This design comes from an exercise in tuning for small area, a short achievable clock period and few clock cycles per item on the open sky130 flow, not from production work. Where RTL was checked, it was by simulation tests only, not by an equivalence proof against the original. Not every run is shown, and edits may drop behaviour that the tests do not exercise. The RTL of runs 10 to 13 was laid out without a check of its function.

### Routing congestion, run 1

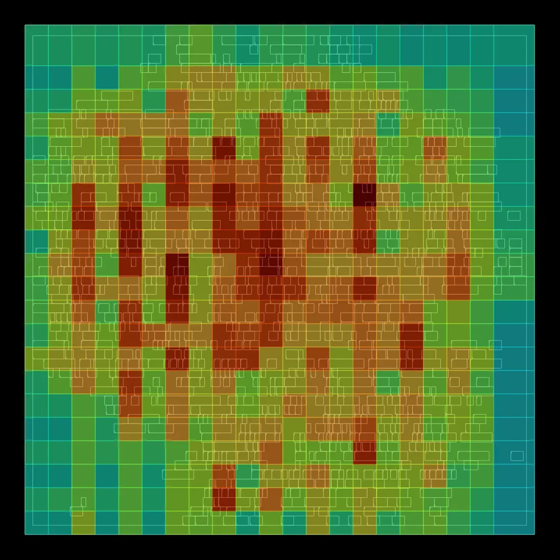
### Signal wires by layer, run 1

Only two layers are drawn.
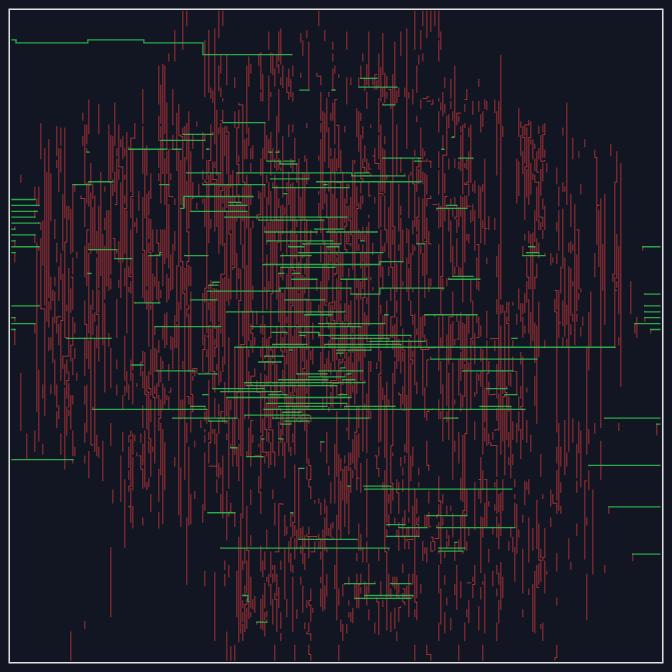
### Met3 routing, run 1

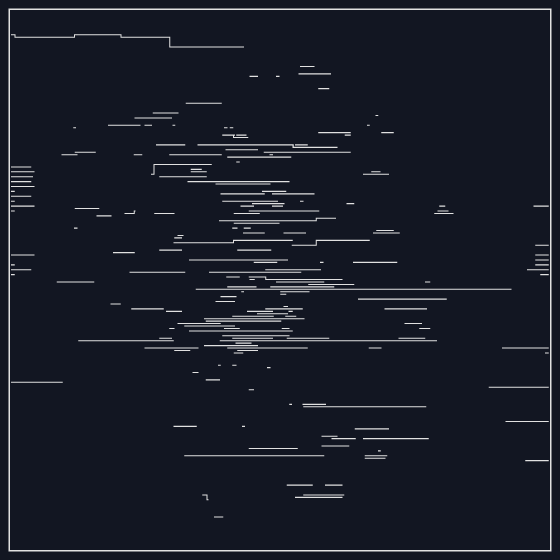
`flow/design.v`:
```
module rom #( parameter  DATA_WIDTH = 16, ADDR_WIDTH = 4)
(
	input [(ADDR_WIDTH-1):0] addr,
	output[(DATA_WIDTH-1):0] q
);
	parameter INITIAL_VALUE ={
  	  16'h3244,
	  16'h1dac,
	  16'h0fae,
	  16'h07f5,
	  16'h03ff,
	  16'h0200,
	  16'h0100,
	  16'h0080,
	  16'h0040,
	  16'h0020,
	  16'h0010,
	  16'h0008,
	  16'h0004,
	  16'h0002,
	  16'h0001,
	  16'h0001
	  };
	assign q = INITIAL_VALUE[((2**ADDR_WIDTH-1)-addr)*DATA_WIDTH +: DATA_WIDTH];
endmodule
module cordic_core #(parameter DATA_WIDTH = 16, ADDR_WIDTH = 4)
(
	input	clk, rst, en,
	input signed [DATA_WIDTH-1:0] z,q,
	output [ADDR_WIDTH-1:0] addr,
	output done,
	output signed [DATA_WIDTH-1:0] x,y
);
	reg [4:0] n,n_next;
	reg done_int, done_dly;
	wire done_redge;
	reg signed [19:0]x_reg,y_reg,x_next,y_next,z_reg,z_next;
	reg [1:0] state,state_next; 
	parameter idle = 1'b0, iteration = 1'b1;
	always @ (posedge clk, posedge rst) 
	begin
		if (rst)
		begin
			state <= idle;
			n 	  <= 0;
			x_reg <= 0;
			y_reg <= 0;
			z_reg <= 0;
			done_dly <=1;
		end
		else
		begin
			state <= state_next;
			n 	  <= n_next;
			x_reg <= x_next;
			y_reg <= y_next;
			z_reg <= z_next;
			done_dly <= done_int;
		end	
	end
	always @ (*)
	begin
		n_next = n;
		done_int = 1'b0;
		state_next = idle;
		case (state)
			idle:
			begin
				if (en)
				begin
					state_next = iteration;
				end
				else
				begin
					state_next = idle;
				end
				n_next = 0;
				done_int = 1'b1;
			end
			iteration:
			begin
				if (n == (DATA_WIDTH-2))
				begin
					state_next = idle;
				end
				else
				begin
					n_next = n + 1'b1;
					state_next = iteration;
				end
			end
		endcase
	end
	always @ (*)
	begin
		x_next = x_reg;
		y_next = y_reg;
		z_next = z_reg;
		case (state)
			idle:
			begin
				x_next = 16'h26dd;
				y_next = 0;
				z_next = z;
			end
			iteration:
			begin
				if (z_reg[DATA_WIDTH-1]==1'b0) 
				begin
					x_next = x_reg - (y_reg >>> n);
					y_next = y_reg + (x_reg >>> n);
					z_next = z_reg - q;
				end
				else
				begin
					x_next = x_reg + (y_reg >>> n);
					y_next = y_reg - (x_reg >>> n);
					z_next = z_reg + q;
				end
			end
		endcase
	end
	assign addr = n;
	assign done = done_redge;
	assign done_redge = done_int & (~done_dly);   
	assign x = done_redge? x_reg: 0;
	assign y = done_redge? y_reg: 0;
endmodule
`timescale 1ns/100ps
module cordic #(parameter DATA_WIDTH = 16 , ADDR_WIDTH = 4)
(
	input  clk,rst,en,
	output done,
	input  signed [DATA_WIDTH-1:0] z,
	output signed [DATA_WIDTH-1:0] x,y
);
	wire [ADDR_WIDTH-1:0] rom_addr;
	wire [DATA_WIDTH-1:0] rom_data;
	cordic_core #(.DATA_WIDTH(DATA_WIDTH),.ADDR_WIDTH(ADDR_WIDTH)) u_cordic_core
	(
		.clk(clk),
		.rst(rst),
		.en(en),
		.done(done), 
		.z(z),
		.addr(rom_addr),
		.q(rom_data),
		.x(x),
		.y(y)
	);
	rom #(.DATA_WIDTH(DATA_WIDTH),.ADDR_WIDTH(ADDR_WIDTH)) u_rom
	(
		.addr(rom_addr),
		.q(rom_data)
	);
endmodule
```
`flow/run.sh`:
```
#!/bin/bash
# synth_recipe.tcl (not shown) runs the flow's synth.tcl, then flattens the netlist and writes it again
# the make line also repeats each setting of config.mk as NAME=value (left out here)
make -C /OpenROAD-flow-scripts/flow DESIGN_CONFIG=/design/flow/config.mk WORK_HOME=/design/flow/orfs CLKGATE_MAP_FILE= SYNTH_SCRIPT=/design/flow/synth_recipe.tcl finish
```
`flow/config.mk`:
```
export PLATFORM = sky130hd
export DESIGN_NAME = cordic
export DESIGN_NICKNAME = cordic
export VERILOG_FILES = /design/flow/design.v
export SDC_FILE = /design/flow/constraint.sdc
export NUM_CORES = 4
export LEC_CHECK = 0
export CAP_MARGIN = 20
export CORE_MARGIN = 2
export CORE_UTILIZATION = 40
export SLEW_MARGIN = 20
```
`flow/constraint.sdc`:
```
create_clock -name core_clock -period 6.0 [get_ports {clk}]
set_input_delay 1.2000 -clock core_clock [delete_from_list [all_inputs] [get_ports {clk}]]
set_output_delay 1.2000 -clock core_clock [all_outputs]
set_load 0.01 [all_outputs]
```
==> flow_summary.ini, run 1 <==
[sta]
fin_setup_tns_ps = 0
relSlewSlack = 0.353
skew_ps = 7.66
finalSetupViolCount = 0
grt_setup_unrepaired = false
worstMarginPinSlew_ps = 960
hold_viol = 0
period_share = 0.918
fmax_ghz = 0.182
period_needed_ps = 5510
slew_violations = 0

[synth]
synthesis.nets = 1112
avgSynthCellArea_um2 = 8.35
synth_xor_area_frac = 0.0842
synth_compound_area_frac = 0.213
yosys.area_share.simple = 0.192
async_reset_ff_frac = 1.00
ys_warn_count = 1
ys.flop_type = dfrtp_1
ys_ff_latch = 63
syn_area_um2 = 8530
synthMuxAreaShare = 0.170
seq_area_frac_synth = 0.185
synthAdderAreaFrac = 0.108
ys_types = 84
synth-edff-count = 0
synth_top_family_by_area = compound AO/OA/AOI/OAI gates
syn_inst = 1021

[critical_path]
ff2ff_setup_slack_ps = 490
path_class = reg2reg
rr_endpoint = u_cordic_core.y_reg[19]
crit_fanout = 25
reg2reg_from = u_cordic_core.n[0]
crit_arrival_ps = 5750
critPathRequiredTime_ps = 6250
worst-r2r-cell-count = 16
critPathLaunchType = flip-flop
end_kind = flip-flop

[route]
ant_nets = 0
dr.pass1.iters = 5
drtIter0Drc = 716
avgViaCountPerCell = 6.05
drc_errors = 0
wl_met2_mm = 11.7
wl_met1_mm = 12.5
routed.top_layer = met4
dr_wl_met3_mm = 1.70

[cells_and_area]
n_clock_buffer = 12
area_growth_pct = 13.5
clock_cell_area_share = 0.0268
regArea_um2 = 1580
multi_input_gates = 862
nFlopsAndLatches = 63
fin_area_um2 = 9680
drive_gt1_frac = 0.130
inv_count = 35
buf_share = 0.0833
most-common-layout-cells = 101 x nor2_1, 87 x a21oi_1, 81 x nand2_1
final_common_cell = nor2_1
multi_input_area_share = 0.677
buffers_excl_clock = 87
antenna_cells = 0
nFillCells = 2113
multi_input_area_um2 = 6560
largest_class = multi-input gates
seq_share = 0.164
nets = 1149

[cts]
ctsResizeCount = 0
cts-root-buf = clkbuf_16
htreeDepth = 3
clkSinkCount = 63
hold_buffers = 0
clk_latency_ps = 350
cts_buffers = 9
cts_buffer_depth = 2
clk_pin_slew_worst_paths_ps = 60
tritoncts = yes
post-cts-setup-buffer-count = 0

[floorplanning]
die_w_um = 150
rows = 53
core_um2 = 21000
taps = 275
initial_utilization = 0.407
ios = 52
die_area_um2 = 22500
die_y_um = 150

[hold_path]
min_from = u_cordic_core.z_reg[0]
holdPathEnd = u_cordic_core.z_reg[0]
holdPathStages = 2
hold_class = reg2reg

[global_routing]
grt_pass1_vias = 7643
antenna_found_initial = 0
grt_first_pass_wirelength_mm = 42.5
grt_max_degree = 48
grt_overflow = 0

[placed_design]
post-dp-hpwl_mm = 20.1
placed_area_um2 = 9390
gp_congestion = 0.974
numPortBuffers = 51

[run_status]
status = no timing/DRC/antenna violations

[flow_run]
cap_viol_max_count = 0
Testbench counts for the RTL of run 1, summed over its fixed seeds: cycles 38,400, items 2,400.
-- 'Routing congestion' (at the start) --
Util after Layout: 0.462
met2 usage: 0.369
met1 Use GR: 0.348

-- 'Signal wires by layer' (at the start) --
| layer | colour | wire length |
|---|---|---|
| met2 | red | 11700 um |
| met3 | green | 1700 um |
post-DR wirelength/cell: 20.1 um
gr usage total: 0.245
Vias: 8097

-- 'Met3 routing' (at the start) --
longest straight run: 87.4 um
nets with wire on the layer: 136
met3 Resource Use GR: 0.0360
Detailed Route WL: 26.9 mm

-- run 1: how the worst max path moves through the flow --
stage	from	to	slack, ps	depth (start not counted)
2_1_floorplan	u_cordic_core.n[0]	u_cordic_core.x_reg[19]	730	21
3_3_place_gp	u_cordic_core.n[0]	u_cordic_core.x_reg[19]	490	19
3_5_place_dp	u_cordic_core.n[0]	u_cordic_core.x_reg[19]	370	19
4_1_cts	u_cordic_core.n[0]	u_cordic_core.x_reg[19]	350	19
5_1_grt	u_cordic_core.n[0]	u_cordic_core.x_reg[19]	230	19
6_report	u_cordic_core.n[0]	u_cordic_core.y_reg[19]	490	16
-- run 1: worst max-delay path, cell delays in order, from the launching register on --
cell and delay, ps:
dfrtp_4 670, buf_12 250, mux4_2 530, a221o_1 410
or2_2 310, or4_4 510, or2_4 260, or4_1 420
and2_0 170, o32a_1 290, ha_1 220, or3_1 340
a211o_1 250, a41oi_1 290, o21ai_0 160, xnor2_1 140
and2_1 150
-- run 1: synth_stat cells, drive strengths merged (13+ instances only) --
library cell | count | area, um2
nor2b | 13 | 81.3
mux2i | 22 | 220
clkbuf | 38 | 143
xnor2 | 55 | 482
mux4 | 34 | 766
dfrtp | 62 | 1550
mux2 | 41 | 465
and2 | 37 | 231
inv | 34 | 128
buf | 23 | 129
ha | 69 | 863
o21ai | 45 | 225
xor2 | 27 | 236
nand2 | 81 | 304
and3 | 13 | 81.3
a21oi | 87 | 435
a31oi | 13 | 81.3
nor3 | 20 | 100
nor2 | 102 | 383
a21o | 27 | 203
-- run 1: stage by stage --
step | setup slack [ps] | std cells | hold WS, ps
6_report | 492 | 1338 | 617
5_1_grt | 234 | 1338 | 648
4_1_cts | 345 | 1337 | 619
3_5_place_dp | 368 | 1321 | 605
3_3_place_gp | 485 | 1321 | 590
2_1_floorplan | 733 | 1021 | 564
-- run 1: metal layers --
metal	global-route usage	vias to the layer above
met5	0	-
met1	0.348	3898
met2	0.369	320
met3	0.0360	56
li1	-	3823
met4	0.105	0
==> run 2, diff against run 1 <==
==> flow/design.v (replaced) <==
module rom (
	input  [3:0]  addr,
	output [15:0] q
);
	assign q = (addr == 4'd0) ? 16'h3244 :
	           (addr == 4'd1) ? 16'h1dac :
	           (addr == 4'd2) ? 16'h0fae :
	           (addr == 4'd3) ? 16'h07f5 :
	           (addr == 4'd4) ? 16'h03ff :
	           (addr == 4'd15) ? 16'h0001 :
	           (16'h4000 >> addr);
endmodule
module cordic_core (
	input             clk, rst, en,
	input      [15:0] z,
	input      [15:0] q,
	output     [3:0]  addr,
	output reg        done,
	output     [15:0] x, y
);
	localparam [15:0] A0 = 16'h3244, X0 = 16'h26dd;
	reg               busy;
	reg        [3:0]  n;
	reg signed [15:0] xr, yr, zr;
	wire accept = en & ~busy;
	wire               dn = zr[15];
	wire signed [15:0] ysh = yr >>> n;
	wire signed [15:0] xsh = xr >>> n;
	wire        [15:0] oy = ysh ^ {16{~dn}};
	wire        [15:0] ox = xsh ^ {16{dn}};
	wire        [15:0] oz = q ^ {16{~dn}};
	wire        [16:0] sx = {xr, 1'b1} + {oy, ~dn};
	wire        [16:0] sy = {yr, 1'b1} + {ox, dn};
	wire        [16:0] sz = {zr, 1'b1} + {oz, ~dn};
	always @(posedge clk) begin
		if (accept) begin
			xr <= X0;
			yr <= z[15] ? -X0 : X0;
			zr <= z[15] ? z + A0 : z - A0;
			n  <= 4'd1;
		end else begin
			xr <= sx[16:1];
			yr <= sy[16:1];
			zr <= sz[16:1];
			n  <= n + 4'd1;
		end
	end
	always @(posedge clk, posedge rst) begin
		if (rst) begin
			busy <= 1'b0;
			done <= 1'b0;
		end else begin
			busy <= accept | (busy & (n != 4'd14));
			done <= busy & (n == 4'd14);
		end
	end
	assign addr = n;
	assign x = xr;
	assign y = yr;
endmodule
module cordic (
	input                clk, rst, en,
	output               done,
	input  signed [15:0] z,
	output signed [15:0] x, y
);
	wire [3:0]  rom_addr;
	wire [15:0] rom_data;
	cordic_core u_cordic_core (
		.clk(clk), .rst(rst), .en(en), .z(z),
		.addr(rom_addr), .q(rom_data),
		.done(done), .x(x), .y(y)
	);
	rom u_rom (.addr(rom_addr), .q(rom_data));
endmodule
--- a/flow/config.mk
+++ b/flow/config.mk
@@ -5,7 +5,9 @@
 export SDC_FILE = /design/flow/constraint.sdc
 export NUM_CORES = 4
 export LEC_CHECK = 0
+export ABC_AREA = 1
 export CAP_MARGIN = 20
 export CORE_MARGIN = 2
-export CORE_UTILIZATION = 40
+export CORE_UTILIZATION = 60
+export SETUP_SLACK_MARGIN = 2.0
 export SLEW_MARGIN = 20
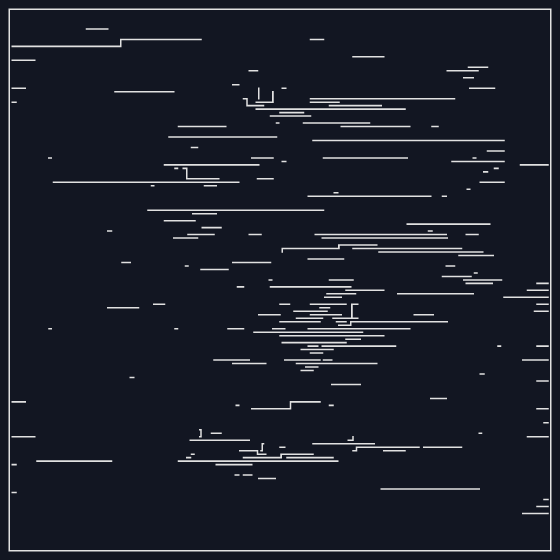
*Met3 routing, run 2*
share of all routed wire: 6.5%
nets with wire on the layer: 118
longest straight run: 37.3 um
main direction: horizontal
wire length on this layer: 1190 um
Detailed Route WL: 18.3 mm
Vias: 6787
met3 Resource Use GR: 0.0513

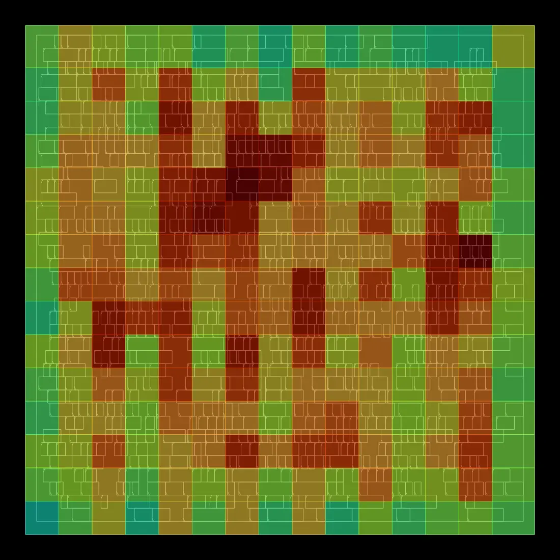
*Routing congestion, run 2*
gr busiest metal: met2
gr usage total: 0.328
met1 Use GR: 0.384
post-DR wirelength/cell: 16.0 um

==> run 2 against run 1 <==
Sequential share of layout area decreased by 0.35 points. Count of clock-buffer cells in the layout decreased by 6. Worst setup slack improved by 1700 ps.
==> flow_summary.ini, run 2 <==
[synth]
syn_area_um2 = 6160
synthesis.nets = 1056
seq_area_frac_synth = 0.177
syn_inst = 972
ys_top_cells_by_count = 268 x nand2_1, 84 x nand3_1, 80 x inv_1, 80 x o21ai_0, 74 x a21oi_1
ys_types = 53
ys.flop_type = dfxtp_1
ys_warn_count = 1
async_reset_ff_frac = 0.0370
synth.most_common_cell = nand2_1
synth_area_leaders = dfxtp_1 17%, nand2_1 16%, ha_1 13%
ys_ff_latch = 54
synth_top_area_frac = 0.169
avgSynthCellArea_um2 = 6.34
synth_top_area_cell = dfxtp_1
synth-edff-count = 0

[cells_and_area]
most-common-layout-cells = 268 x nand2_1, 84 x nand3_1, 80 x o21ai_0
final_common_cell = nand2_1
fin_area_um2 = 6830
area_growth_pct = 10.8
antenna_cells = 0
drive_gt1_frac = 0.0458
nets = 1088

[critical_path]
crit_arrival_ps = 4050
end_kind = flip-flop
critPathLaunchType = flip-flop
critPathRequiredTime_ps = 6220
crit_fanout = 32

[route]
avgViaCountPerCell = 5.95
drtIter0Drc = 502
dr.pass1.iters = 7
ant_nets = 0
drc_errors = 0

[sta]
grt_setup_unrepaired = true
finalSetupViolCount = 0
fin_setup_tns_ps = 0
hold_slack_ps = 539
hold_viol = 0
slew_violations = 0
skew_ps = 12.3
period_share = 0.637
worstMarginPinSlew_ps = 695
period_needed_ps = 3820
relSlewSlack = 0.536
fmax_ghz = 0.261

[hold_path]
hold_class = reg2reg

[cts]
clkSinkCount = 54
clk_latency_ps = 330
cts_buffer_depth = 2
clk_pin_slew_worst_paths_ps = 110
hold_buffers = 0
cts-root-buf = clkbuf_8
htreeDepth = 2
tritoncts = yes
post-cts-setup-buffer-count = 0
cts_buffers = 5

[placed_design]
gp_congestion = 0.987
numPortBuffers = 51
placed_area_um2 = 6720
post-dp-hpwl_mm = 14.2

[global_routing]
grt_overflow = 0
grt_max_degree = 39
antenna_found_initial = 0
grt_pass1_vias = 6425
grt_first_pass_wirelength_mm = 29.8

[floorplanning]
die_w_um = 105
ios = 52
initial_utilization = 0.608
die_area_um2 = 11100
rows = 37
die_y_um = 105
core_um2 = 10100

[flow_run]
cap_viol_max_count = 0

[run_status]
status = no timing/DRC/antenna violations
Testbench counts for the RTL of run 2, summed over its fixed seeds: cycles 36,000, items 2,400.
-- run 2: final cells by class --
| class | instances | area (um2) |
|---|---|---|
| clock buffer | 6 | 72.6 |
| inverter | 87 | 335 |
| multi-input combinational | 800 | 4590 |
| fill | 925 | 3310 |
| clock inverter | 2 | 13.8 |
| timing repair inverter | 1 | 5.00 |
| tap | 136 | 170 |
| sequential | 54 | 1090 |
| timing repair buffer | 55 | 548 |
-- run 2: final timing paths --
check                                        start              endpoint  slack (ps)  cells after the start
worst min register to register  u_cordic_core.busy    u_cordic_core.done         540                      2
worst min-delay path            u_cordic_core.busy    u_cordic_core.done         540                      2
worst max-delay path            u_cordic_core.n[1]  u_cordic_core.zr[12]        2180                     23
min in group asynchronous                      rst    u_cordic_core.done        1030                      2
worst max register to register  u_cordic_core.n[1]  u_cordic_core.zr[12]        2180                     23
max in group asynchronous                      rst    u_cordic_core.busy        4860                      2
-- run 2: logic make-up after synthesis --
family          Yosys count  synth area share
fa+ha+maj                65             0.133
buf+inv                 118            0.0792
xor+xnor                 61            0.0867
mux                       5           0.00812
compound gates          225             0.211
flops                    54             0.177
simple gates            444             0.305
-- run 2: metal layers --
metal / track usage / up-vias / wire length (um)
met3: 0.0513 / 63 / 1190
met5: 0 / - / 0
li1: - / 3354 / -
met4: 0.176 / 0 / 851
met2: 0.571 / 282 / 8850
met1: 0.384 / 3088 / 7370
-- run 2: critical path: stages (launching register included) --
cell     delay, ps
dfxtp_1        450
buf_6          280
ha_1           250
inv_1          100
nor2_1         260
inv_2          110
nand2_1         90
nor2_2          50
nor2_1         120
nand2_1         60
nand2_1         90
inv_1           40
ha_1           280
nand2_1         90
a21oi_2        240
a21oi_1        120
o21ai_1        320
nand2_1        130
a31oi_1        270
nand2_1        110
nand2_1         70
nand2_1         40
nand3_1         60
nand2_1         50
-- run 2: timing repair --
item,4_1_cts,5_1_grt
resized for setup,1,6
cloned,1,0
setup endpoints to repair,1,12
-- run 2: per-stage QoR --
stage / instances / util / setup WS, ps
after global routing: 1141 / 0.674 / 1960
after global placement: 1132 / 0.663 / 2000
final: 1141 / 0.674 / 2180
after CTS: 1141 / 0.672 / 2030
after floorplan: 972 / - / 2720
after detailed placement: 1132 / 0.663 / 1980
==> run 3, diff against run 2 <==
--- a/flow/config.mk
+++ b/flow/config.mk
@@ -9,5 +9,6 @@
 export CAP_MARGIN = 20
 export CORE_MARGIN = 2
 export CORE_UTILIZATION = 60
-export SETUP_SLACK_MARGIN = 2.0
+export GPL_TIMING_DRIVEN = 1
+export SETUP_SLACK_MARGIN = 2.5
 export SLEW_MARGIN = 20
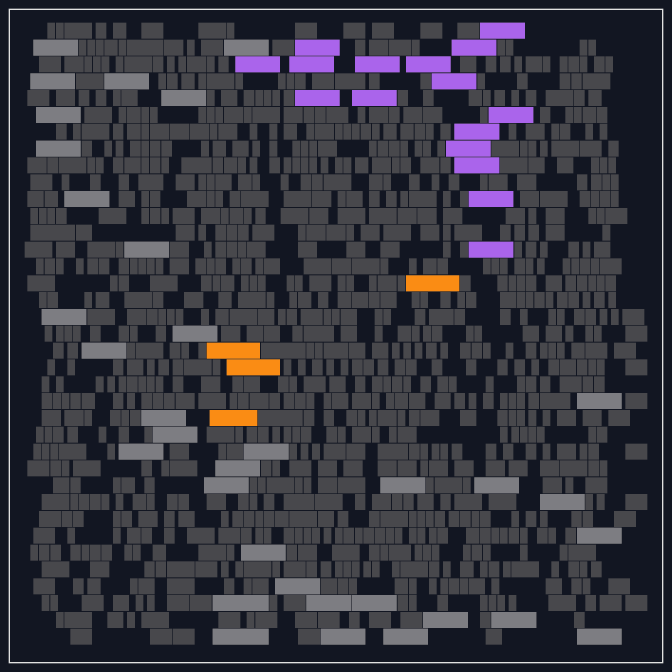
*Sequential cells coloured by netlist name, run 3*
| netlist name | colour | flops |
|---|---|---|
| `u_cordic_core.n` | orange | 4 |
| `u_cordic_core.yr` | purple | 16 |
register area: 1100 um2
Util after Layout: 0.690
proportion of cell area occupied by registers: 0.158

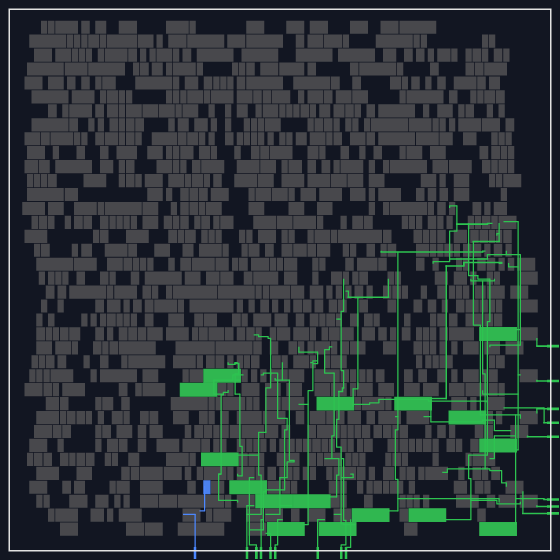
*I/O nets highlighted, run 3*
| port | colour | bits | direction | edge | end cells | buffers | wire |
|---|---|---|---|---|---|---|---|
| `en` | blue | 1 | input | bottom | 1 | 1 | 14.6 um |
| `x` | green | 16 | output | 8 bottom, 8 right | 16 | 16 | 1030 um |
IO buf count: 51
I/O pin cnt: 52

==> run 3 against run 2 <==
Sequential share of layout area fell by 0.24 points. Design area rose by 2.5%. Synthesized area did not move. Hold slack got worse by 4.4 ps. Count of clock-buffer cells in the layout did not move. Die area did not move.
==> flow_summary.ini, run 3 <==
[run_status]
status = no timing/DRC/antenna violations

[synth]
synth_top_area_frac = 0.169
avgSynthCellArea_um2 = 6.34
synth_xor_area_frac = 0.0867
syn_inst = 972
ys_types = 53
ys_warn_count = 1
synthAdderAreaFrac = 0.133
ys_top_cells_by_count = 268 x nand2_1, 84 x nand3_1, 80 x inv_1, 80 x o21ai_0, 74 x a21oi_1
ys_ff_latch = 54
synth_top_family_by_area = simple AND/OR/NAND/NOR gates

[global_routing]
grt_first_pass_wirelength_mm = 30.0
grt_overflow = 0
grt_pass1_vias = 6469

[critical_path]
worst-r2r-cell-count = 23
critPathRequiredTime_ps = 6230
rr_endpoint = u_cordic_core.zr[12]
end_kind = flip-flop
critPathBufInv = 4
ff2ff_setup_slack_ps = 2580
critPathMaxStageDelay_ps = 410
cp_common_cell = nand2_1
crit_fanout = 32
path_cells = buf_12 -> ha_1 -> inv_1 -> nor2_2 -> inv_2 -> nand2_1 -> nor2_2 -> nor2_1 -> nand2_1 -> nand2_1 -> inv_1 -> ha_1 -> nand2_1 -> a21oi_2 -> a21oi_1 -> o21ai_2 -> nand2_1 -> a31oi_2 -> nand2_1 -> nand2_1 -> nand2_1 -> nand3_1 -> nand2_1
cp_top_family = simple AND/OR/NAND/NOR gates

[route]
dr_total_vias = 6879
wl_per_cell_um = 16.0
ant_nets = 0
drc_errors = 0

[sta]
period_needed_ps = 3420
grt_setup_unrepaired = true
worstMarginPinSlew_ps = 626
hold_viol = 0
fmax_ghz = 0.292
slew_violations = 0
relSlewSlack = 0.582
finalSetupViolCount = 0

[placed_design]
placed_area_um2 = 6720
dp_cells = 1132

[cts]
tritoncts = yes
clkSinkCount = 54
clk_pin_slew_worst_paths_ps = 110
cts_buffers = 5
htreeDepth = 2
cts_buffer_depth = 2
clk_latency_ps = 330

[floorplanning]
die_w_um = 105
rows = 37
core_um2 = 10100

[flow_run]
cap_viol_max_count = 0

[hold_path]
holdPathStages = 2
holdPathEnd = u_cordic_core.done
min_from = u_cordic_core.busy

[cells_and_area]
nets = 1102
final_common_cell = nand2_1
fin_area_um2 = 7000
antenna_cells = 0
==> run 3: cell counts after synthesis <==
No cell type changed its count.
==> run 3: worst max-delay path by stage <==
| stage | from | to | slack (ps) |
|---|---|---|---|
| final | u_cordic_core.n[1] | u_cordic_core.zr[12] | 2580 |
| after global routing | u_cordic_core.n[1] | u_cordic_core.zr[12] | 2390 |
| after CTS | u_cordic_core.n[1] | u_cordic_core.zr[12] | 2460 |
| after detailed placement | en | u_cordic_core.zr[15] | 1980 |
| after global placement | z[15] | u_cordic_core.zr[12] | 2000 |
| after floorplan | u_cordic_core.n[1] | u_cordic_core.zr[12] | 2720 |
==> run 3: timing repair <==
item	in CTS	in global routing
pin swaps	0	4
setup buffers	4	10
gates resized for setup	14	20
cloned	1	0
endpoints found under the setup margin	27	21
==> run 3: layer usage <==
layer  up-vias  GRT usage  wire, um
met4         0      0.170       822
li1       3374          -         -
met3        62     0.0458      1170
met2       288      0.580      9100
met5         -          0         0
met1      3155      0.387      7400
==> run 3: worst register-to-register path: stages, from the launching register on <==
cell and delay [ps]:
dfxtp_4 410, buf_12 190, ha_1 230, inv_1 110, nor2_2 190, inv_2 90, nand2_1 80, nor2_2 50
nor2_1 120, nand2_1 60, nand2_1 90, inv_1 40, ha_1 280, nand2_1 100, a21oi_2 250, a21oi_1 140
o21ai_2 250, nand2_1 130, a31oi_2 200, nand2_1 100, nand2_1 70, nand2_1 40, nand3_1 60, nand2_1 50
==> run 3: cell type report <==
type	count	area (um2)
inverter	87	344
tap	136	170
timing repair inverter	1	7.51
multi-input combinational	800	4620
sequential	54	1100
clock buffer	6	72.6
timing repair buffer	69	671
fill	904	3140
clock inverter	2	13.8
==> run 3: logic make-up (layout without fill, tap and decap cells) <==
group	after synthesis	after routing
AND/OR/NAND/NOR	444	444
flip-flops	54	54
multiplexers	5	5
buffers and inverters	118	165
XOR/XNOR	61	61
adder cells (fa/ha/maj)	65	65
AO/OA/AOI/OAI	225	225
==> run 4, diff against run 3 <==
--- a/flow/config.mk
+++ b/flow/config.mk
@@ -9,6 +9,5 @@
 export CAP_MARGIN = 20
 export CORE_MARGIN = 2
 export CORE_UTILIZATION = 60
-export GPL_TIMING_DRIVEN = 1
-export SETUP_SLACK_MARGIN = 2.5
+export SETUP_SLACK_MARGIN = 2.3
 export SLEW_MARGIN = 20
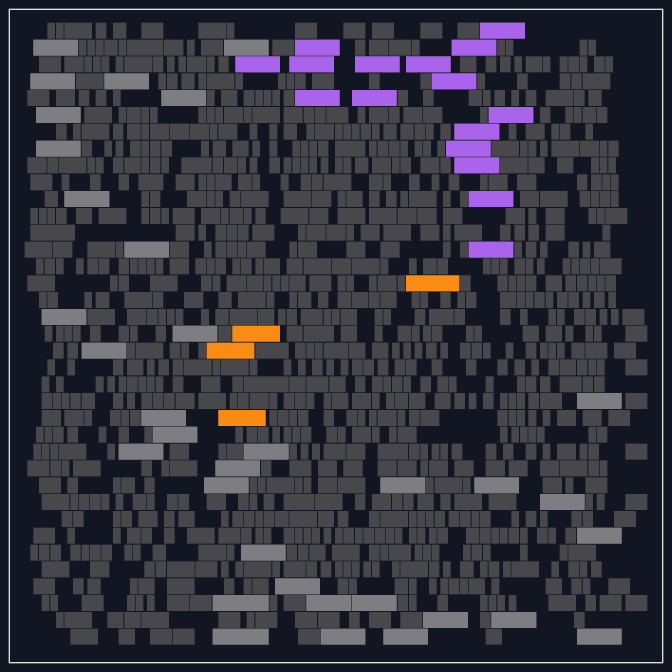
*Sequential cells coloured by netlist name, run 4*
proportion of cell area occupied by registers: 0.158
Util after Layout: 0.687

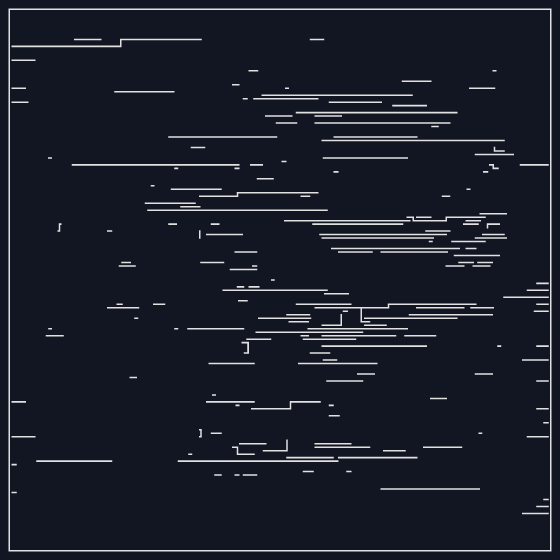
*Met3 routing, run 4*
share of all routed wire: 6.7%
main direction: horizontal
nets with wire on the layer: 124
longest straight run: 35.4 um
Vias: 6885
met3 Resource Use GR: 0.0507
Detailed Route WL: 18.4 mm

==> run 4 against run 3 <==
Die area did not move. Worst setup slack lost 64 ps. Critical path type unchanged. Maximum frequency down 1.8%. Still clean. Sequential share of layout area hardly changed. Utilization fell by 0.36 points. Sequential cell count is the same. Via count about the same. Critical path depth unchanged. Register-to-register slack got worse by 60 ps.
==> flow_summary.ini, run 4 <==
[cts]
clk_pin_slew_worst_paths_ps = 110
hold_buffers = 0
post-cts-setup-buffer-count = 1
tritoncts = yes
clk_latency_ps = 330
htreeDepth = 2
ctsResizeCount = 5
cts_buffers = 5
clkSinkCount = 54
cts-root-buf = clkbuf_8
cts_buffer_depth = 2

[global_routing]
grtUsageMet2 = 0.572
grt_max_degree = 39
grt_pass1_vias = 6438
grt_first_pass_wirelength_mm = 29.9
grt_overflow = 0
antenna_found_initial = 0
track_usage = 0.328
use_met1 = 0.384
top_usage_layer = met2

[cells_and_area]
nets = 1100
most-common-layout-cells = 268 x nand2_1, 84 x nand3_1, 79 x o21ai_0
nFillCells = 900
antenna_cells = 0
fin_area_um2 = 6960
drive_gt1_frac = 0.0639
area_growth_pct = 13.0
final_common_cell = nand2_1

[sta]
slew_violations = 0
fmax_ghz = 0.287
grt_setup_unrepaired = false
period_needed_ps = 3490
hold_viol = 0
fin_setup_tns_ps = 0
worstMarginPinSlew_ps = 682
relSlewSlack = 0.545
finalSetupViolCount = 0
period_share = 0.581
skew_ps = 13.2

[synth]
seq_area_frac_synth = 0.177
synth_top_area_cell = dfxtp_1
ys_types = 53
ys_top_cells_by_count = 268 x nand2_1, 84 x nand3_1, 80 x inv_1, 80 x o21ai_0, 74 x a21oi_1
synth.most_common_cell = nand2_1
synth_area_leaders = dfxtp_1 17%, nand2_1 16%, ha_1 13%
synth_top_area_frac = 0.169
synthesis.nets = 1056
ys.flop_type = dfxtp_1
avgSynthCellArea_um2 = 6.34
syn_inst = 972
synth-edff-count = 0
ys_warn_count = 1
async_reset_ff_frac = 0.0370
ys_ff_latch = 54
syn_area_um2 = 6160

[route]
wl_per_cell_um = 15.9
wl_met1_mm = 7.30
avgViaCountPerCell = 5.97
ant_nets = 0
drtIter0Drc = 526
wl_met2_mm = 8.91
dr_wl_met3_mm = 1.24
drc_errors = 0
dr.pass1.iters = 6
routed.top_layer = met4

[flow_run]
cap_viol_max_count = 0

[critical_path]
critPathRequiredTime_ps = 6230
crit_fanout = 32
crit_arrival_ps = 3710
critPathLaunchType = flip-flop
end_kind = flip-flop
path_class = reg2reg
reg2reg_from = u_cordic_core.n[1]
ff2ff_setup_slack_ps = 2510
rr_endpoint = u_cordic_core.zr[12]
worst-r2r-cell-count = 23

[hold_path]
hold_class = reg2reg
min_from = u_cordic_core.busy
holdPathEnd = u_cordic_core.done
holdPathStages = 2

[floorplanning]
die_area_um2 = 11100
core_um2 = 10100
rows = 37
die_y_um = 105
ios = 52
initial_utilization = 0.608
die_w_um = 105

[placed_design]
numPortBuffers = 51
placed_area_um2 = 6720
gp_congestion = 0.987
post-dp-hpwl_mm = 14.2

[run_status]
status = no timing/DRC/antenna violations
==> run 4: cell count changes in the layout (fill, tap and decap cells not counted), moves of 2 or more <==
cell,previous run,this run
o21ai_1,11,8
buf_4,16,14
dfxtp_2,1,3
dfxtp_4,3,1
o21ai_0,75,79
==> run 4: how the worst max path moves through the flow <==
stage,start,endpoint,slack [ps],cells after the start
3_3_place_gp,z[15],u_cordic_core.zr[12],2000,13
2_1_floorplan,u_cordic_core.n[1],u_cordic_core.zr[12],2720,25
6_report,u_cordic_core.n[1],u_cordic_core.zr[12],2510,23
4_1_cts,u_cordic_core.n[1],u_cordic_core.zr[12],2270,23
5_1_grt,u_cordic_core.n[1],u_cordic_core.zr[12],2280,23
3_5_place_dp,en,u_cordic_core.zr[15],1980,6
==> run 4: critical path: stages (launching register included) <==
cell,delay [ps]
dfxtp_2,430
buf_8,230
ha_1,240
inv_1,120
nor2_2,190
inv_2,80
nand2_1,70
nor2_2,50
nor2_1,120
nand2_1,60
nand2_1,90
inv_1,40
ha_1,280
nand2_1,90
a21oi_2,240
a21oi_1,130
o21ai_2,240
nand2_1,130
a31oi_2,210
nand2_1,100
nand2_1,70
nand2_1,40
nand3_1,60
nand2_1,50
==> run 4: metrics by stage <==
stage,setup WS [ps],std cells,hold WS [ps]
2_1_floorplan,2720,972,468
3_3_place_gp,2000,1132,492
3_5_place_dp,1980,1132,506
4_1_cts,2270,1142,528
5_1_grt,2280,1153,585
6_report,2510,1153,536
==> run 4: kinds of logic (layout without fill, tap and decap cells) <==
group | count (synthesis) | in the layout | synth area share
simple gates | 444 | 444 | 0.305
compound gates | 225 | 225 | 0.211
buf+inv | 118 | 163 | 0.0792
fa+ha+maj | 65 | 65 | 0.133
xor+xnor | 61 | 61 | 0.0867
flops | 54 | 54 | 0.177
mux | 5 | 5 | 0.00812
==> run 4: area by class of cell <==
cell class,count,area (um2),share of cell area
clock buffers,6,72.6,0.0104
clock inverters,2,13.8,0.00198
inverters,87,343,0.0492
multi-input cells,800,4610,0.661
flip-flops and latches,54,1100,0.158
well taps,136,170,0.0244
repair buffers,67,653,0.0938
repair inverters,1,7.51,0.00108
==> run 5, diff against run 4 <==
--- a/flow/config.mk
+++ b/flow/config.mk
@@ -8,6 +8,5 @@
 export ABC_AREA = 1
 export CAP_MARGIN = 20
 export CORE_MARGIN = 2
-export CORE_UTILIZATION = 60
-export SETUP_SLACK_MARGIN = 2.3
+export CORE_UTILIZATION = 40
 export SLEW_MARGIN = 20
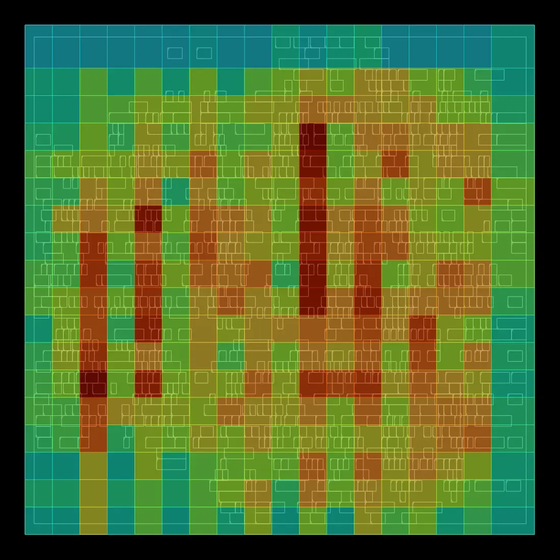
*Routing congestion, run 5*
post-DR wirelength/cell: 14.4 um
met1 Use GR: 0.271
met3 Resource Use GR: 0.0267

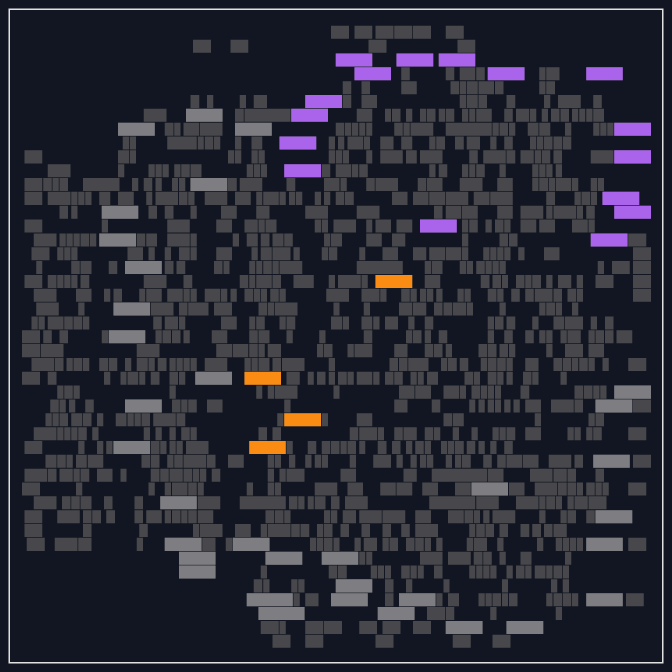
*Sequential cells coloured by netlist name, run 5*
| netlist name | colour | flops |
|---|---|---|
| `u_cordic_core.n` | orange | 4 |
| `u_cordic_core.yr` | purple | 16 |
register area: 1090 um2
Util after Layout: 0.460

==> run 5 against run 4 <==
Register-to-register slack got worse by 520 ps. Wire length fell by 6.2%. First-iteration DRC count fell by 9.5%. Still clean. Maximum frequency fell by 13%. Die area rose by 48%. Non-clock buffer count fell by 10. Highest routed layer unchanged.
==> flow_summary.ini, run 5 <==
[synth]
synth_area_leaders = dfxtp_1 17%, nand2_1 16%, ha_1 13%
synth.most_common_cell = nand2_1
syn_area_um2 = 6160
synth_top_area_cell = dfxtp_1
synth-edff-count = 0
synth_top_area_frac = 0.169
seq_area_frac_synth = 0.177
syn_inst = 972
async_reset_ff_frac = 0.0370
synthesis.nets = 1056
avgSynthCellArea_um2 = 6.34
ys.flop_type = dfxtp_1
ys_warn_count = 1
ys_types = 53
ys_top_cells_by_count = 268 x nand2_1, 84 x nand3_1, 80 x inv_1, 80 x o21ai_0, 74 x a21oi_1
ys_ff_latch = 54

[route]
wl_mm = 17.2
ant_nets = 0
drc_errors = 0
avgViaCountPerCell = 5.30
dr.pass1.iters = 5
dr_total_vias = 6333
drtIter0Drc = 476

[cells_and_area]
nFillCells = 1570
most-common-layout-cells = 268 x nand2_1, 84 x nand3_1, 80 x o21ai_0, 80 x inv_1, 74 x a21oi_1
area_growth_pct = 13.0
antenna_cells = 0
nets = 1089
final_common_cell = nand2_1
fin_area_um2 = 6960
drive_gt1_frac = 0.0417

[sta]
fin_setup_tns_ps = 0
skew_ps = 10.4
fmax_ghz = 0.250
finalSetupViolCount = 0
hold_viol = 0
grt_setup_unrepaired = false
period_needed_ps = 4000
slew_violations = 0
relSlewSlack = 0.348
period_share = 0.667
worstMarginPinSlew_ps = 976

[floorplanning]
initial_utilization = 0.407
rows = 45
die_w_um = 128
core_um2 = 15100
ios = 52
die_area_um2 = 16400
die_y_um = 128

[critical_path]
end_kind = flip-flop
crit_arrival_ps = 4210
critPathLaunchType = flip-flop
worst-r2r-cell-count = 23
crit_fanout = 31
path_class = reg2reg
ff2ff_setup_slack_ps = 2000
critPathRequiredTime_ps = 6210

[cts]
htreeDepth = 2
clk_latency_ps = 310
cts_buffers = 5
tritoncts = yes
ctsResizeCount = 0
post-cts-setup-buffer-count = 0
hold_buffers = 0
clk_pin_slew_worst_paths_ps = 70
cts-root-buf = clkbuf_16
cts_buffer_depth = 2
clkSinkCount = 54

[global_routing]
grt_max_degree = 37
track_usage = 0.215
grt_overflow = 0
grt_first_pass_wirelength_mm = 28.7
grt_pass1_vias = 5928
antenna_found_initial = 0

[hold_path]
holdPathStages = 2
hold_class = reg2reg

[placed_design]
gp_congestion = 0.890
placed_area_um2 = 6800
post-dp-hpwl_mm = 13.4
numPortBuffers = 51

[flow_run]
cap_viol_max_count = 0

[run_status]
status = no timing/DRC/antenna violations
[run 5: cell counts after synthesis]
No cell type changed its count.
[run 5: critical path, cell delays in order, from the launching register on]
cell and delay [ps]:
dfxtp_1 310, inv_1 630, ha_1 370, nand2_1 100, inv_1 130, nand2_2 100, nand2_2 110, nor2_2 50
nor2_1 120, nand2_1 60, nand2_1 80, inv_1 40, ha_1 280, nand2_1 70, a21oi_1 270, a21oi_1 150
o21ai_1 310, nand2_1 120, a31oi_1 230, nand2_1 110, nand2_1 70, nand2_1 50, nand3_1 70, nand2_1 50
[run 5: worst paths after layout]
check	start	to
max	u_cordic_core.n[1]	u_cordic_core.zr[12]
min	u_cordic_core.busy	u_cordic_core.done
max reg2reg	u_cordic_core.n[1]	u_cordic_core.zr[12]
min reg2reg	u_cordic_core.busy	u_cordic_core.done
max in group asynchronous	rst	u_cordic_core.busy
min in group asynchronous	rst	u_cordic_core.done
[run 5: kinds of logic (layout without fill, tap and decap cells)]
| group | count (synthesis) | count (layout) | synth area share |
|---|---|---|---|
| XOR/XNOR | 61 | 61 | 0.0867 |
| AO/OA/AOI/OAI | 225 | 225 | 0.211 |
| buffers and inverters | 118 | 152 | 0.0792 |
| AND/OR/NAND/NOR | 444 | 444 | 0.305 |
| adder cells (fa/ha/maj) | 65 | 65 | 0.133 |
| multiplexers | 5 | 5 | 0.00812 |
| flip-flops | 54 | 54 | 0.177 |
[run 5: final cells by class]
| class | instances | area [um2] | share of cell area |
|---|---|---|---|
| clock inverter | 3 | 40.0 | 0.00575 |
| tap | 188 | 235 | 0.0338 |
| multi-input combinational | 800 | 4590 | 0.658 |
| sequential | 54 | 1090 | 0.157 |
| inverter | 87 | 332 | 0.0476 |
| timing repair buffer | 57 | 556 | 0.0798 |
| clock buffer | 5 | 125 | 0.0180 |
[run 5: through the flow]
stage | cells | hold WS (ps) | worst slack (ps) | utilization
floorplan | 972 | 468 | 2720 | -
global placement | 1186 | 495 | 2010 | 0.449
detailed placement | 1186 | 496 | 1990 | 0.449
CTS | 1194 | 514 | 1960 | 0.460
global route | 1194 | 584 | 1430 | 0.460
finish | 1194 | 503 | 2000 | 0.460
[run 5: per-layer routing]
layer  GRT usage  part of all wire
met1       0.271              0.46
met2       0.384              0.48
met3      0.0267             0.040
met4      0.0640             0.019
met5           0                 0
==> run 6, diff against run 5 <==
--- a/flow/config.mk
+++ b/flow/config.mk
@@ -8,5 +8,7 @@
 export ABC_AREA = 1
 export CAP_MARGIN = 20
 export CORE_MARGIN = 2
-export CORE_UTILIZATION = 40
+export CORE_UTILIZATION = 70
+export GPL_TIMING_DRIVEN = 1
+export SETUP_SLACK_MARGIN = 2.5
 export SLEW_MARGIN = 20
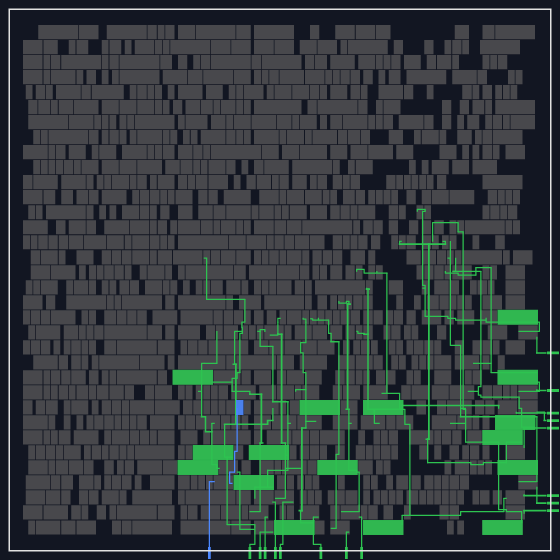
*I/O nets highlighted, run 6*

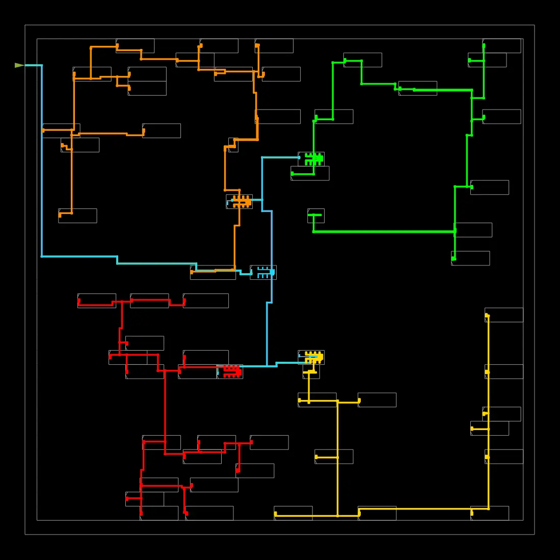
*CTS result over the die, run 6*
CTS sink cnt: 54
total CTS buffers: 5
FFs & Latches: 54
clk root buf: clkbuf_8
H-tree Lvls: 2

==> run 6 against run 5 <==
Final cell count shrank 4.5%. Utilization grew 38 points. Design area grew 3.7%. Still clean on timing, DRC and antenna.
==> flow_summary.ini, run 6 <==
[synth]
synth_top_area_frac = 0.169
ys_top_cells_by_count = 268 x nand2_1, 84 x nand3_1, 80 x inv_1, 80 x o21ai_0, 74 x a21oi_1
ys.flop_type = dfxtp_1
ys_ff_latch = 54
avgSynthCellArea_um2 = 6.34
ys_types = 53
async_reset_ff_frac = 0.0370
synth_top_area_cell = dfxtp_1
ys_warn_count = 1
synth-edff-count = 0
syn_area_um2 = 6160
synthesis.nets = 1056
synth.most_common_cell = nand2_1
syn_inst = 972
synth_area_leaders = dfxtp_1 17%, nand2_1 16%, ha_1 13%
seq_area_frac_synth = 0.177

[cts]
hold_buffers = 0
tritoncts = yes
cts_buffer_depth = 2
clk_pin_slew_worst_paths_ps = 120

[route]
avgViaCountPerCell = 6.56
ant_nets = 0
wl_mm = 20.7
dr.pass1.iters = 8
drc_errors = 0
wl_per_cell_um = 18.2
dr_total_vias = 7480
drtIter0Drc = 1001

[global_routing]
grt_pass1_vias = 6616
track_usage = 0.371
grt_max_degree = 40
antenna_found_initial = 0
grt_overflow = 0
grt_first_pass_wirelength_mm = 30.1

[sta]
hold_viol = 0
finalSetupViolCount = 0
hold_slack_ps = 583
fmax_ghz = 0.279
skew_ps = 16.6
period_needed_ps = 3590
setup_slack_ps = 2410
slew_violations = 0
grt_setup_unrepaired = true
period_share = 0.598
relSlewSlack = 0.570
fin_setup_tns_ps = 0
worstMarginPinSlew_ps = 644

[cells_and_area]
area_growth_pct = 17.1
antenna_cells = 0
finish.utilization = 0.836
nets = 1115
final_common_cell = nand2_1
most-common-layout-cells = 265 x nand2_1, 84 x nand3_1, 77 x inv_1
drive_gt1_frac = 0.0921
stdcell_count = 1140

[critical_path]
path_class = reg2reg
critPathLaunchType = flip-flop
end_kind = flip-flop
critPathRequiredTime_ps = 6230
crit_arrival_ps = 3820
crit_fanout = 27

[floorplanning]
rows = 34
ios = 52
initial_utilization = 0.714
die_w_um = 97.8
die_area_um2 = 9570

[placed_design]
dp_cells = 1105
post-dp-hpwl_mm = 13.5
placed_area_um2 = 6690
place_ws_ps = 1860
numPortBuffers = 51
gp_congestion = 1.03

[run_status]
status = no timing/DRC/antenna violations

[flow_run]
cap_viol_max_count = 0

[hold_path]
hold_class = reg2reg
run 6: cell counts after synthesis:
No cell type changed its count.
run 6: cells by family after synthesis:
group,Yosys count,share of synthesized area
AO/OA/AOI/OAI,225,0.211
flip-flops,54,0.177
adder cells (fa/ha/maj),65,0.133
buffers and inverters,118,0.0792
AND/OR/NAND/NOR,444,0.305
XOR/XNOR,61,0.0867
multiplexers,5,0.00812
run 6: path summary, 6_finish.rpt:
path	start	to	slack, ps	cells after the start
max	u_cordic_core.n[0]	u_cordic_core.xr[12]	2410	19
min in group asynchronous	rst	u_cordic_core.busy	1020	2
min	u_cordic_core.busy	u_cordic_core.done	580	2
max in group asynchronous	rst	u_cordic_core.busy	4870	2
max reg2reg	u_cordic_core.n[0]	u_cordic_core.xr[12]	2410	19
min reg2reg	u_cordic_core.busy	u_cordic_core.done	580	2
run 6: critical path, cell delays in order, from the launching register on:
cell and delay, ps:
dfxtp_4 410, buf_12 190, inv_16 80, o21ai_0 410, nand2_1 120, o21ai_1 160
nand2_1 80, o211ai_1 120, xor2_1 180, ha_1 300, a21oi_1 250, nand2_1 170
a21oi_2 210, o21ai_2 110, a21boi_1 190, o21ai_1 130, a21boi_1 190, nand2_1 70
nand2_1 70, nor2_1 40
run 6: timing repair:
action	in CTS	in global routing
pin swaps	0	10
gates cloned	1	2
setup buffers	4	20
endpoints found under the hold margin	0	0
setup endpoints to repair	30	19
resized for setup	14	45
run 6: routing by layer:
layer | global-route usage | share of wire
met5 | 0 | 0
met4 | 0.187 | 0.081
met3 | 0.0451 | 0.097
met2 | 0.665 | 0.47
met1 | 0.434 | 0.35
run 6: final cells by class:
cell class,instances,area (um2)
Fill cell,516,1420
Clock inverter,3,22.5
Sequential cell,54,1110
Clock buffer,5,68.8
Tap cell,108,135
Multi-Input combinational cell,800,4700
Timing Repair inverter,1,7.51
Timing Repair Buffer,82,822
Inverter,87,354
==> run 7, diff against run 6 <==
--- a/flow/design.v
+++ b/flow/design.v
@@ -2,13 +2,11 @@
 	input  [3:0]  addr,
 	output [15:0] q
 );
-	assign q = (addr == 4'd0) ? 16'h3244 :
-	           (addr == 4'd1) ? 16'h1dac :
+	assign q = (addr == 4'd1) ? 16'h1dac :
 	           (addr == 4'd2) ? 16'h0fae :
 	           (addr == 4'd3) ? 16'h07f5 :
 	           (addr == 4'd4) ? 16'h03ff :
-	           (addr == 4'd15) ? 16'h0001 :
-	           (16'h4000 >> addr);
+	           16'h0200;
 endmodule
 module cordic_core (
 	input             clk, rst, en,
@@ -22,13 +20,14 @@
 	reg               busy;
 	reg        [3:0]  n;
 	reg signed [15:0] xr, yr, zr;
+	reg        [15:0] ar;     
 	wire accept = en & ~busy;
 	wire               dn = zr[15];
 	wire signed [15:0] ysh = yr >>> n;
 	wire signed [15:0] xsh = xr >>> n;
 	wire        [15:0] oy = ysh ^ {16{~dn}};
 	wire        [15:0] ox = xsh ^ {16{dn}};
-	wire        [15:0] oz = q ^ {16{~dn}};
+	wire        [15:0] oz = ar ^ {16{~dn}};
 	wire        [16:0] sx = {xr, 1'b1} + {oy, ~dn};
 	wire        [16:0] sy = {yr, 1'b1} + {ox, dn};
 	wire        [16:0] sz = {zr, 1'b1} + {oz, ~dn};
@@ -38,7 +37,9 @@
 			yr <= z[15] ? -X0 : X0;
 			zr <= z[15] ? z + A0 : z - A0;
 			n  <= 4'd1;
+			ar <= 16'h1dac;
 		end else begin
+			ar <= (n < 4'd5) ? q : (ar >> 1);
 			xr <= sx[16:1];
 			yr <= sy[16:1];
 			zr <= sz[16:1];
@@ -54,7 +55,7 @@
 			done <= busy & (n == 4'd14);
 		end
 	end
-	assign addr = n;
+	assign addr = n + 4'd1;
 	assign x = xr;
 	assign y = yr;
 endmodule
--- a/flow/config.mk
+++ b/flow/config.mk
@@ -8,7 +8,7 @@
 export ABC_AREA = 1
 export CAP_MARGIN = 20
 export CORE_MARGIN = 2
-export CORE_UTILIZATION = 70
+export CORE_UTILIZATION = 60
 export GPL_TIMING_DRIVEN = 1
 export SETUP_SLACK_MARGIN = 2.5
 export SLEW_MARGIN = 20
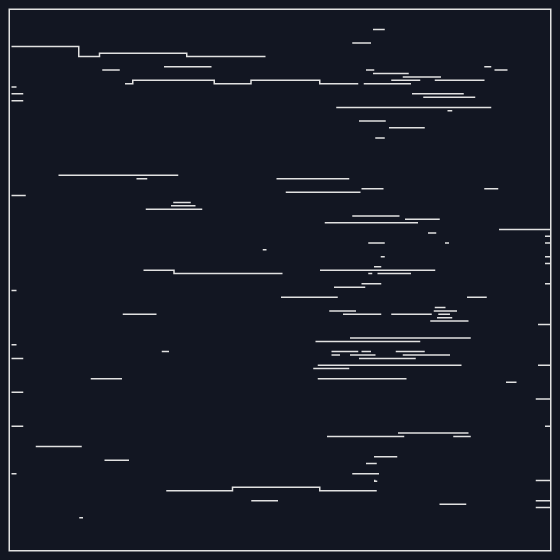
*Met3 routing, run 7*
main direction: horizontal
longest straight run: 30.8 um
wire length on this layer: 777 um
Detailed Route WL: 16.5 mm
met3 Resource Use GR: 0.0518
Vias: 6625

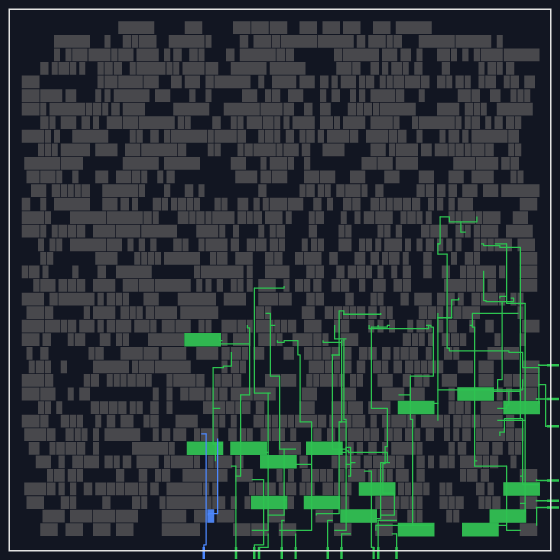
*I/O nets highlighted, run 7*
| port | colour | bits | direction | edge | end cells | buffers | wire |
|---|---|---|---|---|---|---|---|
| `en` | blue | 1 | input | bottom | 1 | 1 | 41.5 um |
| `x` | green | 16 | output | 10 bottom, 6 right | 16 | 16 | 1020 um |

==> run 7 against run 6 <==
Still clean on timing, DRC and antenna. Final cell count increased by 2.3%. Count of clock-buffer cells in the layout increased by 5. Register-to-register slack improved by 300 ps. Critical endpoint unchanged.
==> flow_summary.ini, run 7 <==
[cells_and_area]
area_growth_pct = 10.9
antenna_cells = 0
most-common-layout-cells = 266 x nand2_1, 86 x nand3_1, 81 x a21oi_1
final_common_cell = nand2_1

[critical_path]
critPathLaunchType = flip-flop
crit_arrival_ps = 3540
path_class = reg2reg
cp_common_cell = nand2_1
crit_fanout = 34
end_kind = flip-flop
critPathMaxStageDelay_ps = 420
path_cells = buf_8 -> mux2i_1 -> o21ai_0 -> o21ai_1 -> o22ai_1 -> xor2_1 -> ha_1 -> a21oi_1 -> nand2_1 -> a31oi_1 -> o21ai_2 -> a21boi_1 -> o21ai_1 -> nand2_1 -> nand3_1 -> nand2_1 -> nor2_1
critPathBufInv = 1

[placed_design]
place_ws_ps = 1890
post-dp-hpwl_mm = 12.5
numPortBuffers = 51

[sta]
slew_violations = 0
worstMarginPinSlew_ps = 836
skew_ps = 18.6
hold_viol = 0
period_share = 0.548
setup_slack_ps = 2710
fin_setup_tns_ps = 0
period_needed_ps = 3290
fmax_ghz = 0.304

[global_routing]
antenna_found_initial = 0
grt_overflow = 0
grt_max_degree = 46
track_usage = 0.293
grt_pass1_vias = 5972
grt_first_pass_wirelength_mm = 27.3

[synth]
synth_top_area_frac = 0.199
ys_ff_latch = 67
avgSynthCellArea_um2 = 6.60
syn_area_um2 = 6520
ys.flop_type = dfxtp_1
ys_warn_count = 1
synth_top_area_cell = dfxtp_1
ys_types = 52
synth_area_leaders = dfxtp_1 20%, nand2_1 15%, ha_1 12%
synthesis.nets = 1073

[floorplanning]
core_um2 = 10700
die_y_um = 108
ios = 52
die_area_um2 = 11700
rows = 38
die_w_um = 108
initial_utilization = 0.607

[route]
ant_nets = 0
drtIter0Drc = 383
avgViaCountPerCell = 5.68
drc_errors = 0

[cts]
tritoncts = yes
htreeDepth = 3
clk_latency_ps = 370
cts_buffer_depth = 2
cts-root-buf = clkbuf_8
clk_pin_slew_worst_paths_ps = 80
clkSinkCount = 67
cts_buffers = 9

[hold_path]
hold_class = reg2reg

[run_status]
status = no timing/DRC/antenna violations

[flow_run]
cap_viol_max_count = 0
Testbench counts for the RTL of run 7, summed over its fixed seeds: cycles 36,000, items 2,400.
## run 7: changes by cell type in the layout (fill, tap and decap cells not counted), moves of 6 or more
cell	delta
o221ai_1	-6
o211ai_1	-8
o21ai_1	+10
inv_1	-10
dfxtp_1	+12
a21oi_1	+10
nand3_2	+14
buf_4	-20
xnor2_1	+11
## run 7: cell families after synthesis
logic type | Yosys count | synth area share
DFF | 67 | 0.207
xor gates and xnor gates | 67 | 0.0899
muxes | 3 | 0.00460
buffers and inverters | 112 | 0.0773
AOI/OAI and AO/OA | 217 | 0.184
and+or+nand+nor | 458 | 0.311
adders and majority gates | 65 | 0.126
## run 7: final timing paths
path / from / end / slack, ps / depth (start not counted)
max in group asynchronous: rst / u_cordic_core.busy / 4900 / 2
min: u_cordic_core.n[0] / u_cordic_core.n[0] / 470 / 1
max: u_cordic_core.n[0] / u_cordic_core.xr[12] / 2710 / 17
min reg2reg: u_cordic_core.n[0] / u_cordic_core.n[0] / 470 / 1
min in group asynchronous: rst / u_cordic_core.done / 990 / 2
max reg2reg: u_cordic_core.n[0] / u_cordic_core.xr[12] / 2710 / 17
## run 7: cell type report
class / count / area [um2]
Clock inverter: 5 / 31.3
Fill cell: 1052 / 3510
Multi-Input combinational cell: 810 / 4670
Sequential cell: 67 / 1360
Clock buffer: 10 / 128
Inverter: 76 / 297
Tap cell: 140 / 175
Timing Repair Buffer: 58 / 569
## run 7: stage by stage
step | hold slack (ps) | instances | utilization
floorplan | 442 | 989 | -
global placement | 455 | 1149 | 0.655
detailed placement | 458 | 1149 | 0.655
CTS | 472 | 1166 | 0.672
global route | 478 | 1166 | 0.673
finish | 470 | 1166 | 0.673
## run 7: what timing repair did
| item | CTS | global route |
|---|---|---|
| resized for setup | 4 | 10 |
| setup buffers | 2 | 0 |
| setup endpoints to repair | 10 | 11 |
| cloned | 0 | 0 |
## run 7: per-layer routing
metal  global-route usage  part of all wire
met1                0.368              0.45
met2                0.511              0.49
met3               0.0518             0.047
met4               0.0861             0.018
met5                    0                 0
==> run 8, diff against run 7 <==
--- a/flow/config.mk
+++ b/flow/config.mk
@@ -10,5 +10,5 @@
 export CORE_MARGIN = 2
 export CORE_UTILIZATION = 60
 export GPL_TIMING_DRIVEN = 1
-export SETUP_SLACK_MARGIN = 2.5
+export SETUP_SLACK_MARGIN = 2.8
 export SLEW_MARGIN = 20
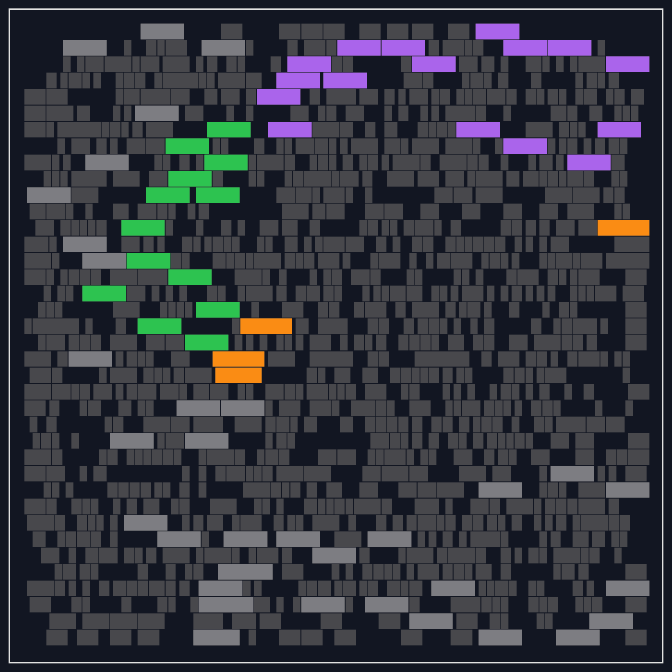
*Sequential cells coloured by netlist name, run 8*
| netlist name | colour | flops |
|---|---|---|
| `u_cordic_core.yr` | purple | 16 |
| `u_cordic_core.ar` | green | 13 |
| `u_cordic_core.n` | orange | 4 |
Util after Layout: 0.688
proportion of cell area occupied by registers: 0.185
register area: 1370 um2

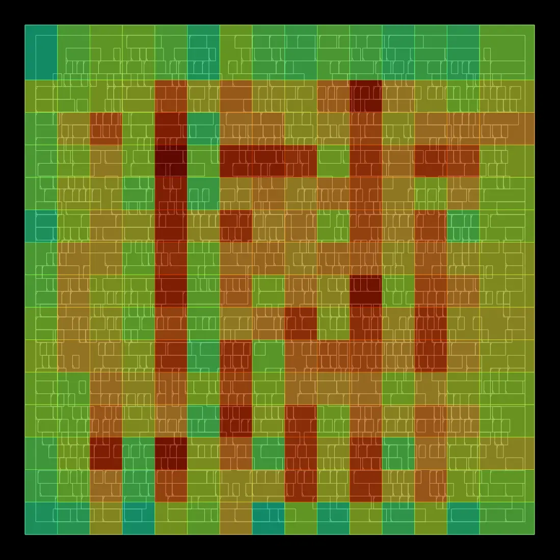
*Routing congestion, run 8*
met1 Use GR: 0.369
gr usage total: 0.293

==> run 8 against run 7 <==
Utilization up 1.5 points. Die area did not move. Via count rose by 0.39%. Non-clock buffer count grew 4. Hold slack improved by 2.8 ps. Global-route usage hardly changed. Critical path depth up 1.
==> flow_summary.ini, run 8 <==
[route]
wl_met2_mm = 8.22
dr_wl_met3_um = 867
wl_mm = 16.9
dr.pass1.iters = 5
routed.top_layer = met4
drc_errors = 0
ant_nets = 0
wl_per_cell_um = 14.4
drtIter0Drc = 438
dr_total_vias = 6651
avgViaCountPerCell = 5.68
wl_met1_mm = 7.43

[synth]
syn_area_um2 = 6520
ys_types = 52
async_reset_ff_frac = 0.0299
syn_inst = 989
ys.flop_type = dfxtp_1
seq_area_frac_synth = 0.207
synth.most_common_cell = nand2_1
synth_top_area_cell = dfxtp_1
synth-edff-count = 0
avgSynthCellArea_um2 = 6.60
ys_top_cells_by_count = 266 x nand2_1, 86 x nand3_1, 81 x a21oi_1
ys_ff_latch = 67
synth_area_leaders = dfxtp_1 20%, nand2_1 15%, ha_1 12%
ys_warn_count = 1
synth_top_area_frac = 0.199
synthesis.nets = 1073

[critical_path]
crit_fanout = 15
cp_common_cell = nand2_1
end_kind = flip-flop
critPathBufInv = 1
path_class = reg2reg
critPathMaxStageDelay_ps = 460
critPathLaunchType = flip-flop
crit_arrival_ps = 3400
path_cells = clkinv_8 -> nand2_1 -> o21ai_0 -> o21ai_1 -> nand2_1 -> o21ai_1 -> o22ai_1 -> xor2_1 -> ha_1 -> nand3_1 -> nand2_1 -> a31oi_2 -> o21ai_2 -> a21boi_2 -> o21ai_2 -> nand2_1 -> a21oi_1 -> nor2_1
critPathRequiredTime_ps = 6260
cp_top_family = compound AO/OA/AOI/OAI gates
critPathSlowestCell = dfxtp_4

[placed_design]
numPortBuffers = 51
place_ws_ps = 1890
post-dp-hpwl_mm = 12.5
gp_congestion = 0.921
placed_area_um2 = 7040
dp_cells = 1149

[cells_and_area]
antenna_cells = 0
nets = 1111
area_growth_pct = 13.3
drive_gt1_frac = 0.0931
fin_area_um2 = 7390
nFillCells = 1028
stdcell_count = 1171
final_common_cell = nand2_1
most-common-layout-cells = 266 x nand2_1, 82 x nand3_1, 81 x a21oi_1

[cts]
cts-root-buf = clkbuf_8
cts_buffers = 9
clk_pin_slew_worst_paths_ps = 80
htreeDepth = 3
cts_buffer_depth = 2
clk_latency_ps = 370
tritoncts = yes
clkSinkCount = 67

[global_routing]
grt_pass1_vias = 5974
grt_max_degree = 46
grt_first_pass_wirelength_mm = 27.3
grt_overflow = 0
antenna_found_initial = 0

[sta]
fin_setup_tns_ps = 0
setup_slack_ps = 2860
hold_slack_ps = 473
period_share = 0.523
skew_ps = 17.7
hold_viol = 0
worstMarginPinSlew_ps = 826
slew_violations = 0
finalSetupViolCount = 0
fmax_ghz = 0.318
period_needed_ps = 3140
relSlewSlack = 0.446
grt_setup_unrepaired = true

[flow_run]
cap_viol_max_count = 0

[hold_path]
hold_class = reg2reg

[floorplanning]
initial_utilization = 0.607
rows = 38
core_um2 = 10700
ios = 52
die_w_um = 108
die_area_um2 = 11700
die_y_um = 108

[run_status]
status = no timing/DRC/antenna violations
## run 8: cell families after synthesis
group,Yosys count,share of synthesized area
compound gates,217,0.184
xor+xnor,67,0.0899
fa+ha+maj,65,0.126
buf+inv,112,0.0773
flops,67,0.207
mux,3,0.00460
simple gates,458,0.311
## run 8: worst paths after layout
| path | from | cells past startpoint | slack, ps | endpoint |
|---|---|---|---|---|
| min in group asynchronous | rst | 2 | 990 | u_cordic_core.done |
| setup / recovery | u_cordic_core.n[0] | 18 | 2860 | u_cordic_core.xr[12] |
| hold / removal | u_cordic_core.ar[6] | 2 | 470 | u_cordic_core.ar[5] |
| hold reg to reg | u_cordic_core.ar[6] | 2 | 470 | u_cordic_core.ar[5] |
| max in group asynchronous | rst | 2 | 4900 | u_cordic_core.busy |
| setup reg to reg | u_cordic_core.n[0] | 18 | 2860 | u_cordic_core.xr[12] |
## run 8: repair_timing
item / CTS / global route
pin swaps: 0 / 3
hold buffers: 0 / 0
gates resized for setup: 14 / 31
gates cloned: 0 / 2
endpoints found under the setup margin: 35 / 13
endpoints found under the hold margin: 0 / 0
setup buffers: 2 / 3
## run 8: layout make-up
| type | count | area, um2 | share of cell area |
|---|---|---|---|
| clock buffer | 10 | 128 | 0.0173 |
| clock inverter | 5 | 31.3 | 0.00423 |
| inverter | 76 | 310 | 0.0420 |
| multi-input combinational | 810 | 4730 | 0.640 |
| sequential | 67 | 1370 | 0.185 |
| tap | 140 | 175 | 0.0237 |
| timing repair buffer | 62 | 641 | 0.0866 |
| timing repair inverter | 1 | 8.76 | 0.00118 |
## run 8: worst reg2reg max path, stage by stage (launching register included)
cell and delay, ps:
dfxtp_4 460, clkinv_8 120, nand2_1 70, o21ai_0 130
o21ai_1 270, nand2_1 70, o21ai_1 120, o22ai_1 110
xor2_1 180, ha_1 350, nand3_1 100, nand2_1 140
a31oi_2 110, o21ai_2 220, a21boi_2 100, o21ai_2 180
nand2_1 90, a21oi_1 130, nor2_1 60
## run 8: layer usage
layer | vias up | GRT usage
li1 | 3415 | -
met1 | 3006 | 0.369
met2 | 196 | 0.511
met3 | 34 | 0.0518
met4 | 0 | 0.0861
met5 | - | 0
==> run 9, diff against run 8 <==
--- a/flow/config.mk
+++ b/flow/config.mk
@@ -8,7 +8,7 @@
 export ABC_AREA = 1
 export CAP_MARGIN = 20
 export CORE_MARGIN = 2
-export CORE_UTILIZATION = 60
+export CORE_UTILIZATION = 55
 export GPL_TIMING_DRIVEN = 1
-export SETUP_SLACK_MARGIN = 2.8
+export SETUP_SLACK_MARGIN = 3.0
 export SLEW_MARGIN = 20
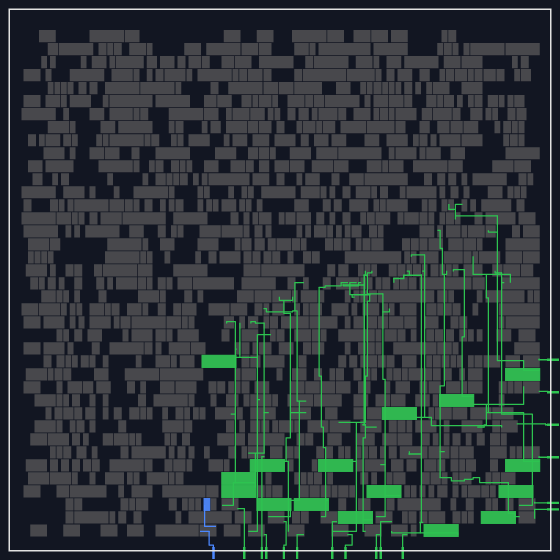
*I/O nets highlighted, run 9*
| port | colour | bits | direction | edge | end cells | buffers | wire |
|---|---|---|---|---|---|---|---|
| `x` | green | 16 | output | 10 bottom, 6 right | 16 | 16 | 1080 um |
| `en` | blue | 1 | input | bottom | 1 | 1 | 13.1 um |

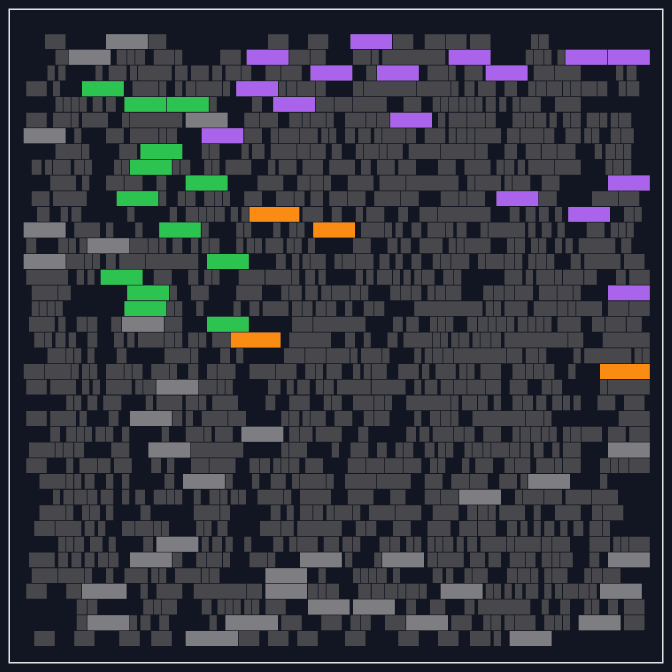
*Sequential cells coloured by netlist name, run 9*
| netlist name | colour | flops |
|---|---|---|
| `u_cordic_core.n` | orange | 4 |
| `u_cordic_core.ar` | green | 13 |
| `u_cordic_core.yr` | purple | 16 |
not coloured: 34
proportion of cell area occupied by registers: 0.168

==> run 9 against run 8 <==
Worst setup slack better by 83 ps. Maximum frequency up 2.7%. Largest cell class unchanged. Register-to-register slack improved by 80 ps. Highest routed layer unchanged.
==> flow_summary.ini, run 9 <==
[critical_path]
crit_arrival_ps = 3300
crit_start = u_cordic_core.n[0]
end_kind = flip-flop
reg2reg_from = u_cordic_core.n[0]
path_class = reg2reg
critPathLaunchType = flip-flop
critPathRequiredTime_ps = 6240
crit_fanout = 7
ff2ff_setup_slack_ps = 2940
worst-r2r-cell-count = 19
rr_endpoint = u_cordic_core.yr[10]
crit_path_end = u_cordic_core.yr[10]

[route]
avgViaCountPerCell = 5.73
dr_total_vias = 6873
dr.pass1.iters = 16
wl_per_cell_um = 15.4
routed.top_layer = met4
drtIter0Drc = 465
wl_mm = 18.4
wl_met2_mm = 9.21
ant_nets = 0
drc_errors = 0
wl_met1_mm = 7.80
dr_wl_met3_um = 967

[sta]
skew_ps = 13.7
fmax_ghz = 0.327
setup_slack_ps = 2940
worstMarginPinSlew_ps = 823
period_share = 0.510
slew_violations = 0
fin_setup_tns_ps = 0
grt_setup_unrepaired = true
finalSetupViolCount = 0
period_needed_ps = 3060
hold_viol = 0
relSlewSlack = 0.448

[floorplanning]
core_um2 = 11500
die_area_um2 = 12700
rows = 39
ios = 52
die_y_um = 113
die_w_um = 113
initial_utilization = 0.566

[cts]
clk_latency_ps = 350
clk_pin_slew_worst_paths_ps = 70
clkSinkCount = 67
hold_buffers = 0
cts_buffers = 9
htreeDepth = 3
tritoncts = yes
cts_buffer_depth = 2
cts-root-buf = clkbuf_16

[global_routing]
grt_max_degree = 45
track_usage = 0.278
antenna_found_initial = 0
grt_overflow = 0
grt_first_pass_wirelength_mm = 28.8
grt_pass1_vias = 6093

[placed_design]
numPortBuffers = 51
post-dp-hpwl_mm = 12.7
dp_cells = 1153
gp_congestion = 0.920
place_ws_ps = 2330

[synth]
synth.most_common_cell = nand2_1
synth_top_area_cell = dfxtp_1
syn_area_um2 = 6520
synth_top_area_frac = 0.199
synth-edff-count = 0
seq_area_frac_synth = 0.207
syn_inst = 989
avgSynthCellArea_um2 = 6.60
synth_area_leaders = dfxtp_1 20%, nand2_1 15%, ha_1 12%
async_reset_ff_frac = 0.0299
ys_ff_latch = 67
synthesis.nets = 1073
ys_top_cells_by_count = 266 x nand2_1, 86 x nand3_1, 81 x a21oi_1
ys_types = 52
ys_warn_count = 1
ys.flop_type = dfxtp_1

[cells_and_area]
most-common-layout-cells = 248 x nand2_1, 78 x nand3_1, 66 x inv_1
final_common_cell = nand2_1
area_growth_pct = 24.3
stdcell_count = 1199
nets = 1135
antenna_cells = 0
drive_gt1_frac = 0.175

[flow_run]
cap_viol_max_count = 0

[hold_path]
hold_class = reg2reg
min_from = u_cordic_core.ar[8]
holdPathStages = 2
holdPathEnd = u_cordic_core.ar[7]

[run_status]
status = no timing/DRC/antenna violations
run 9: worst max-delay path: stages, from the launching register on:
cell and delay [ps]:
dfxtp_4 370, buf_12 160, buf_8 140, mux2i_4 250
nand2_1 100, o21ai_2 80, o21ai_1 80, inv_1 110
o21ai_1 80, xor2_1 170, ha_1 390, a21oi_2 190
nand2_2 100, nand3_1 90, nand2_2 90, nand3_2 90
a31oi_2 90, or2_1 230, nand3_1 60, nand2_1 50
run 9: cell families after synthesis:
logic type	Yosys count	share of synthesized area
DFF	67	0.207
and+or+nand+nor	458	0.311
buffers and inverters	112	0.0773
muxes	3	0.00460
adders and majority gates	65	0.126
xor gates and xnor gates	67	0.0899
AOI/OAI and AO/OA	217	0.184
run 9: layer usage:
metal,GRT usage,vias to the layer above
met3,0.0407,36
met2,0.480,206
met5,0,-
met1,0.353,3171
met4,0.106,0
li1,-,3460
run 9: what timing repair did:
| action | 4_1_cts | 5_1_grt |
|---|---|---|
| setup endpoints to repair | 29 | 25 |
| buffers inserted | 7 | 20 |
| pin swaps | 4 | 37 |
| cloned | 1 | 2 |
| resized for setup | 30 | 116 |
run 9: final cells by class:
class / instances / area (um2)
clock buffers: 10 / 239
clock inverters: 6 / 70.1
fillers: 1039 / 3410
inverters: 76 / 332
multi-input cells: 810 / 5050
flip-flops and latches: 67 / 1360
well taps: 143 / 179
repair buffers: 86 / 862
repair inverters: 1 / 16.3
run 9: metrics by stage:
stage / utilization / hold slack (ps) / cell area (um2)
final: 0.704 / 465 / 8110
after detailed placement: 0.612 / 461 / 7050
after CTS: 0.654 / 470 / 7530
after global routing: 0.704 / 505 / 8110
after global placement: 0.612 / 460 / 7050
after floorplan: - / 442 / 6520
==> run 10, diff against run 9 <==
--- a/flow/design.v
+++ b/flow/design.v
@@ -2,11 +2,10 @@
 	input  [3:0]  addr,
 	output [15:0] q
 );
-	assign q = (addr == 4'd1) ? 16'h1dac :
-	           (addr == 4'd2) ? 16'h0fae :
-	           (addr == 4'd3) ? 16'h07f5 :
-	           (addr == 4'd4) ? 16'h03ff :
-	           16'h0200;
+	assign q = (addr[1:0] == 2'd1) ? 16'h1dac :
+	           (addr[1:0] == 2'd2) ? 16'h0fae :
+	           (addr[1:0] == 2'd3) ? 16'h07f5 :
+	           16'h03ff;
 endmodule
 module cordic_core (
 	input             clk, rst, en,
@@ -20,31 +19,45 @@
 	reg               busy;
 	reg        [3:0]  n;
 	reg signed [15:0] xr, yr, zr;
-	reg        [15:0] ar;     
+	reg               inr;     
+	reg               dn;      
+	reg        [4:0]  zs;      
 	wire accept = en & ~busy;
-	wire               dn = zr[15];
+	wire inr_v  = (zr[15:10] == 6'b000000) | (zr[15:10] == 6'b111111);
 	wire signed [15:0] ysh = yr >>> n;
 	wire signed [15:0] xsh = xr >>> n;
 	wire        [15:0] oy = ysh ^ {16{~dn}};
 	wire        [15:0] ox = xsh ^ {16{dn}};
-	wire        [15:0] oz = ar ^ {16{~dn}};
+	wire        [15:0] qa = ({16{zs[0]}} & 16'h1dac) | ({16{zs[1]}} & 16'h0fae) |
+	                        ({16{zs[2]}} & 16'h07f5) | ({16{zs[3]}} & 16'h03ff);
+	wire        [15:0] oz = qa ^ {16{~dn}};
 	wire        [16:0] sx = {xr, 1'b1} + {oy, ~dn};
 	wire        [16:0] sy = {yr, 1'b1} + {ox, dn};
 	wire        [16:0] sz = {zr, 1'b1} + {oz, ~dn};
+	wire [15:0] z1 = z[15] ? z + A0 : z - A0;
 	always @(posedge clk) begin
 		if (accept) begin
 			xr <= X0;
 			yr <= z[15] ? -X0 : X0;
-			zr <= z[15] ? z + A0 : z - A0;
+			zr <= z1;
+			dn <= z1[15];
 			n  <= 4'd1;
-			ar <= 16'h1dac;
+			zs <= 5'b00001;
 		end else begin
-			ar <= (n < 4'd5) ? q : (ar >> 1);
 			xr <= sx[16:1];
 			yr <= sy[16:1];
-			zr <= sz[16:1];
+			zr <= (|zs[3:0]) ? sz[16:1] : {zr[15], zr[13:0], 1'b0};
 			n  <= n + 4'd1;
+			zs <= {zs[3:0], 1'b0};
+			if (|zs[3:0])
+				dn <= sz[16];
+			else if (zs[4] ? inr_v : inr)
+				dn <= ~zr[9];
+			else
+				dn <= zr[15];
 		end
+		if (zs[4])
+			inr <= inr_v;
 	end
 	always @(posedge clk, posedge rst) begin
 		if (rst) begin
@@ -55,7 +68,7 @@
 			done <= busy & (n == 4'd14);
 		end
 	end
-	assign addr = n + 4'd1;
+	assign addr = n;
 	assign x = xr;
 	assign y = yr;
 endmodule
--- a/flow/config.mk
+++ b/flow/config.mk
@@ -8,7 +8,7 @@
 export ABC_AREA = 1
 export CAP_MARGIN = 20
 export CORE_MARGIN = 2
-export CORE_UTILIZATION = 55
+export CORE_UTILIZATION = 65
 export GPL_TIMING_DRIVEN = 1
-export SETUP_SLACK_MARGIN = 3.0
+export SETUP_SLACK_MARGIN = 2.7
 export SLEW_MARGIN = 20
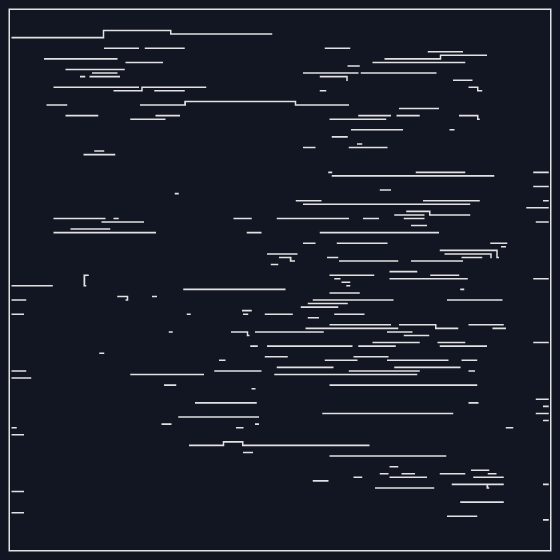
*Met3 routing, run 10*
wire length on this layer: 1260 um
main direction: horizontal
longest straight run: 31.7 um
nets with wire on the layer: 126
Vias: 6971
met3 Resource Use GR: 0.0503
Detailed Route WL: 17.9 mm

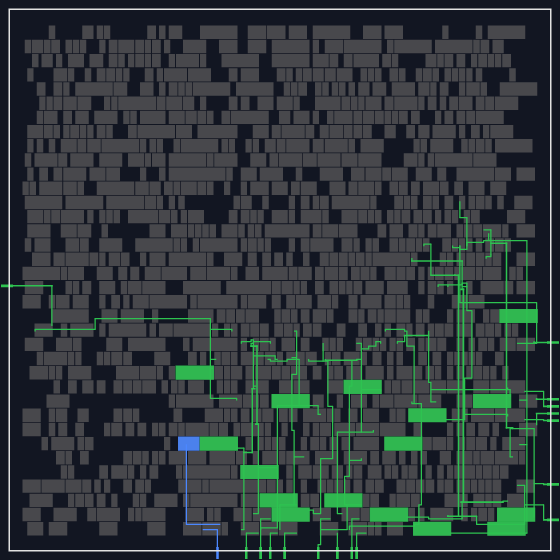
*I/O nets highlighted, run 10*
| port | colour | bits | direction | edge | end cells | buffers | wire |
|---|---|---|---|---|---|---|---|
| `en` | blue | 1 | input | bottom | 1 | 1 | 28.1 um |
| `x` | green | 16 | output | 8 bottom, 7 right, 1 left | 16 | 16 | 1020 um |

==> run 10 against run 9 <==
Still clean on timing, DRC and antenna. Critical path depth shrank 13. Final cell count shrank 0.92%. Sequential cell count shrank 6. Via count grew 1.4%. Synthesized area shrank 1.2%. Count of clock-buffer cells in the layout grew 1. Wire length shrank 2.6%. First-iteration DRC count grew 1.5%.
==> flow_summary.ini, run 10 <==
[route]
dr.pass1.iters = 7
drtIter0Drc = 472
wl_per_cell_um = 15.1
drc_errors = 0
ant_nets = 0
avgViaCountPerCell = 5.87

[hold_path]
hold_class = reg2reg

[cts]
clk_pin_slew_worst_paths_ps = 70
htreeDepth = 3
post-cts-setup-buffer-count = 1
tritoncts = yes
ctsResizeCount = 13
clkSinkCount = 61
cts-root-buf = clkbuf_8
hold_buffers = 0
cts_buffer_depth = 2
cts_buffers = 9
clk_latency_ps = 360

[critical_path]
rr_endpoint = u_cordic_core.yr[10]
crit_path_end = u_cordic_core.zr[6]
end_kind = flip-flop
cp_top_family = buffers and inverters
critPathSlowestCell = clkdlybuf4s50_1
cp_common_cell = clkinv_1
path_cells = clkdlybuf4s50_1 -> nand2_4 -> clkinv_1 -> nor2_2 -> clkinv_1 -> o311ai_1
crit_arrival_ps = 3430
crit_cells = 6
ff2ff_setup_slack_ps = 2860
reg2reg_from = u_cordic_core.n[0]
critPathMaxStageDelay_ps = 460
critPathRequiredTime_ps = 6260
critPathBufInv = 3
critPathLaunchType = primary input
path_class = in2reg
crit_start = en
crit_fanout = 28
worst-r2r-cell-count = 21

[synth]
synth_top_area_cell = dfxtp_1
synth.most_common_cell = nand2_1
ys_types = 50
ys_warn_count = 1
syn_area_um2 = 6440
ys_ff_latch = 61
synth_top_area_frac = 0.180
syn_inst = 1003
ys_top_cells_by_count = 270 x nand2_1, 100 x nand3_1, 83 x inv_1
ys.flop_type = dfxtp_1
async_reset_ff_frac = 0.0328
avgSynthCellArea_um2 = 6.42
synth-edff-count = 1
synth_area_leaders = dfxtp_1 18%, nand2_1 16%, ha_1 12%
synthesis.nets = 1086
seq_area_frac_synth = 0.193

[cells_and_area]
area_growth_pct = 14.1
antenna_cells = 0
nets = 1133
most-common-layout-cells = 268 x nand2_1, 100 x nand3_1, 82 x inv_1
drive_gt1_frac = 0.0844
final_common_cell = nand2_1
nFillCells = 778

[global_routing]
grt_max_degree = 38
antenna_found_initial = 0
grt_first_pass_wirelength_mm = 29.5
grt_overflow = 0
grt_pass1_vias = 6169
track_usage = 0.333

[sta]
skew_ps = 10.5
fin_setup_tns_ps = 0
slew_violations = 0
finalSetupViolCount = 0
worstMarginPinSlew_ps = 641
hold_viol = 0
relSlewSlack = 0.572
period_needed_ps = 3170
fmax_ghz = 0.315
grt_setup_unrepaired = true
period_share = 0.529
hold_slack_ps = 465

[floorplanning]
die_y_um = 104
rows = 36
ios = 52
die_w_um = 104
core_um2 = 9680
initial_utilization = 0.665
die_area_um2 = 10700

[flow_run]
cap_viol_max_count = 0

[run_status]
status = no timing/DRC/antenna violations

[placed_design]
numPortBuffers = 51
gp_congestion = 0.943
post-dp-hpwl_mm = 13.4
## run 10: cells by family after synthesis
group,count (synthesis),synth area share
AND/OR/NAND/NOR,476,0.321
AO/OA/AOI/OAI,213,0.189
XOR/XNOR,63,0.0856
flip-flops,61,0.193
adder cells (fa/ha/maj),64,0.125
multiplexers,4,0.00622
buffers and inverters,122,0.0798
## run 10: area by class of cell
cell class              instances  area [um2]  share of cell area
clock inverters                 5        52.6             0.00715
inverters                      90         353              0.0480
flip-flops and latches         61        1250               0.171
multi-input cells             820        4740               0.644
well taps                     133         166              0.0226
clock buffers                  11         131              0.0179
repair buffers                 68         657              0.0893
## run 10: worst reg2reg max path, stage by stage, from the launching register on
cell     delay (ps)
dfxtp_4         450
buf_12          150
nand2_1          50
nand2_1          90
nor2_1           50
a31oi_1         230
nand2_1         100
nand3_1         100
nand2_1          80
xor2_1          140
ha_1            390
a21oi_2         140
nand2_1          90
nand3_1          90
nand2_2          80
nand3_1         100
nand2_2          90
nand3_1         110
a31oi_1         110
or2_2           300
nand3_1          70
nand2_1          50
## run 10: routing by layer
layer	routed length, um	global-route usage	up-vias
met2	8660	0.574	320
met4	605	0.128	0
met5	0	0	-
met1	7420	0.419	3095
li1	-	-	3504
met3	1260	0.0503	52
## run 10: worst min-delay path by stage
stage	cells past startpoint	slack (ps)	from	endpoint
final	2	470	u_cordic_core.zs[2]	u_cordic_core.zs[3]
after global routing	2	490	u_cordic_core.zs[2]	u_cordic_core.zs[3]
after CTS	2	470	u_cordic_core.zs[2]	u_cordic_core.zs[3]
after detailed placement	2	450	u_cordic_core.zs[2]	u_cordic_core.zs[3]
after global placement	2	450	u_cordic_core.zs[2]	u_cordic_core.zs[3]
after floorplan	2	430	u_cordic_core.zs[2]	u_cordic_core.zs[3]
## run 10: per-stage QoR
stage,area (um2),cells,utilization,worst slack [ps]
floorplan,6440,1003,-,3040
global placement,6970,1159,0.720,2100
detailed placement,6970,1159,0.720,2030
CTS,7190,1176,0.743,2730
global route,7350,1188,0.759,2640
finish,7350,1188,0.759,2830
==> run 11, diff against run 10 <==
--- a/flow/config.mk
+++ b/flow/config.mk
@@ -8,7 +8,7 @@
 export ABC_AREA = 1
 export CAP_MARGIN = 20
 export CORE_MARGIN = 2
-export CORE_UTILIZATION = 65
+export CORE_UTILIZATION = 60
 export GPL_TIMING_DRIVEN = 1
-export SETUP_SLACK_MARGIN = 2.7
+export SETUP_SLACK_MARGIN = 2.8
 export SLEW_MARGIN = 20
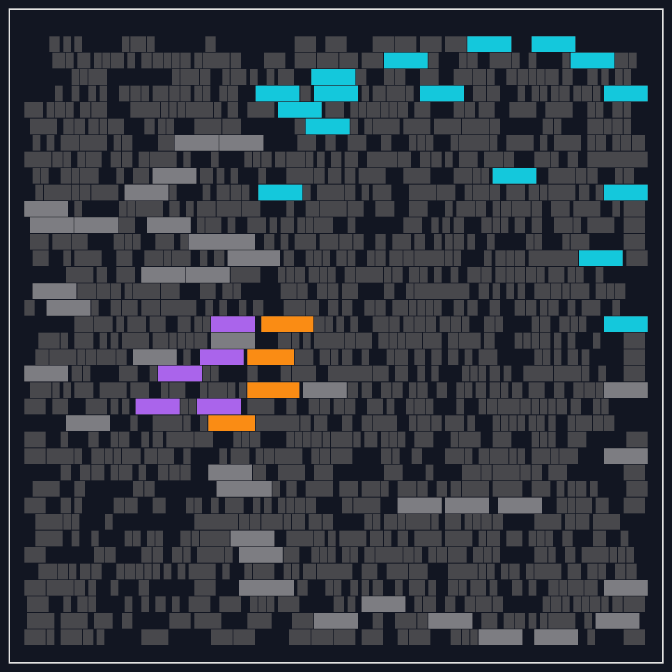
*Sequential cells coloured by netlist name, run 11*
| netlist name | colour | flops |
|---|---|---|
| `u_cordic_core.n` | orange | 4 |
| `u_cordic_core.zs` | purple | 5 |
| `u_cordic_core.yr` | cyan | 16 |
not coloured: 36
Util after Layout: 0.718
proportion of cell area occupied by registers: 0.169

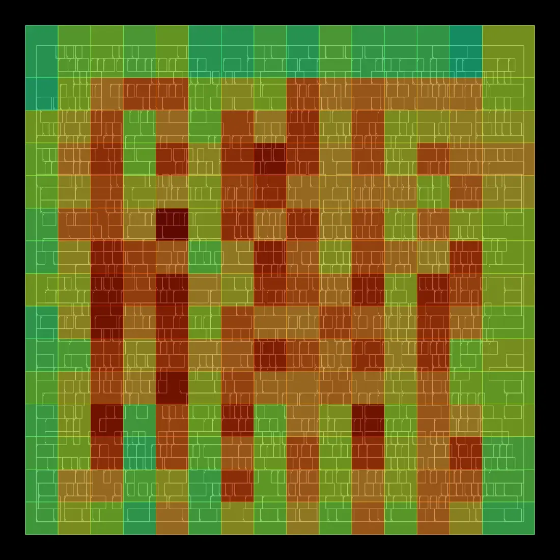
*Routing congestion, run 11*
met2 usage: 0.570
met3 Resource Use GR: 0.0515
met1 Use GR: 0.392
post-DR wirelength/cell: 15.4 um

==> run 11 against run 10 <==
Still clean. Maximum frequency increased by 2.0%. First-iteration DRC count increased by 19%. Count of clock-buffer cells in the layout decreased by 2. Sequential cell count unchanged. Global-route usage decreased by 1.1 points.
==> flow_summary.ini, run 11 <==
[run_status]
status = no timing/DRC/antenna violations

[synth]
synthesis.nets = 1086
ys_top_cells_by_count = 270 x nand2_1, 100 x nand3_1, 83 x inv_1
async_reset_ff_frac = 0.0328
synth_compound_area_frac = 0.189
synthAdderAreaFrac = 0.125
synthMuxAreaShare = 0.00621
avgSynthCellArea_um2 = 6.42
synth_top_area_frac = 0.180
synth.most_common_cell = nand2_1
ys.flop_type = dfxtp_1
synth-edff-count = 1
synth_xor_area_frac = 0.0856
syn_area_um2 = 6440
seq_area_frac_synth = 0.193
ys_warn_count = 1
synth_top_family_by_area = simple AND/OR/NAND/NOR gates
ys_ff_latch = 61
ys_types = 50
synth_area_leaders = dfxtp_1 18%, nand2_1 16%, ha_1 12%
syn_inst = 1003
synth_top_area_cell = dfxtp_1
yosys.area_share.simple = 0.321

[critical_path]
cp_top_family = compound AO/OA/AOI/OAI gates
critPathLaunchType = flip-flop
path_class = reg2reg
crit_arrival_ps = 3370
end_kind = flip-flop
critPathMaxStageDelay_ps = 420
critPathBufInv = 2
critPathRequiredTime_ps = 6260
critPathSlowestCell = dfxtp_4
path_cells = buf_12 -> buf_4 -> mux2i_2 -> nand2_1 -> o21ai_2 -> o21ai_0 -> nand2_1 -> o21ai_0 -> xor2_1 -> ha_1 -> a21oi_1 -> nand2_2 -> a21oi_4 -> o21bai_1 -> a21oi_2 -> o21ai_2 -> a21oi_1 -> o21ai_1
crit_fanout = 9

[route]
drc_errors = 0
dr.pass1.iters = 6
avgViaCountPerCell = 5.84
wl_mm = 18.4
dr_total_vias = 6957
drtIter0Drc = 561
ant_nets = 0

[cells_and_area]
stdcell_count = 1192
most-common-layout-cells = 267 x nand2_1, 99 x nand3_1, 82 x inv_1
final_common_cell = nand2_1
area_growth_pct = 15.5
antenna_cells = 0
nets = 1134
drive_gt1_frac = 0.0956
fin_area_um2 = 7440

[sta]
slew_violations = 0
period_share = 0.519
finalSetupViolCount = 0
fmax_ghz = 0.321
relSlewSlack = 0.576
period_needed_ps = 3110
grt_setup_unrepaired = true
fin_setup_tns_ps = 0
worstMarginPinSlew_ps = 635
hold_slack_ps = 474
setup_slack_ps = 2890
skew_ps = 17.0
hold_viol = 0

[cts]
clk_pin_slew_worst_paths_ps = 80
cts-root-buf = clkbuf_8
clkSinkCount = 61
cts_buffer_depth = 2
cts_buffers = 9
tritoncts = yes
htreeDepth = 3
clk_latency_ps = 380

[floorplanning]
die_area_um2 = 11600
initial_utilization = 0.621
ios = 52
die_w_um = 108
die_y_um = 108
rows = 37
core_um2 = 10400

[flow_run]
cap_viol_max_count = 0

[global_routing]
antenna_found_initial = 0
grt_max_degree = 38
track_usage = 0.322
grt_first_pass_wirelength_mm = 29.6
grt_pass1_vias = 6333
grt_overflow = 0

[placed_design]
numPortBuffers = 51
dp_cells = 1162
post-dp-hpwl_mm = 13.8
placed_area_um2 = 6980
gp_congestion = 0.943
place_ws_ps = 2170

[hold_path]
hold_class = reg2reg
[run 11: cell counts after synthesis]
No cell type changed its count.
[run 11: layer usage]
layer / up-vias / GRT usage / share of wire
li1: 3492 / - / -
met1: 3154 / 0.392 / 0.43
met2: 265 / 0.570 / 0.49
met3: 46 / 0.0515 / 0.052
met4: 0 / 0.114 / 0.027
met5: - / 0 / 0
[run 11: worst register-to-register path, cell delays in order (launching register included)]
cell and delay (ps):
dfxtp_4 420, buf_12 150, buf_4 130, mux2i_2 230, nand2_1 100, o21ai_2 90
o21ai_0 110, nand2_1 90, o21ai_0 100, xor2_1 160, ha_1 350, a21oi_1 170
nand2_2 100, a21oi_4 150, o21bai_1 110, a21oi_2 210, o21ai_2 120, a21oi_1 160
o21ai_1 70
[run 11: logic make-up after synthesis]
group	after synthesis
AO/OA/AOI/OAI	213
XOR/XNOR	63
adder cells (fa/ha/maj)	64
buffers and inverters	122
flip-flops	61
multiplexers	4
AND/OR/NAND/NOR	476
[run 11: worst paths after layout]
check / start / endpoint / slack, ps / cells past startpoint
max in group asynchronous: rst / u_cordic_core.done / 4880 / 2
min: u_cordic_core.zs[2] / u_cordic_core.zs[3] / 470 / 2
max reg2reg: u_cordic_core.n[0] / u_cordic_core.xr[10] / 2890 / 18
min in group asynchronous: rst / u_cordic_core.busy / 1000 / 2
min reg2reg: u_cordic_core.zs[2] / u_cordic_core.zs[3] / 470 / 2
max: u_cordic_core.n[0] / u_cordic_core.xr[10] / 2890 / 18
[run 11: timing repair]
action                                  in CTS  in global routing
endpoints found under the hold margin        0                  0
gates resized for setup                     16                 54
hold buffers                                 0                  0
pin swaps                                    0                 10
buffers inserted                             2                 11
cloned                                       0                  1
endpoints found under the setup margin      36                 24
[run 11: cell type report]
| type | instances | area (um2) |
|---|---|---|
| clock buffer | 9 | 124 |
| clock inverter | 7 | 51.3 |
| fill | 955 | 2930 |
| inverter | 90 | 359 |
| multi-input combinational | 820 | 4800 |
| sequential | 61 | 1250 |
| tap | 136 | 170 |
| timing repair buffer | 69 | 687 |
==> run 12, diff against run 11 <==
--- a/flow/config.mk
+++ b/flow/config.mk
@@ -8,7 +8,7 @@
 export ABC_AREA = 1
 export CAP_MARGIN = 20
 export CORE_MARGIN = 2
-export CORE_UTILIZATION = 60
+export CORE_UTILIZATION = 50
 export GPL_TIMING_DRIVEN = 1
 export SETUP_SLACK_MARGIN = 2.8
 export SLEW_MARGIN = 20
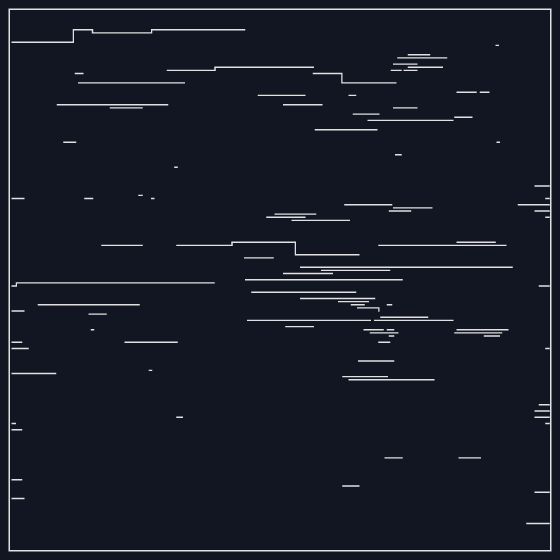
*Met3 routing, run 12*
nets with wire on the layer: 74
wire length on this layer: 869 um
Detailed Route WL: 19.3 mm
Vias: 6795
met3 Resource Use GR: 0.0407

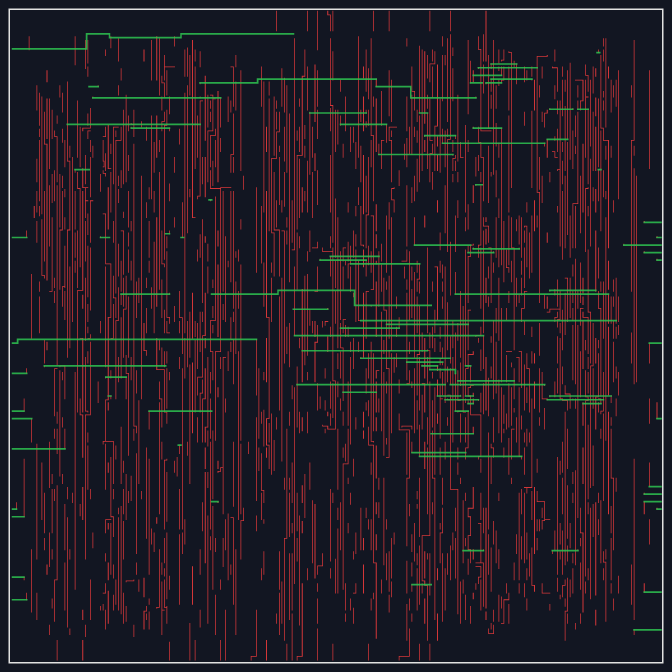
*Signal wires by layer, run 12*
Only two layers are drawn.
gr usage total: 0.278
post-DR wirelength/cell: 15.7 um

==> run 12 against run 11 <==
Die area is 19% higher. Design area rose by 3.0%. Global-route usage fell by 4.4 points. Wire length increased by 4.6%. Synthesized cell count stayed put. Largest cell class unchanged. Still clean on timing, DRC and antenna. Utilization is 11 points lower. Final cell count up 3.0%.
==> flow_summary.ini, run 12 <==
[global_routing]
grt_first_pass_wirelength_mm = 31.3
grt_max_degree = 38
antenna_found_initial = 0
grtUsageMet2 = 0.481
grt_overflow = 0
top_usage_layer = met2
use_met1 = 0.357
grt_pass1_vias = 6307

[sta]
period_needed_ps = 3130
finalSetupViolCount = 0
skew_ps = 6.97
relSlewSlack = 0.572
period_share = 0.521
fin_setup_tns_ps = 0
fmax_ghz = 0.320
hold_viol = 0
grt_setup_unrepaired = true
worstMarginPinSlew_ps = 641
slew_violations = 0

[synth]
synth_top_family_by_area = simple AND/OR/NAND/NOR gates
async_reset_ff_frac = 0.0328
syn_inst = 1003
ys_types = 50
synth_xor_area_frac = 0.0856
ys.flop_type = dfxtp_1
synth_top_area_frac = 0.180
synth_area_leaders = dfxtp_1 18%, nand2_1 16%, ha_1 12%
ys_ff_latch = 61
yosys.area_share.simple = 0.321
synth_compound_area_frac = 0.189
avgSynthCellArea_um2 = 6.42
synth-edff-count = 1
ys_top_cells_by_count = 270 x nand2_1, 100 x nand3_1, 83 x inv_1
synthMuxAreaShare = 0.00621
syn_area_um2 = 6440
seq_area_frac_synth = 0.193
ys_warn_count = 1
synth_top_area_cell = dfxtp_1
synthesis.nets = 1086
synthAdderAreaFrac = 0.125
synth.most_common_cell = nand2_1

[cts]
clk_pin_slew_worst_paths_ps = 50
cts_buffer_depth = 2
clk_latency_ps = 350
cts-root-buf = clkbuf_16
cts_buffers = 9
clkSinkCount = 61
htreeDepth = 3
tritoncts = yes

[placed_design]
dp_cells = 1199
post-dp-hpwl_mm = 14.3
placed_area_um2 = 7030
gp_congestion = 0.893
numPortBuffers = 51

[cells_and_area]
nFillCells = 1304
drive_gt1_frac = 0.103
most-common-layout-cells = 267 x nand2_1, 98 x nand3_1, 82 x inv_1
fin_area_um2 = 7660
nets = 1134
regArea_um2 = 1250
finish.utilization = 0.607
stdcell_count = 1228
final_common_cell = nand2_1
multi_input_area_um2 = 4820
area_growth_pct = 19.0
antenna_cells = 0

[route]
ant_nets = 0
dr_wl_met3_um = 869
wl_met2_mm = 9.48
dr.pass1.iters = 5
wl_met1_mm = 8.55
routed.top_layer = met4
drc_errors = 0
drtIter0Drc = 469
avgViaCountPerCell = 5.53

[critical_path]
critPathSlowestCell = dfxtp_4
crit_arrival_ps = 3350
critPathRequiredTime_ps = 6220
critPathBufInv = 2
path_cells = clkbuf_16 -> nand2_1 -> nand2_1 -> o21ai_0 -> o21ai_0 -> inv_1 -> o21ai_0 -> xor2_1 -> ha_1 -> a21oi_1 -> nand2_2 -> nand3_1 -> nand2_2 -> nand3_2 -> a31oi_1 -> or2_2 -> nand3_1 -> nand2_1
end_kind = flip-flop
critPathLaunchType = flip-flop
critPathMaxStageDelay_ps = 460
crit_fanout = 5
cp_top_family = simple AND/OR/NAND/NOR gates
path_class = reg2reg

[floorplanning]
die_y_um = 118
rows = 41
ios = 52
initial_utilization = 0.511
die_area_um2 = 13800
core_um2 = 12600
die_w_um = 118

[run_status]
status = no timing/DRC/antenna violations

[hold_path]
hold_class = reg2reg

[flow_run]
cap_viol_max_count = 0
-- run 12: cell counts after synthesis --
Identical to the previous run, type by type.
-- run 12: metrics by stage --
step                      setup WS, ps  hold slack [ps]
after floorplan                   3040              430
after global placement            2120              451
after detailed placement          2100              453
after CTS                         2770              462
after global routing              2680              475
final                             2870              459
-- run 12: logic make-up after synthesis --
| logic type | count (synthesis) |
|---|---|
| AOI/OAI and AO/OA | 213 |
| xor gates and xnor gates | 63 |
| adders and majority gates | 64 |
| buffers and inverters | 122 |
| DFF | 61 |
| muxes | 4 |
| and+or+nand+nor | 476 |
-- run 12: cell type report --
cell class                 count  area share
inverter                      90      0.0465
clock buffer                  11      0.0304
sequential                    61       0.163
multi-input combinational    820       0.629
timing repair buffer          69      0.0953
clock inverter                 5     0.00686
tap                          172      0.0281
-- run 12: what timing repair did --
action / in CTS / in global routing
endpoints found under the setup margin: 30 / 27
cloned: 1 / 2
hold buffers: 0 / 0
resized for setup: 19 / 55
pin swaps: 0 / 7
buffers inserted: 2 / 8
-- run 12: path summary, 6_finish.rpt --
| check | from | cells past startpoint | endpoint | slack (ps) |
|---|---|---|---|---|
| worst max-delay path | u_cordic_core.n[0] | 18 | u_cordic_core.yr[10] | 2870 |
| min in group asynchronous | rst | 2 | u_cordic_core.done | 1010 |
| max in group asynchronous | rst | 2 | u_cordic_core.busy | 4870 |
| worst min register to register | u_cordic_core.zs[2] | 2 | u_cordic_core.zs[3] | 460 |
| worst min-delay path | u_cordic_core.zs[2] | 2 | u_cordic_core.zs[3] | 460 |
| worst max register to register | u_cordic_core.n[0] | 18 | u_cordic_core.yr[10] | 2870 |
-- run 12: worst register-to-register path, delay by kind of cell, from the launching register on --
kind	cells	cell delay, ps
buffers and inverters	2	290
and+or+nand+nor	9	940
xor gates and xnor gates	1	200
AOI/OAI and AO/OA	5	820
adders and majority gates	1	300
DFF	1	460
==> run 13, diff against run 12 <==
--- a/flow/design.v
+++ b/flow/design.v
@@ -15,48 +15,59 @@
 	output reg        done,
 	output     [15:0] x, y
 );
-	localparam [15:0] A0 = 16'h3244, X0 = 16'h26dd;
 	reg               busy;
 	reg        [3:0]  n;
 	reg signed [15:0] xr, yr, zr;
 	reg               inr;     
 	reg               dn;      
-	reg        [4:0]  zs;      
+	reg        [2:0]  kd;      
+	reg        [3:0]  zs;      
 	wire accept = en & ~busy;
 	wire inr_v  = (zr[15:10] == 6'b000000) | (zr[15:10] == 6'b111111);
+	wire signed [15:0] zi = z;
+	wire d0 = zi[15];
+	wire d1 = d0 ? (zi < -16'sd12868) : (zi < 16'sd12868);
+	wire d2 = d0 ? (d1 ? (zi < -16'sd20464) : (zi < -16'sd5272))
+	             : (d1 ? (zi <  16'sd5272)  : (zi <  16'sd20464));
+	wire [15:0] x2 = (d1 == d0) ? (d0 ? 16'h136e : 16'h136f) : (d0 ? 16'h3a4c : 16'h3a4b);
+	wire [15:0] y2 = d1 ? (d0 ? 16'hc5b5 : 16'h136f) : (d0 ? 16'hec91 : 16'h3a4b);
+	wire [15:0] kz = (kd == 3'd0) ? 16'ha062 : (kd == 3'd1) ? 16'h04ea :
+	                 (kd == 3'd2) ? 16'hdbba : (kd == 3'd3) ? 16'h4042 :
+	                 (kd == 3'd4) ? 16'hbfbe : (kd == 3'd5) ? 16'h2446 :
+	                 (kd == 3'd6) ? 16'hfb16 : 16'h5f9e;
 	wire signed [15:0] ysh = yr >>> n;
 	wire signed [15:0] xsh = xr >>> n;
 	wire        [15:0] oy = ysh ^ {16{~dn}};
 	wire        [15:0] ox = xsh ^ {16{dn}};
-	wire        [15:0] qa = ({16{zs[0]}} & 16'h1dac) | ({16{zs[1]}} & 16'h0fae) |
-	                        ({16{zs[2]}} & 16'h07f5) | ({16{zs[3]}} & 16'h03ff);
-	wire        [15:0] oz = qa ^ {16{~dn}};
+	wire        [15:0] qa = ({16{zs[1]}} & 16'h07f5) | ({16{zs[2]}} & 16'h03ff);
+	wire        [15:0] oz = zs[0] ? kz : (qa ^ {16{~dn}});
+	wire               cz = ~zs[0] & ~dn;
 	wire        [16:0] sx = {xr, 1'b1} + {oy, ~dn};
 	wire        [16:0] sy = {yr, 1'b1} + {ox, dn};
-	wire        [16:0] sz = {zr, 1'b1} + {oz, ~dn};
-	wire [15:0] z1 = z[15] ? z + A0 : z - A0;
+	wire        [16:0] sz = {zr, 1'b1} + {oz, cz};
 	always @(posedge clk) begin
 		if (accept) begin
-			xr <= X0;
-			yr <= z[15] ? -X0 : X0;
-			zr <= z1;
-			dn <= z1[15];
-			n  <= 4'd1;
-			zs <= 5'b00001;
+			xr <= x2;
+			yr <= y2;
+			zr <= z;
+			dn <= d2;
+			kd <= {d2, d1, d0};
+			n  <= 4'd2;
+			zs <= 4'b0001;
 		end else begin
 			xr <= sx[16:1];
 			yr <= sy[16:1];
-			zr <= (|zs[3:0]) ? sz[16:1] : {zr[15], zr[13:0], 1'b0};
+			zr <= (|zs[2:0]) ? sz[16:1] : {zr[15], zr[13:0], 1'b0};
 			n  <= n + 4'd1;
-			zs <= {zs[3:0], 1'b0};
-			if (|zs[3:0])
+			zs <= {zs[2:0], 1'b0};
+			if (|zs[2:0])
 				dn <= sz[16];
-			else if (zs[4] ? inr_v : inr)
+			else if (zs[3] ? inr_v : inr)
 				dn <= ~zr[9];
 			else
 				dn <= zr[15];
 		end
-		if (zs[4])
+		if (zs[3])
 			inr <= inr_v;
 	end
 	always @(posedge clk, posedge rst) begin
--- a/flow/config.mk
+++ b/flow/config.mk
@@ -8,7 +8,7 @@
 export ABC_AREA = 1
 export CAP_MARGIN = 20
 export CORE_MARGIN = 2
-export CORE_UTILIZATION = 50
+export CORE_UTILIZATION = 60
 export GPL_TIMING_DRIVEN = 1
 export SETUP_SLACK_MARGIN = 2.8
 export SLEW_MARGIN = 20
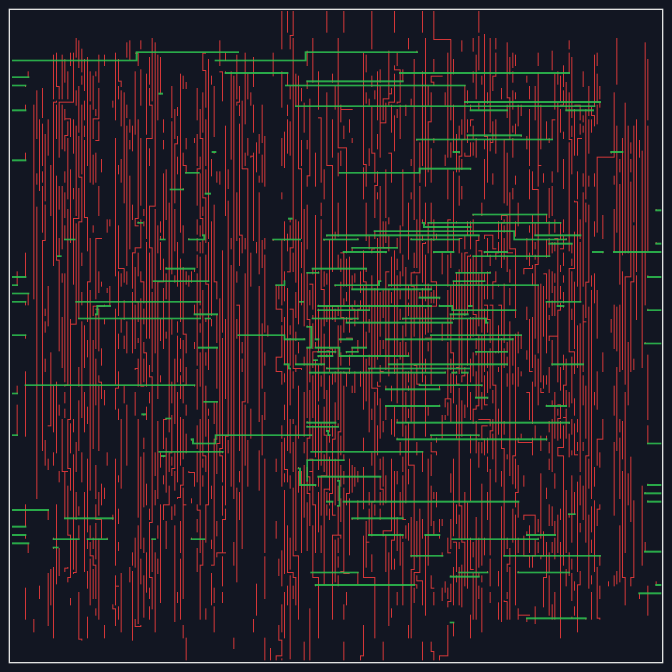
*Signal wires by layer, run 13*
Only two layers are drawn.
| layer | colour | wire length |
|---|---|---|
| met3 | green | 1280 um |
| met2 | red | 8970 um |
Vias: 6953
Detailed Route WL: 18.7 mm

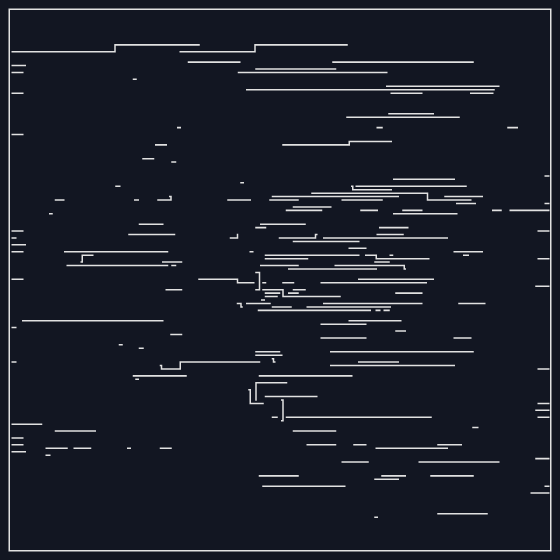
*Met3 routing, run 13*
met3 Resource Use GR: 0.0521

==> run 13 against run 12 <==
Via count is 2.3% higher. Synthesized cell count is 1.2% lower. Count of clock-buffer cells in the layout fell by 2. Maximum frequency up 0.89%. First-iteration DRC count grew 17%.
==> flow_summary.ini, run 13 <==
[synth]
avgSynthCellArea_um2 = 6.36
ys_top_cells_by_count = 259 x nand2_1, 101 x o21ai_0, 90 x inv_1
synth.most_common_cell = nand2_1
synth_area_leaders = dfxtp_1 18%, nand2_1 15%, ha_1 9.5%
seq_area_frac_synth = 0.208
ys_ff_latch = 63
ys_warn_count = 1
synthesis.nets = 1059
ys.flop_type = dfxtp_1
synth-edff-count = 4
syn_inst = 991
ys_types = 49
synth_top_area_frac = 0.181
syn_area_um2 = 6300
synth_top_area_cell = dfxtp_1
async_reset_ff_frac = 0.0317

[placed_design]
placed_area_um2 = 6860
dp_cells = 1151
gp_congestion = 0.904
numPortBuffers = 51
post-dp-hpwl_mm = 13.6

[sta]
period_share = 0.517
skew_ps = 15.2
finalSetupViolCount = 0
worstMarginPinSlew_ps = 1050
hold_viol = 0
relSlewSlack = 0.295
fmax_ghz = 0.323
period_needed_ps = 3100
fin_setup_tns_ps = 0
grt_setup_unrepaired = true
slew_violations = 0

[critical_path]
critPathRequiredTime_ps = 6260
path_cells = clkdlybuf4s50_1 -> inv_1 -> nand2_1 -> nor4_1 -> o2111ai_1 -> a311oi_1 -> ha_1 -> o311ai_0 -> nand3_1 -> nand2_1 -> nand2_1 -> nand2_1 -> nand3_1
crit_start = z[3]
rr_endpoint = u_cordic_core.yr[12]
end_kind = flip-flop
critPathMaxStageDelay_ps = 500
worst-r2r-cell-count = 14
critPathLaunchType = primary input
critPathSlowestCell = clkdlybuf4s50_1
ff2ff_setup_slack_ps = 2960
crit_arrival_ps = 3360
path_class = in2reg
cp_top_family = simple AND/OR/NAND/NOR gates
cp_common_cell = nand2_1
crit_fanout = 4
reg2reg_from = u_cordic_core.n[0]
critPathBufInv = 2

[cells_and_area]
final_common_cell = nand2_1
drive_gt1_frac = 0.108
multi_input_area_um2 = 4540
stdcell_count = 1187
nFillCells = 928
regArea_um2 = 1320
area_growth_pct = 16.7
antenna_cells = 0
most-common-layout-cells = 257 x nand2_1, 88 x inv_1, 84 x nand3_1
fin_area_um2 = 7350
nets = 1114

[route]
dr.pass1.iters = 6
drtIter0Drc = 548
wl_per_cell_um = 15.7
avgViaCountPerCell = 5.86
ant_nets = 0
drc_errors = 0

[hold_path]
holdPathStages = 2
hold_class = reg2reg
min_from = u_cordic_core.busy
holdPathEnd = u_cordic_core.busy

[global_routing]
use_met1 = 0.414
grt_pass1_vias = 6352
track_usage = 0.335
grt_first_pass_wirelength_mm = 30.2
grtUsageMet2 = 0.576
top_usage_layer = met2
antenna_found_initial = 0
grt_max_degree = 44
grt_overflow = 0

[cts]
hold_buffers = 0
cts_buffers = 9
cts-root-buf = clkbuf_8
clk_pin_slew_worst_paths_ps = 80
tritoncts = yes
cts_buffer_depth = 2
clk_latency_ps = 380
clkSinkCount = 63
htreeDepth = 3

[floorplanning]
die_area_um2 = 11300
die_w_um = 107
rows = 37
ios = 52
initial_utilization = 0.613
die_y_um = 107
core_um2 = 10300

[run_status]
status = no timing/DRC/antenna violations

[flow_run]
cap_viol_max_count = 0
## run 13: repair_timing
action                     in CTS  in global routing
buffers inserted                7                  8
gates resized for setup        11                 53
setup endpoints to repair      26                 21
pin swaps                       0                  7
cloned                          3                  2
## run 13: through the flow
step | utilization | setup slack, ps | hold slack [ps]
after floorplan | - | 2990 | 431
after global placement | 0.667 | 2180 | 453
after detailed placement | 0.667 | 2110 | 465
after CTS | 0.695 | 2820 | 489
after global routing | 0.716 | 2740 | 513
final | 0.716 | 2900 | 486
## run 13: worst min-delay path: stages (launching register included)
cell	delay [ps]
dfrtp_1	350
nand2_1	60
nand2_1	50
## run 13: final cells by class
type	instances	share of cell area
tap	136	0.0231
multi-input combinational	800	0.617
timing repair inverter	4	0.00374
clock inverter	7	0.00987
clock buffer	9	0.0168
timing repair buffer	75	0.100
inverter	93	0.0498
sequential	63	0.180
## run 13: cell families (layout without fill, tap and decap cells)
group,after synthesis,after routing,synth area share
xor+xnor,42,42,0.0584
buf+inv,128,188,0.0859
simple gates,456,456,0.319
fa+ha+maj,50,50,0.100
flops,63,63,0.208
compound gates,249,249,0.224
mux,3,3,0.00476
## run 13: worst max-delay path by stage
stage | endpoint | slack (ps) | cells after the start
floorplan | u_cordic_core.yr[15] | 2990 | 17
global placement | u_cordic_core.yr[10] | 2180 | 19
detailed placement | u_cordic_core.yr[15] | 2110 | 17
CTS | u_cordic_core.yr[10] | 2820 | 19
global route | u_cordic_core.yr[15] | 2740 | 17
finish | u_cordic_core.dn | 2900 | 13
## run 13: per-layer routing
metal  wire [um]  vias up  part of all wire
met5           0        -                 0
met4         655        0             0.035
met3        1280       49             0.069
met2        8970      288              0.48
met1        7780     3127              0.42
li1            -     3489                 -

==> gallery <==
I/O nets highlighted.
image #1
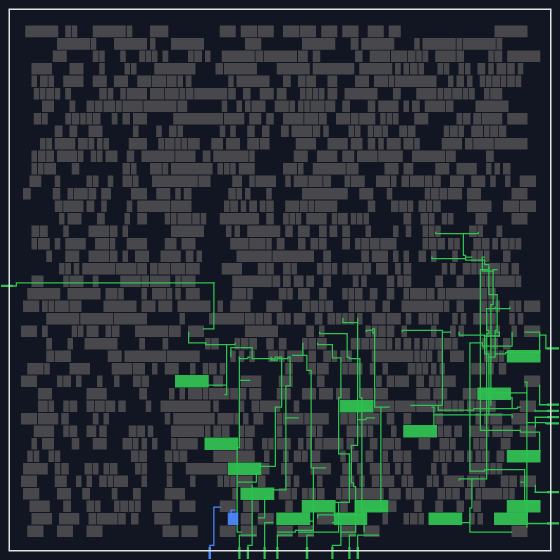
image #2
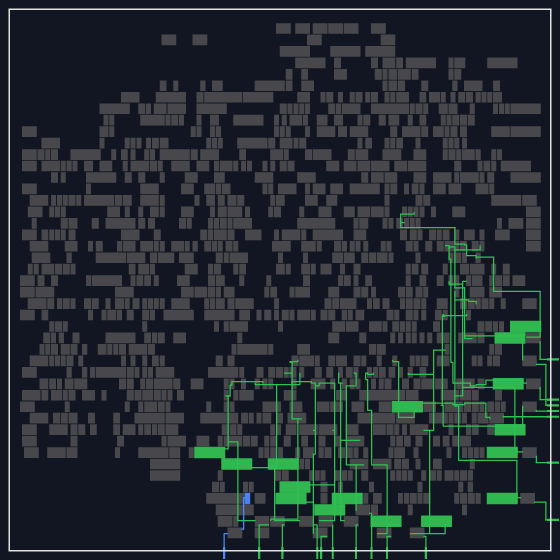
image #3
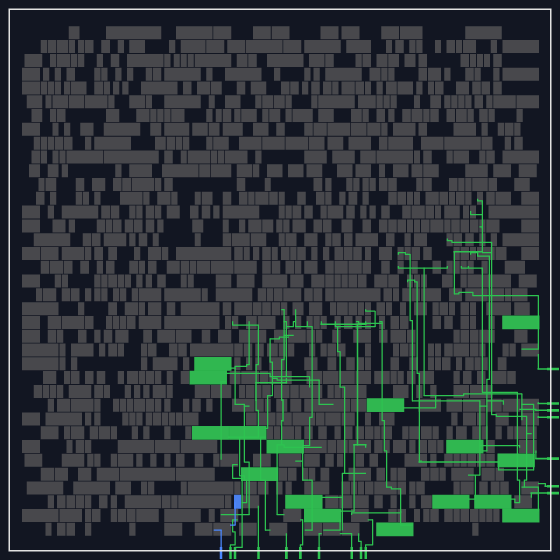
image #4
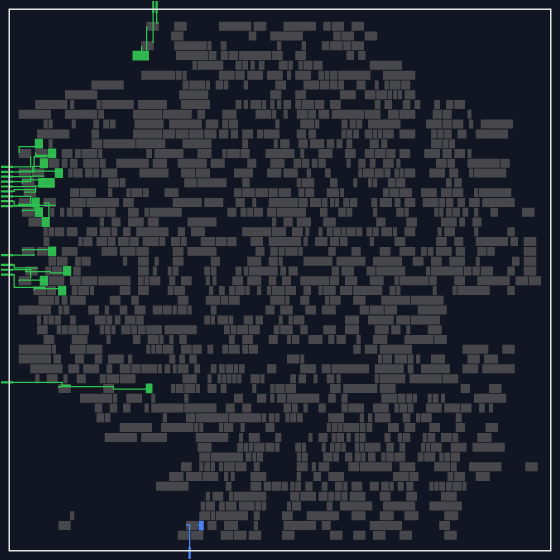
- run 12 = image #1
- run 5 = image #2
- run 1 = image #4
- run 13 = image #3


==> gallery <==
Met3 routing.
picture 1
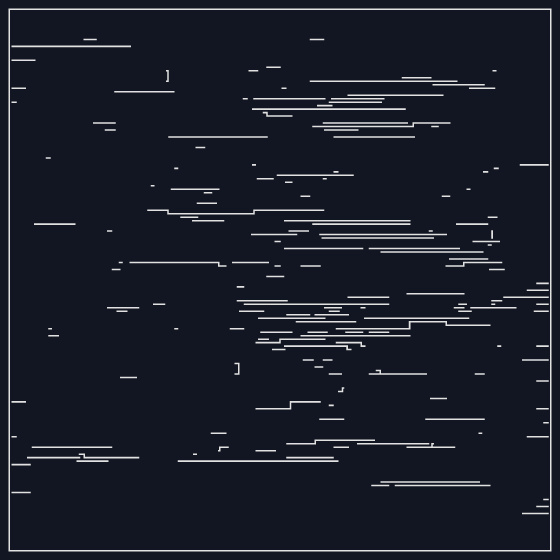
picture 2
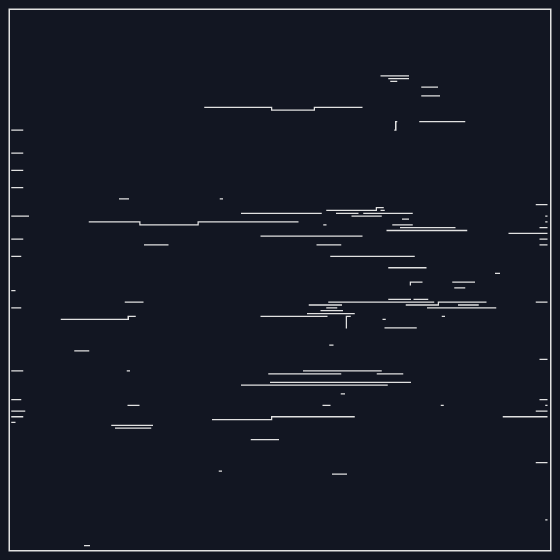
picture 3
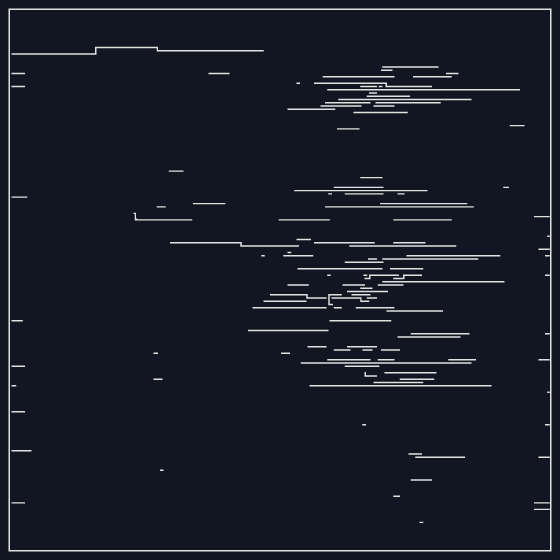
picture 4
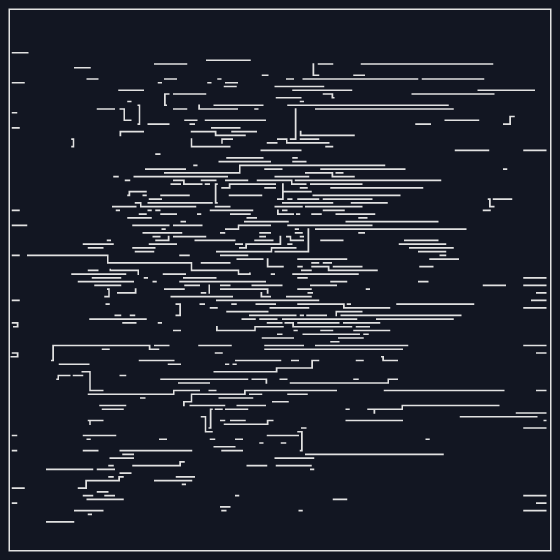
picture 5
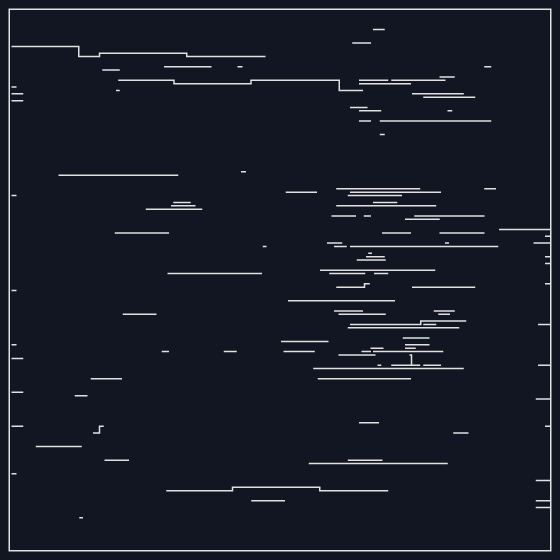
picture 6
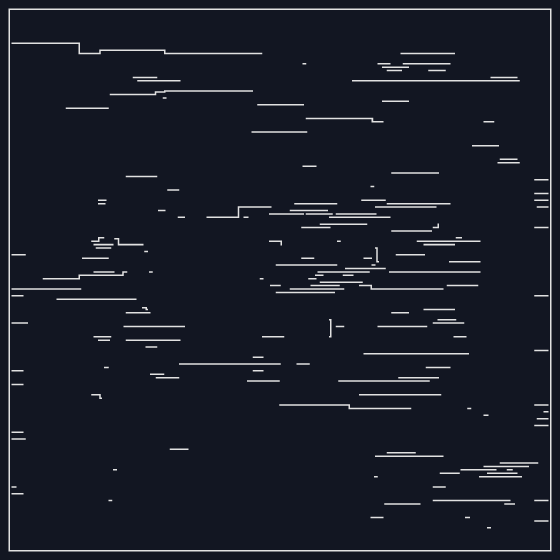
For run 3, see picture 1.
For run 5, see picture 2.
For run 6, see picture 4.
For run 8, see picture 5.
For run 9, see picture 3.
For run 11, see picture 6.

## separate check: timing with driven ports
The results above use ideal ports. As a check the final layouts listed here were re-extracted and re-timed, cells and wires unchanged.
Step 1 (the two cells are an assumption about what drives the block):
set clk [get_ports {clk}]
set_driving_cell -lib_cell sky130_fd_sc_hd__clkbuf_16 $clk
set_driving_cell -lib_cell sky130_fd_sc_hd__buf_2 [delete_from_list [all_inputs] $clk]
Step 2 times the ports against the registers' clock, not the clock port: input delays grow and output delays shrink by t, the midpoint of the rising clock arrivals with the driver on.
a / b / c = no drivers / after step 1 / after step 2; a / b = the first two.
| run | t (ns) | setup WS [ns] | worst setup path at the end | cell pins on the clock port's net |
|---|---|---|---|---|
| run 1 | 0.392 | 0.492 / 0.492 / 0.492 | register to register | 1 |
| run 2 | 0.357 | 2.176 / 2.176 / 1.971 | input to register | 1 |
| run 3 | 0.361 | 2.578 / 2.578 / 2.334 | input to register | 1 |
| run 4 | 0.360 | 2.515 / 2.515 / 2.438 | input to register | 1 |
| run 5 | 0.346 | 1.999 / 1.999 / 1.999 | register to register | 1 |
| run 6 | 0.361 | 2.411 / 2.411 / 2.280 | input to register | 1 |
| run 7 | 0.396 | 2.713 / 2.713 / 2.351 | input to register | 1 |
| run 8 | 0.396 | 2.859 / 2.859 / 2.603 | input to register | 1 |
| run 9 | 0.387 | 2.942 / 2.942 / 2.778 | input to register | 1 |
| run 10 | 0.386 | 2.826 / 2.841 / 2.455 | input to register | 1 |
| run 11 | 0.402 | 2.887 / 2.887 / 2.576 | input to register | 1 |
| run 12 | 0.385 | 2.873 / 2.873 / 2.661 | input to register | 1 |
| run 13 | 0.410 | 2.901 / 2.918 / 2.507 | input to register | 1 |
After both steps every run listed still meets setup and hold. For run 13, which loses most, drivers alone change the setup slack by +0.017 ns; drivers and shift together by -0.394 ns.
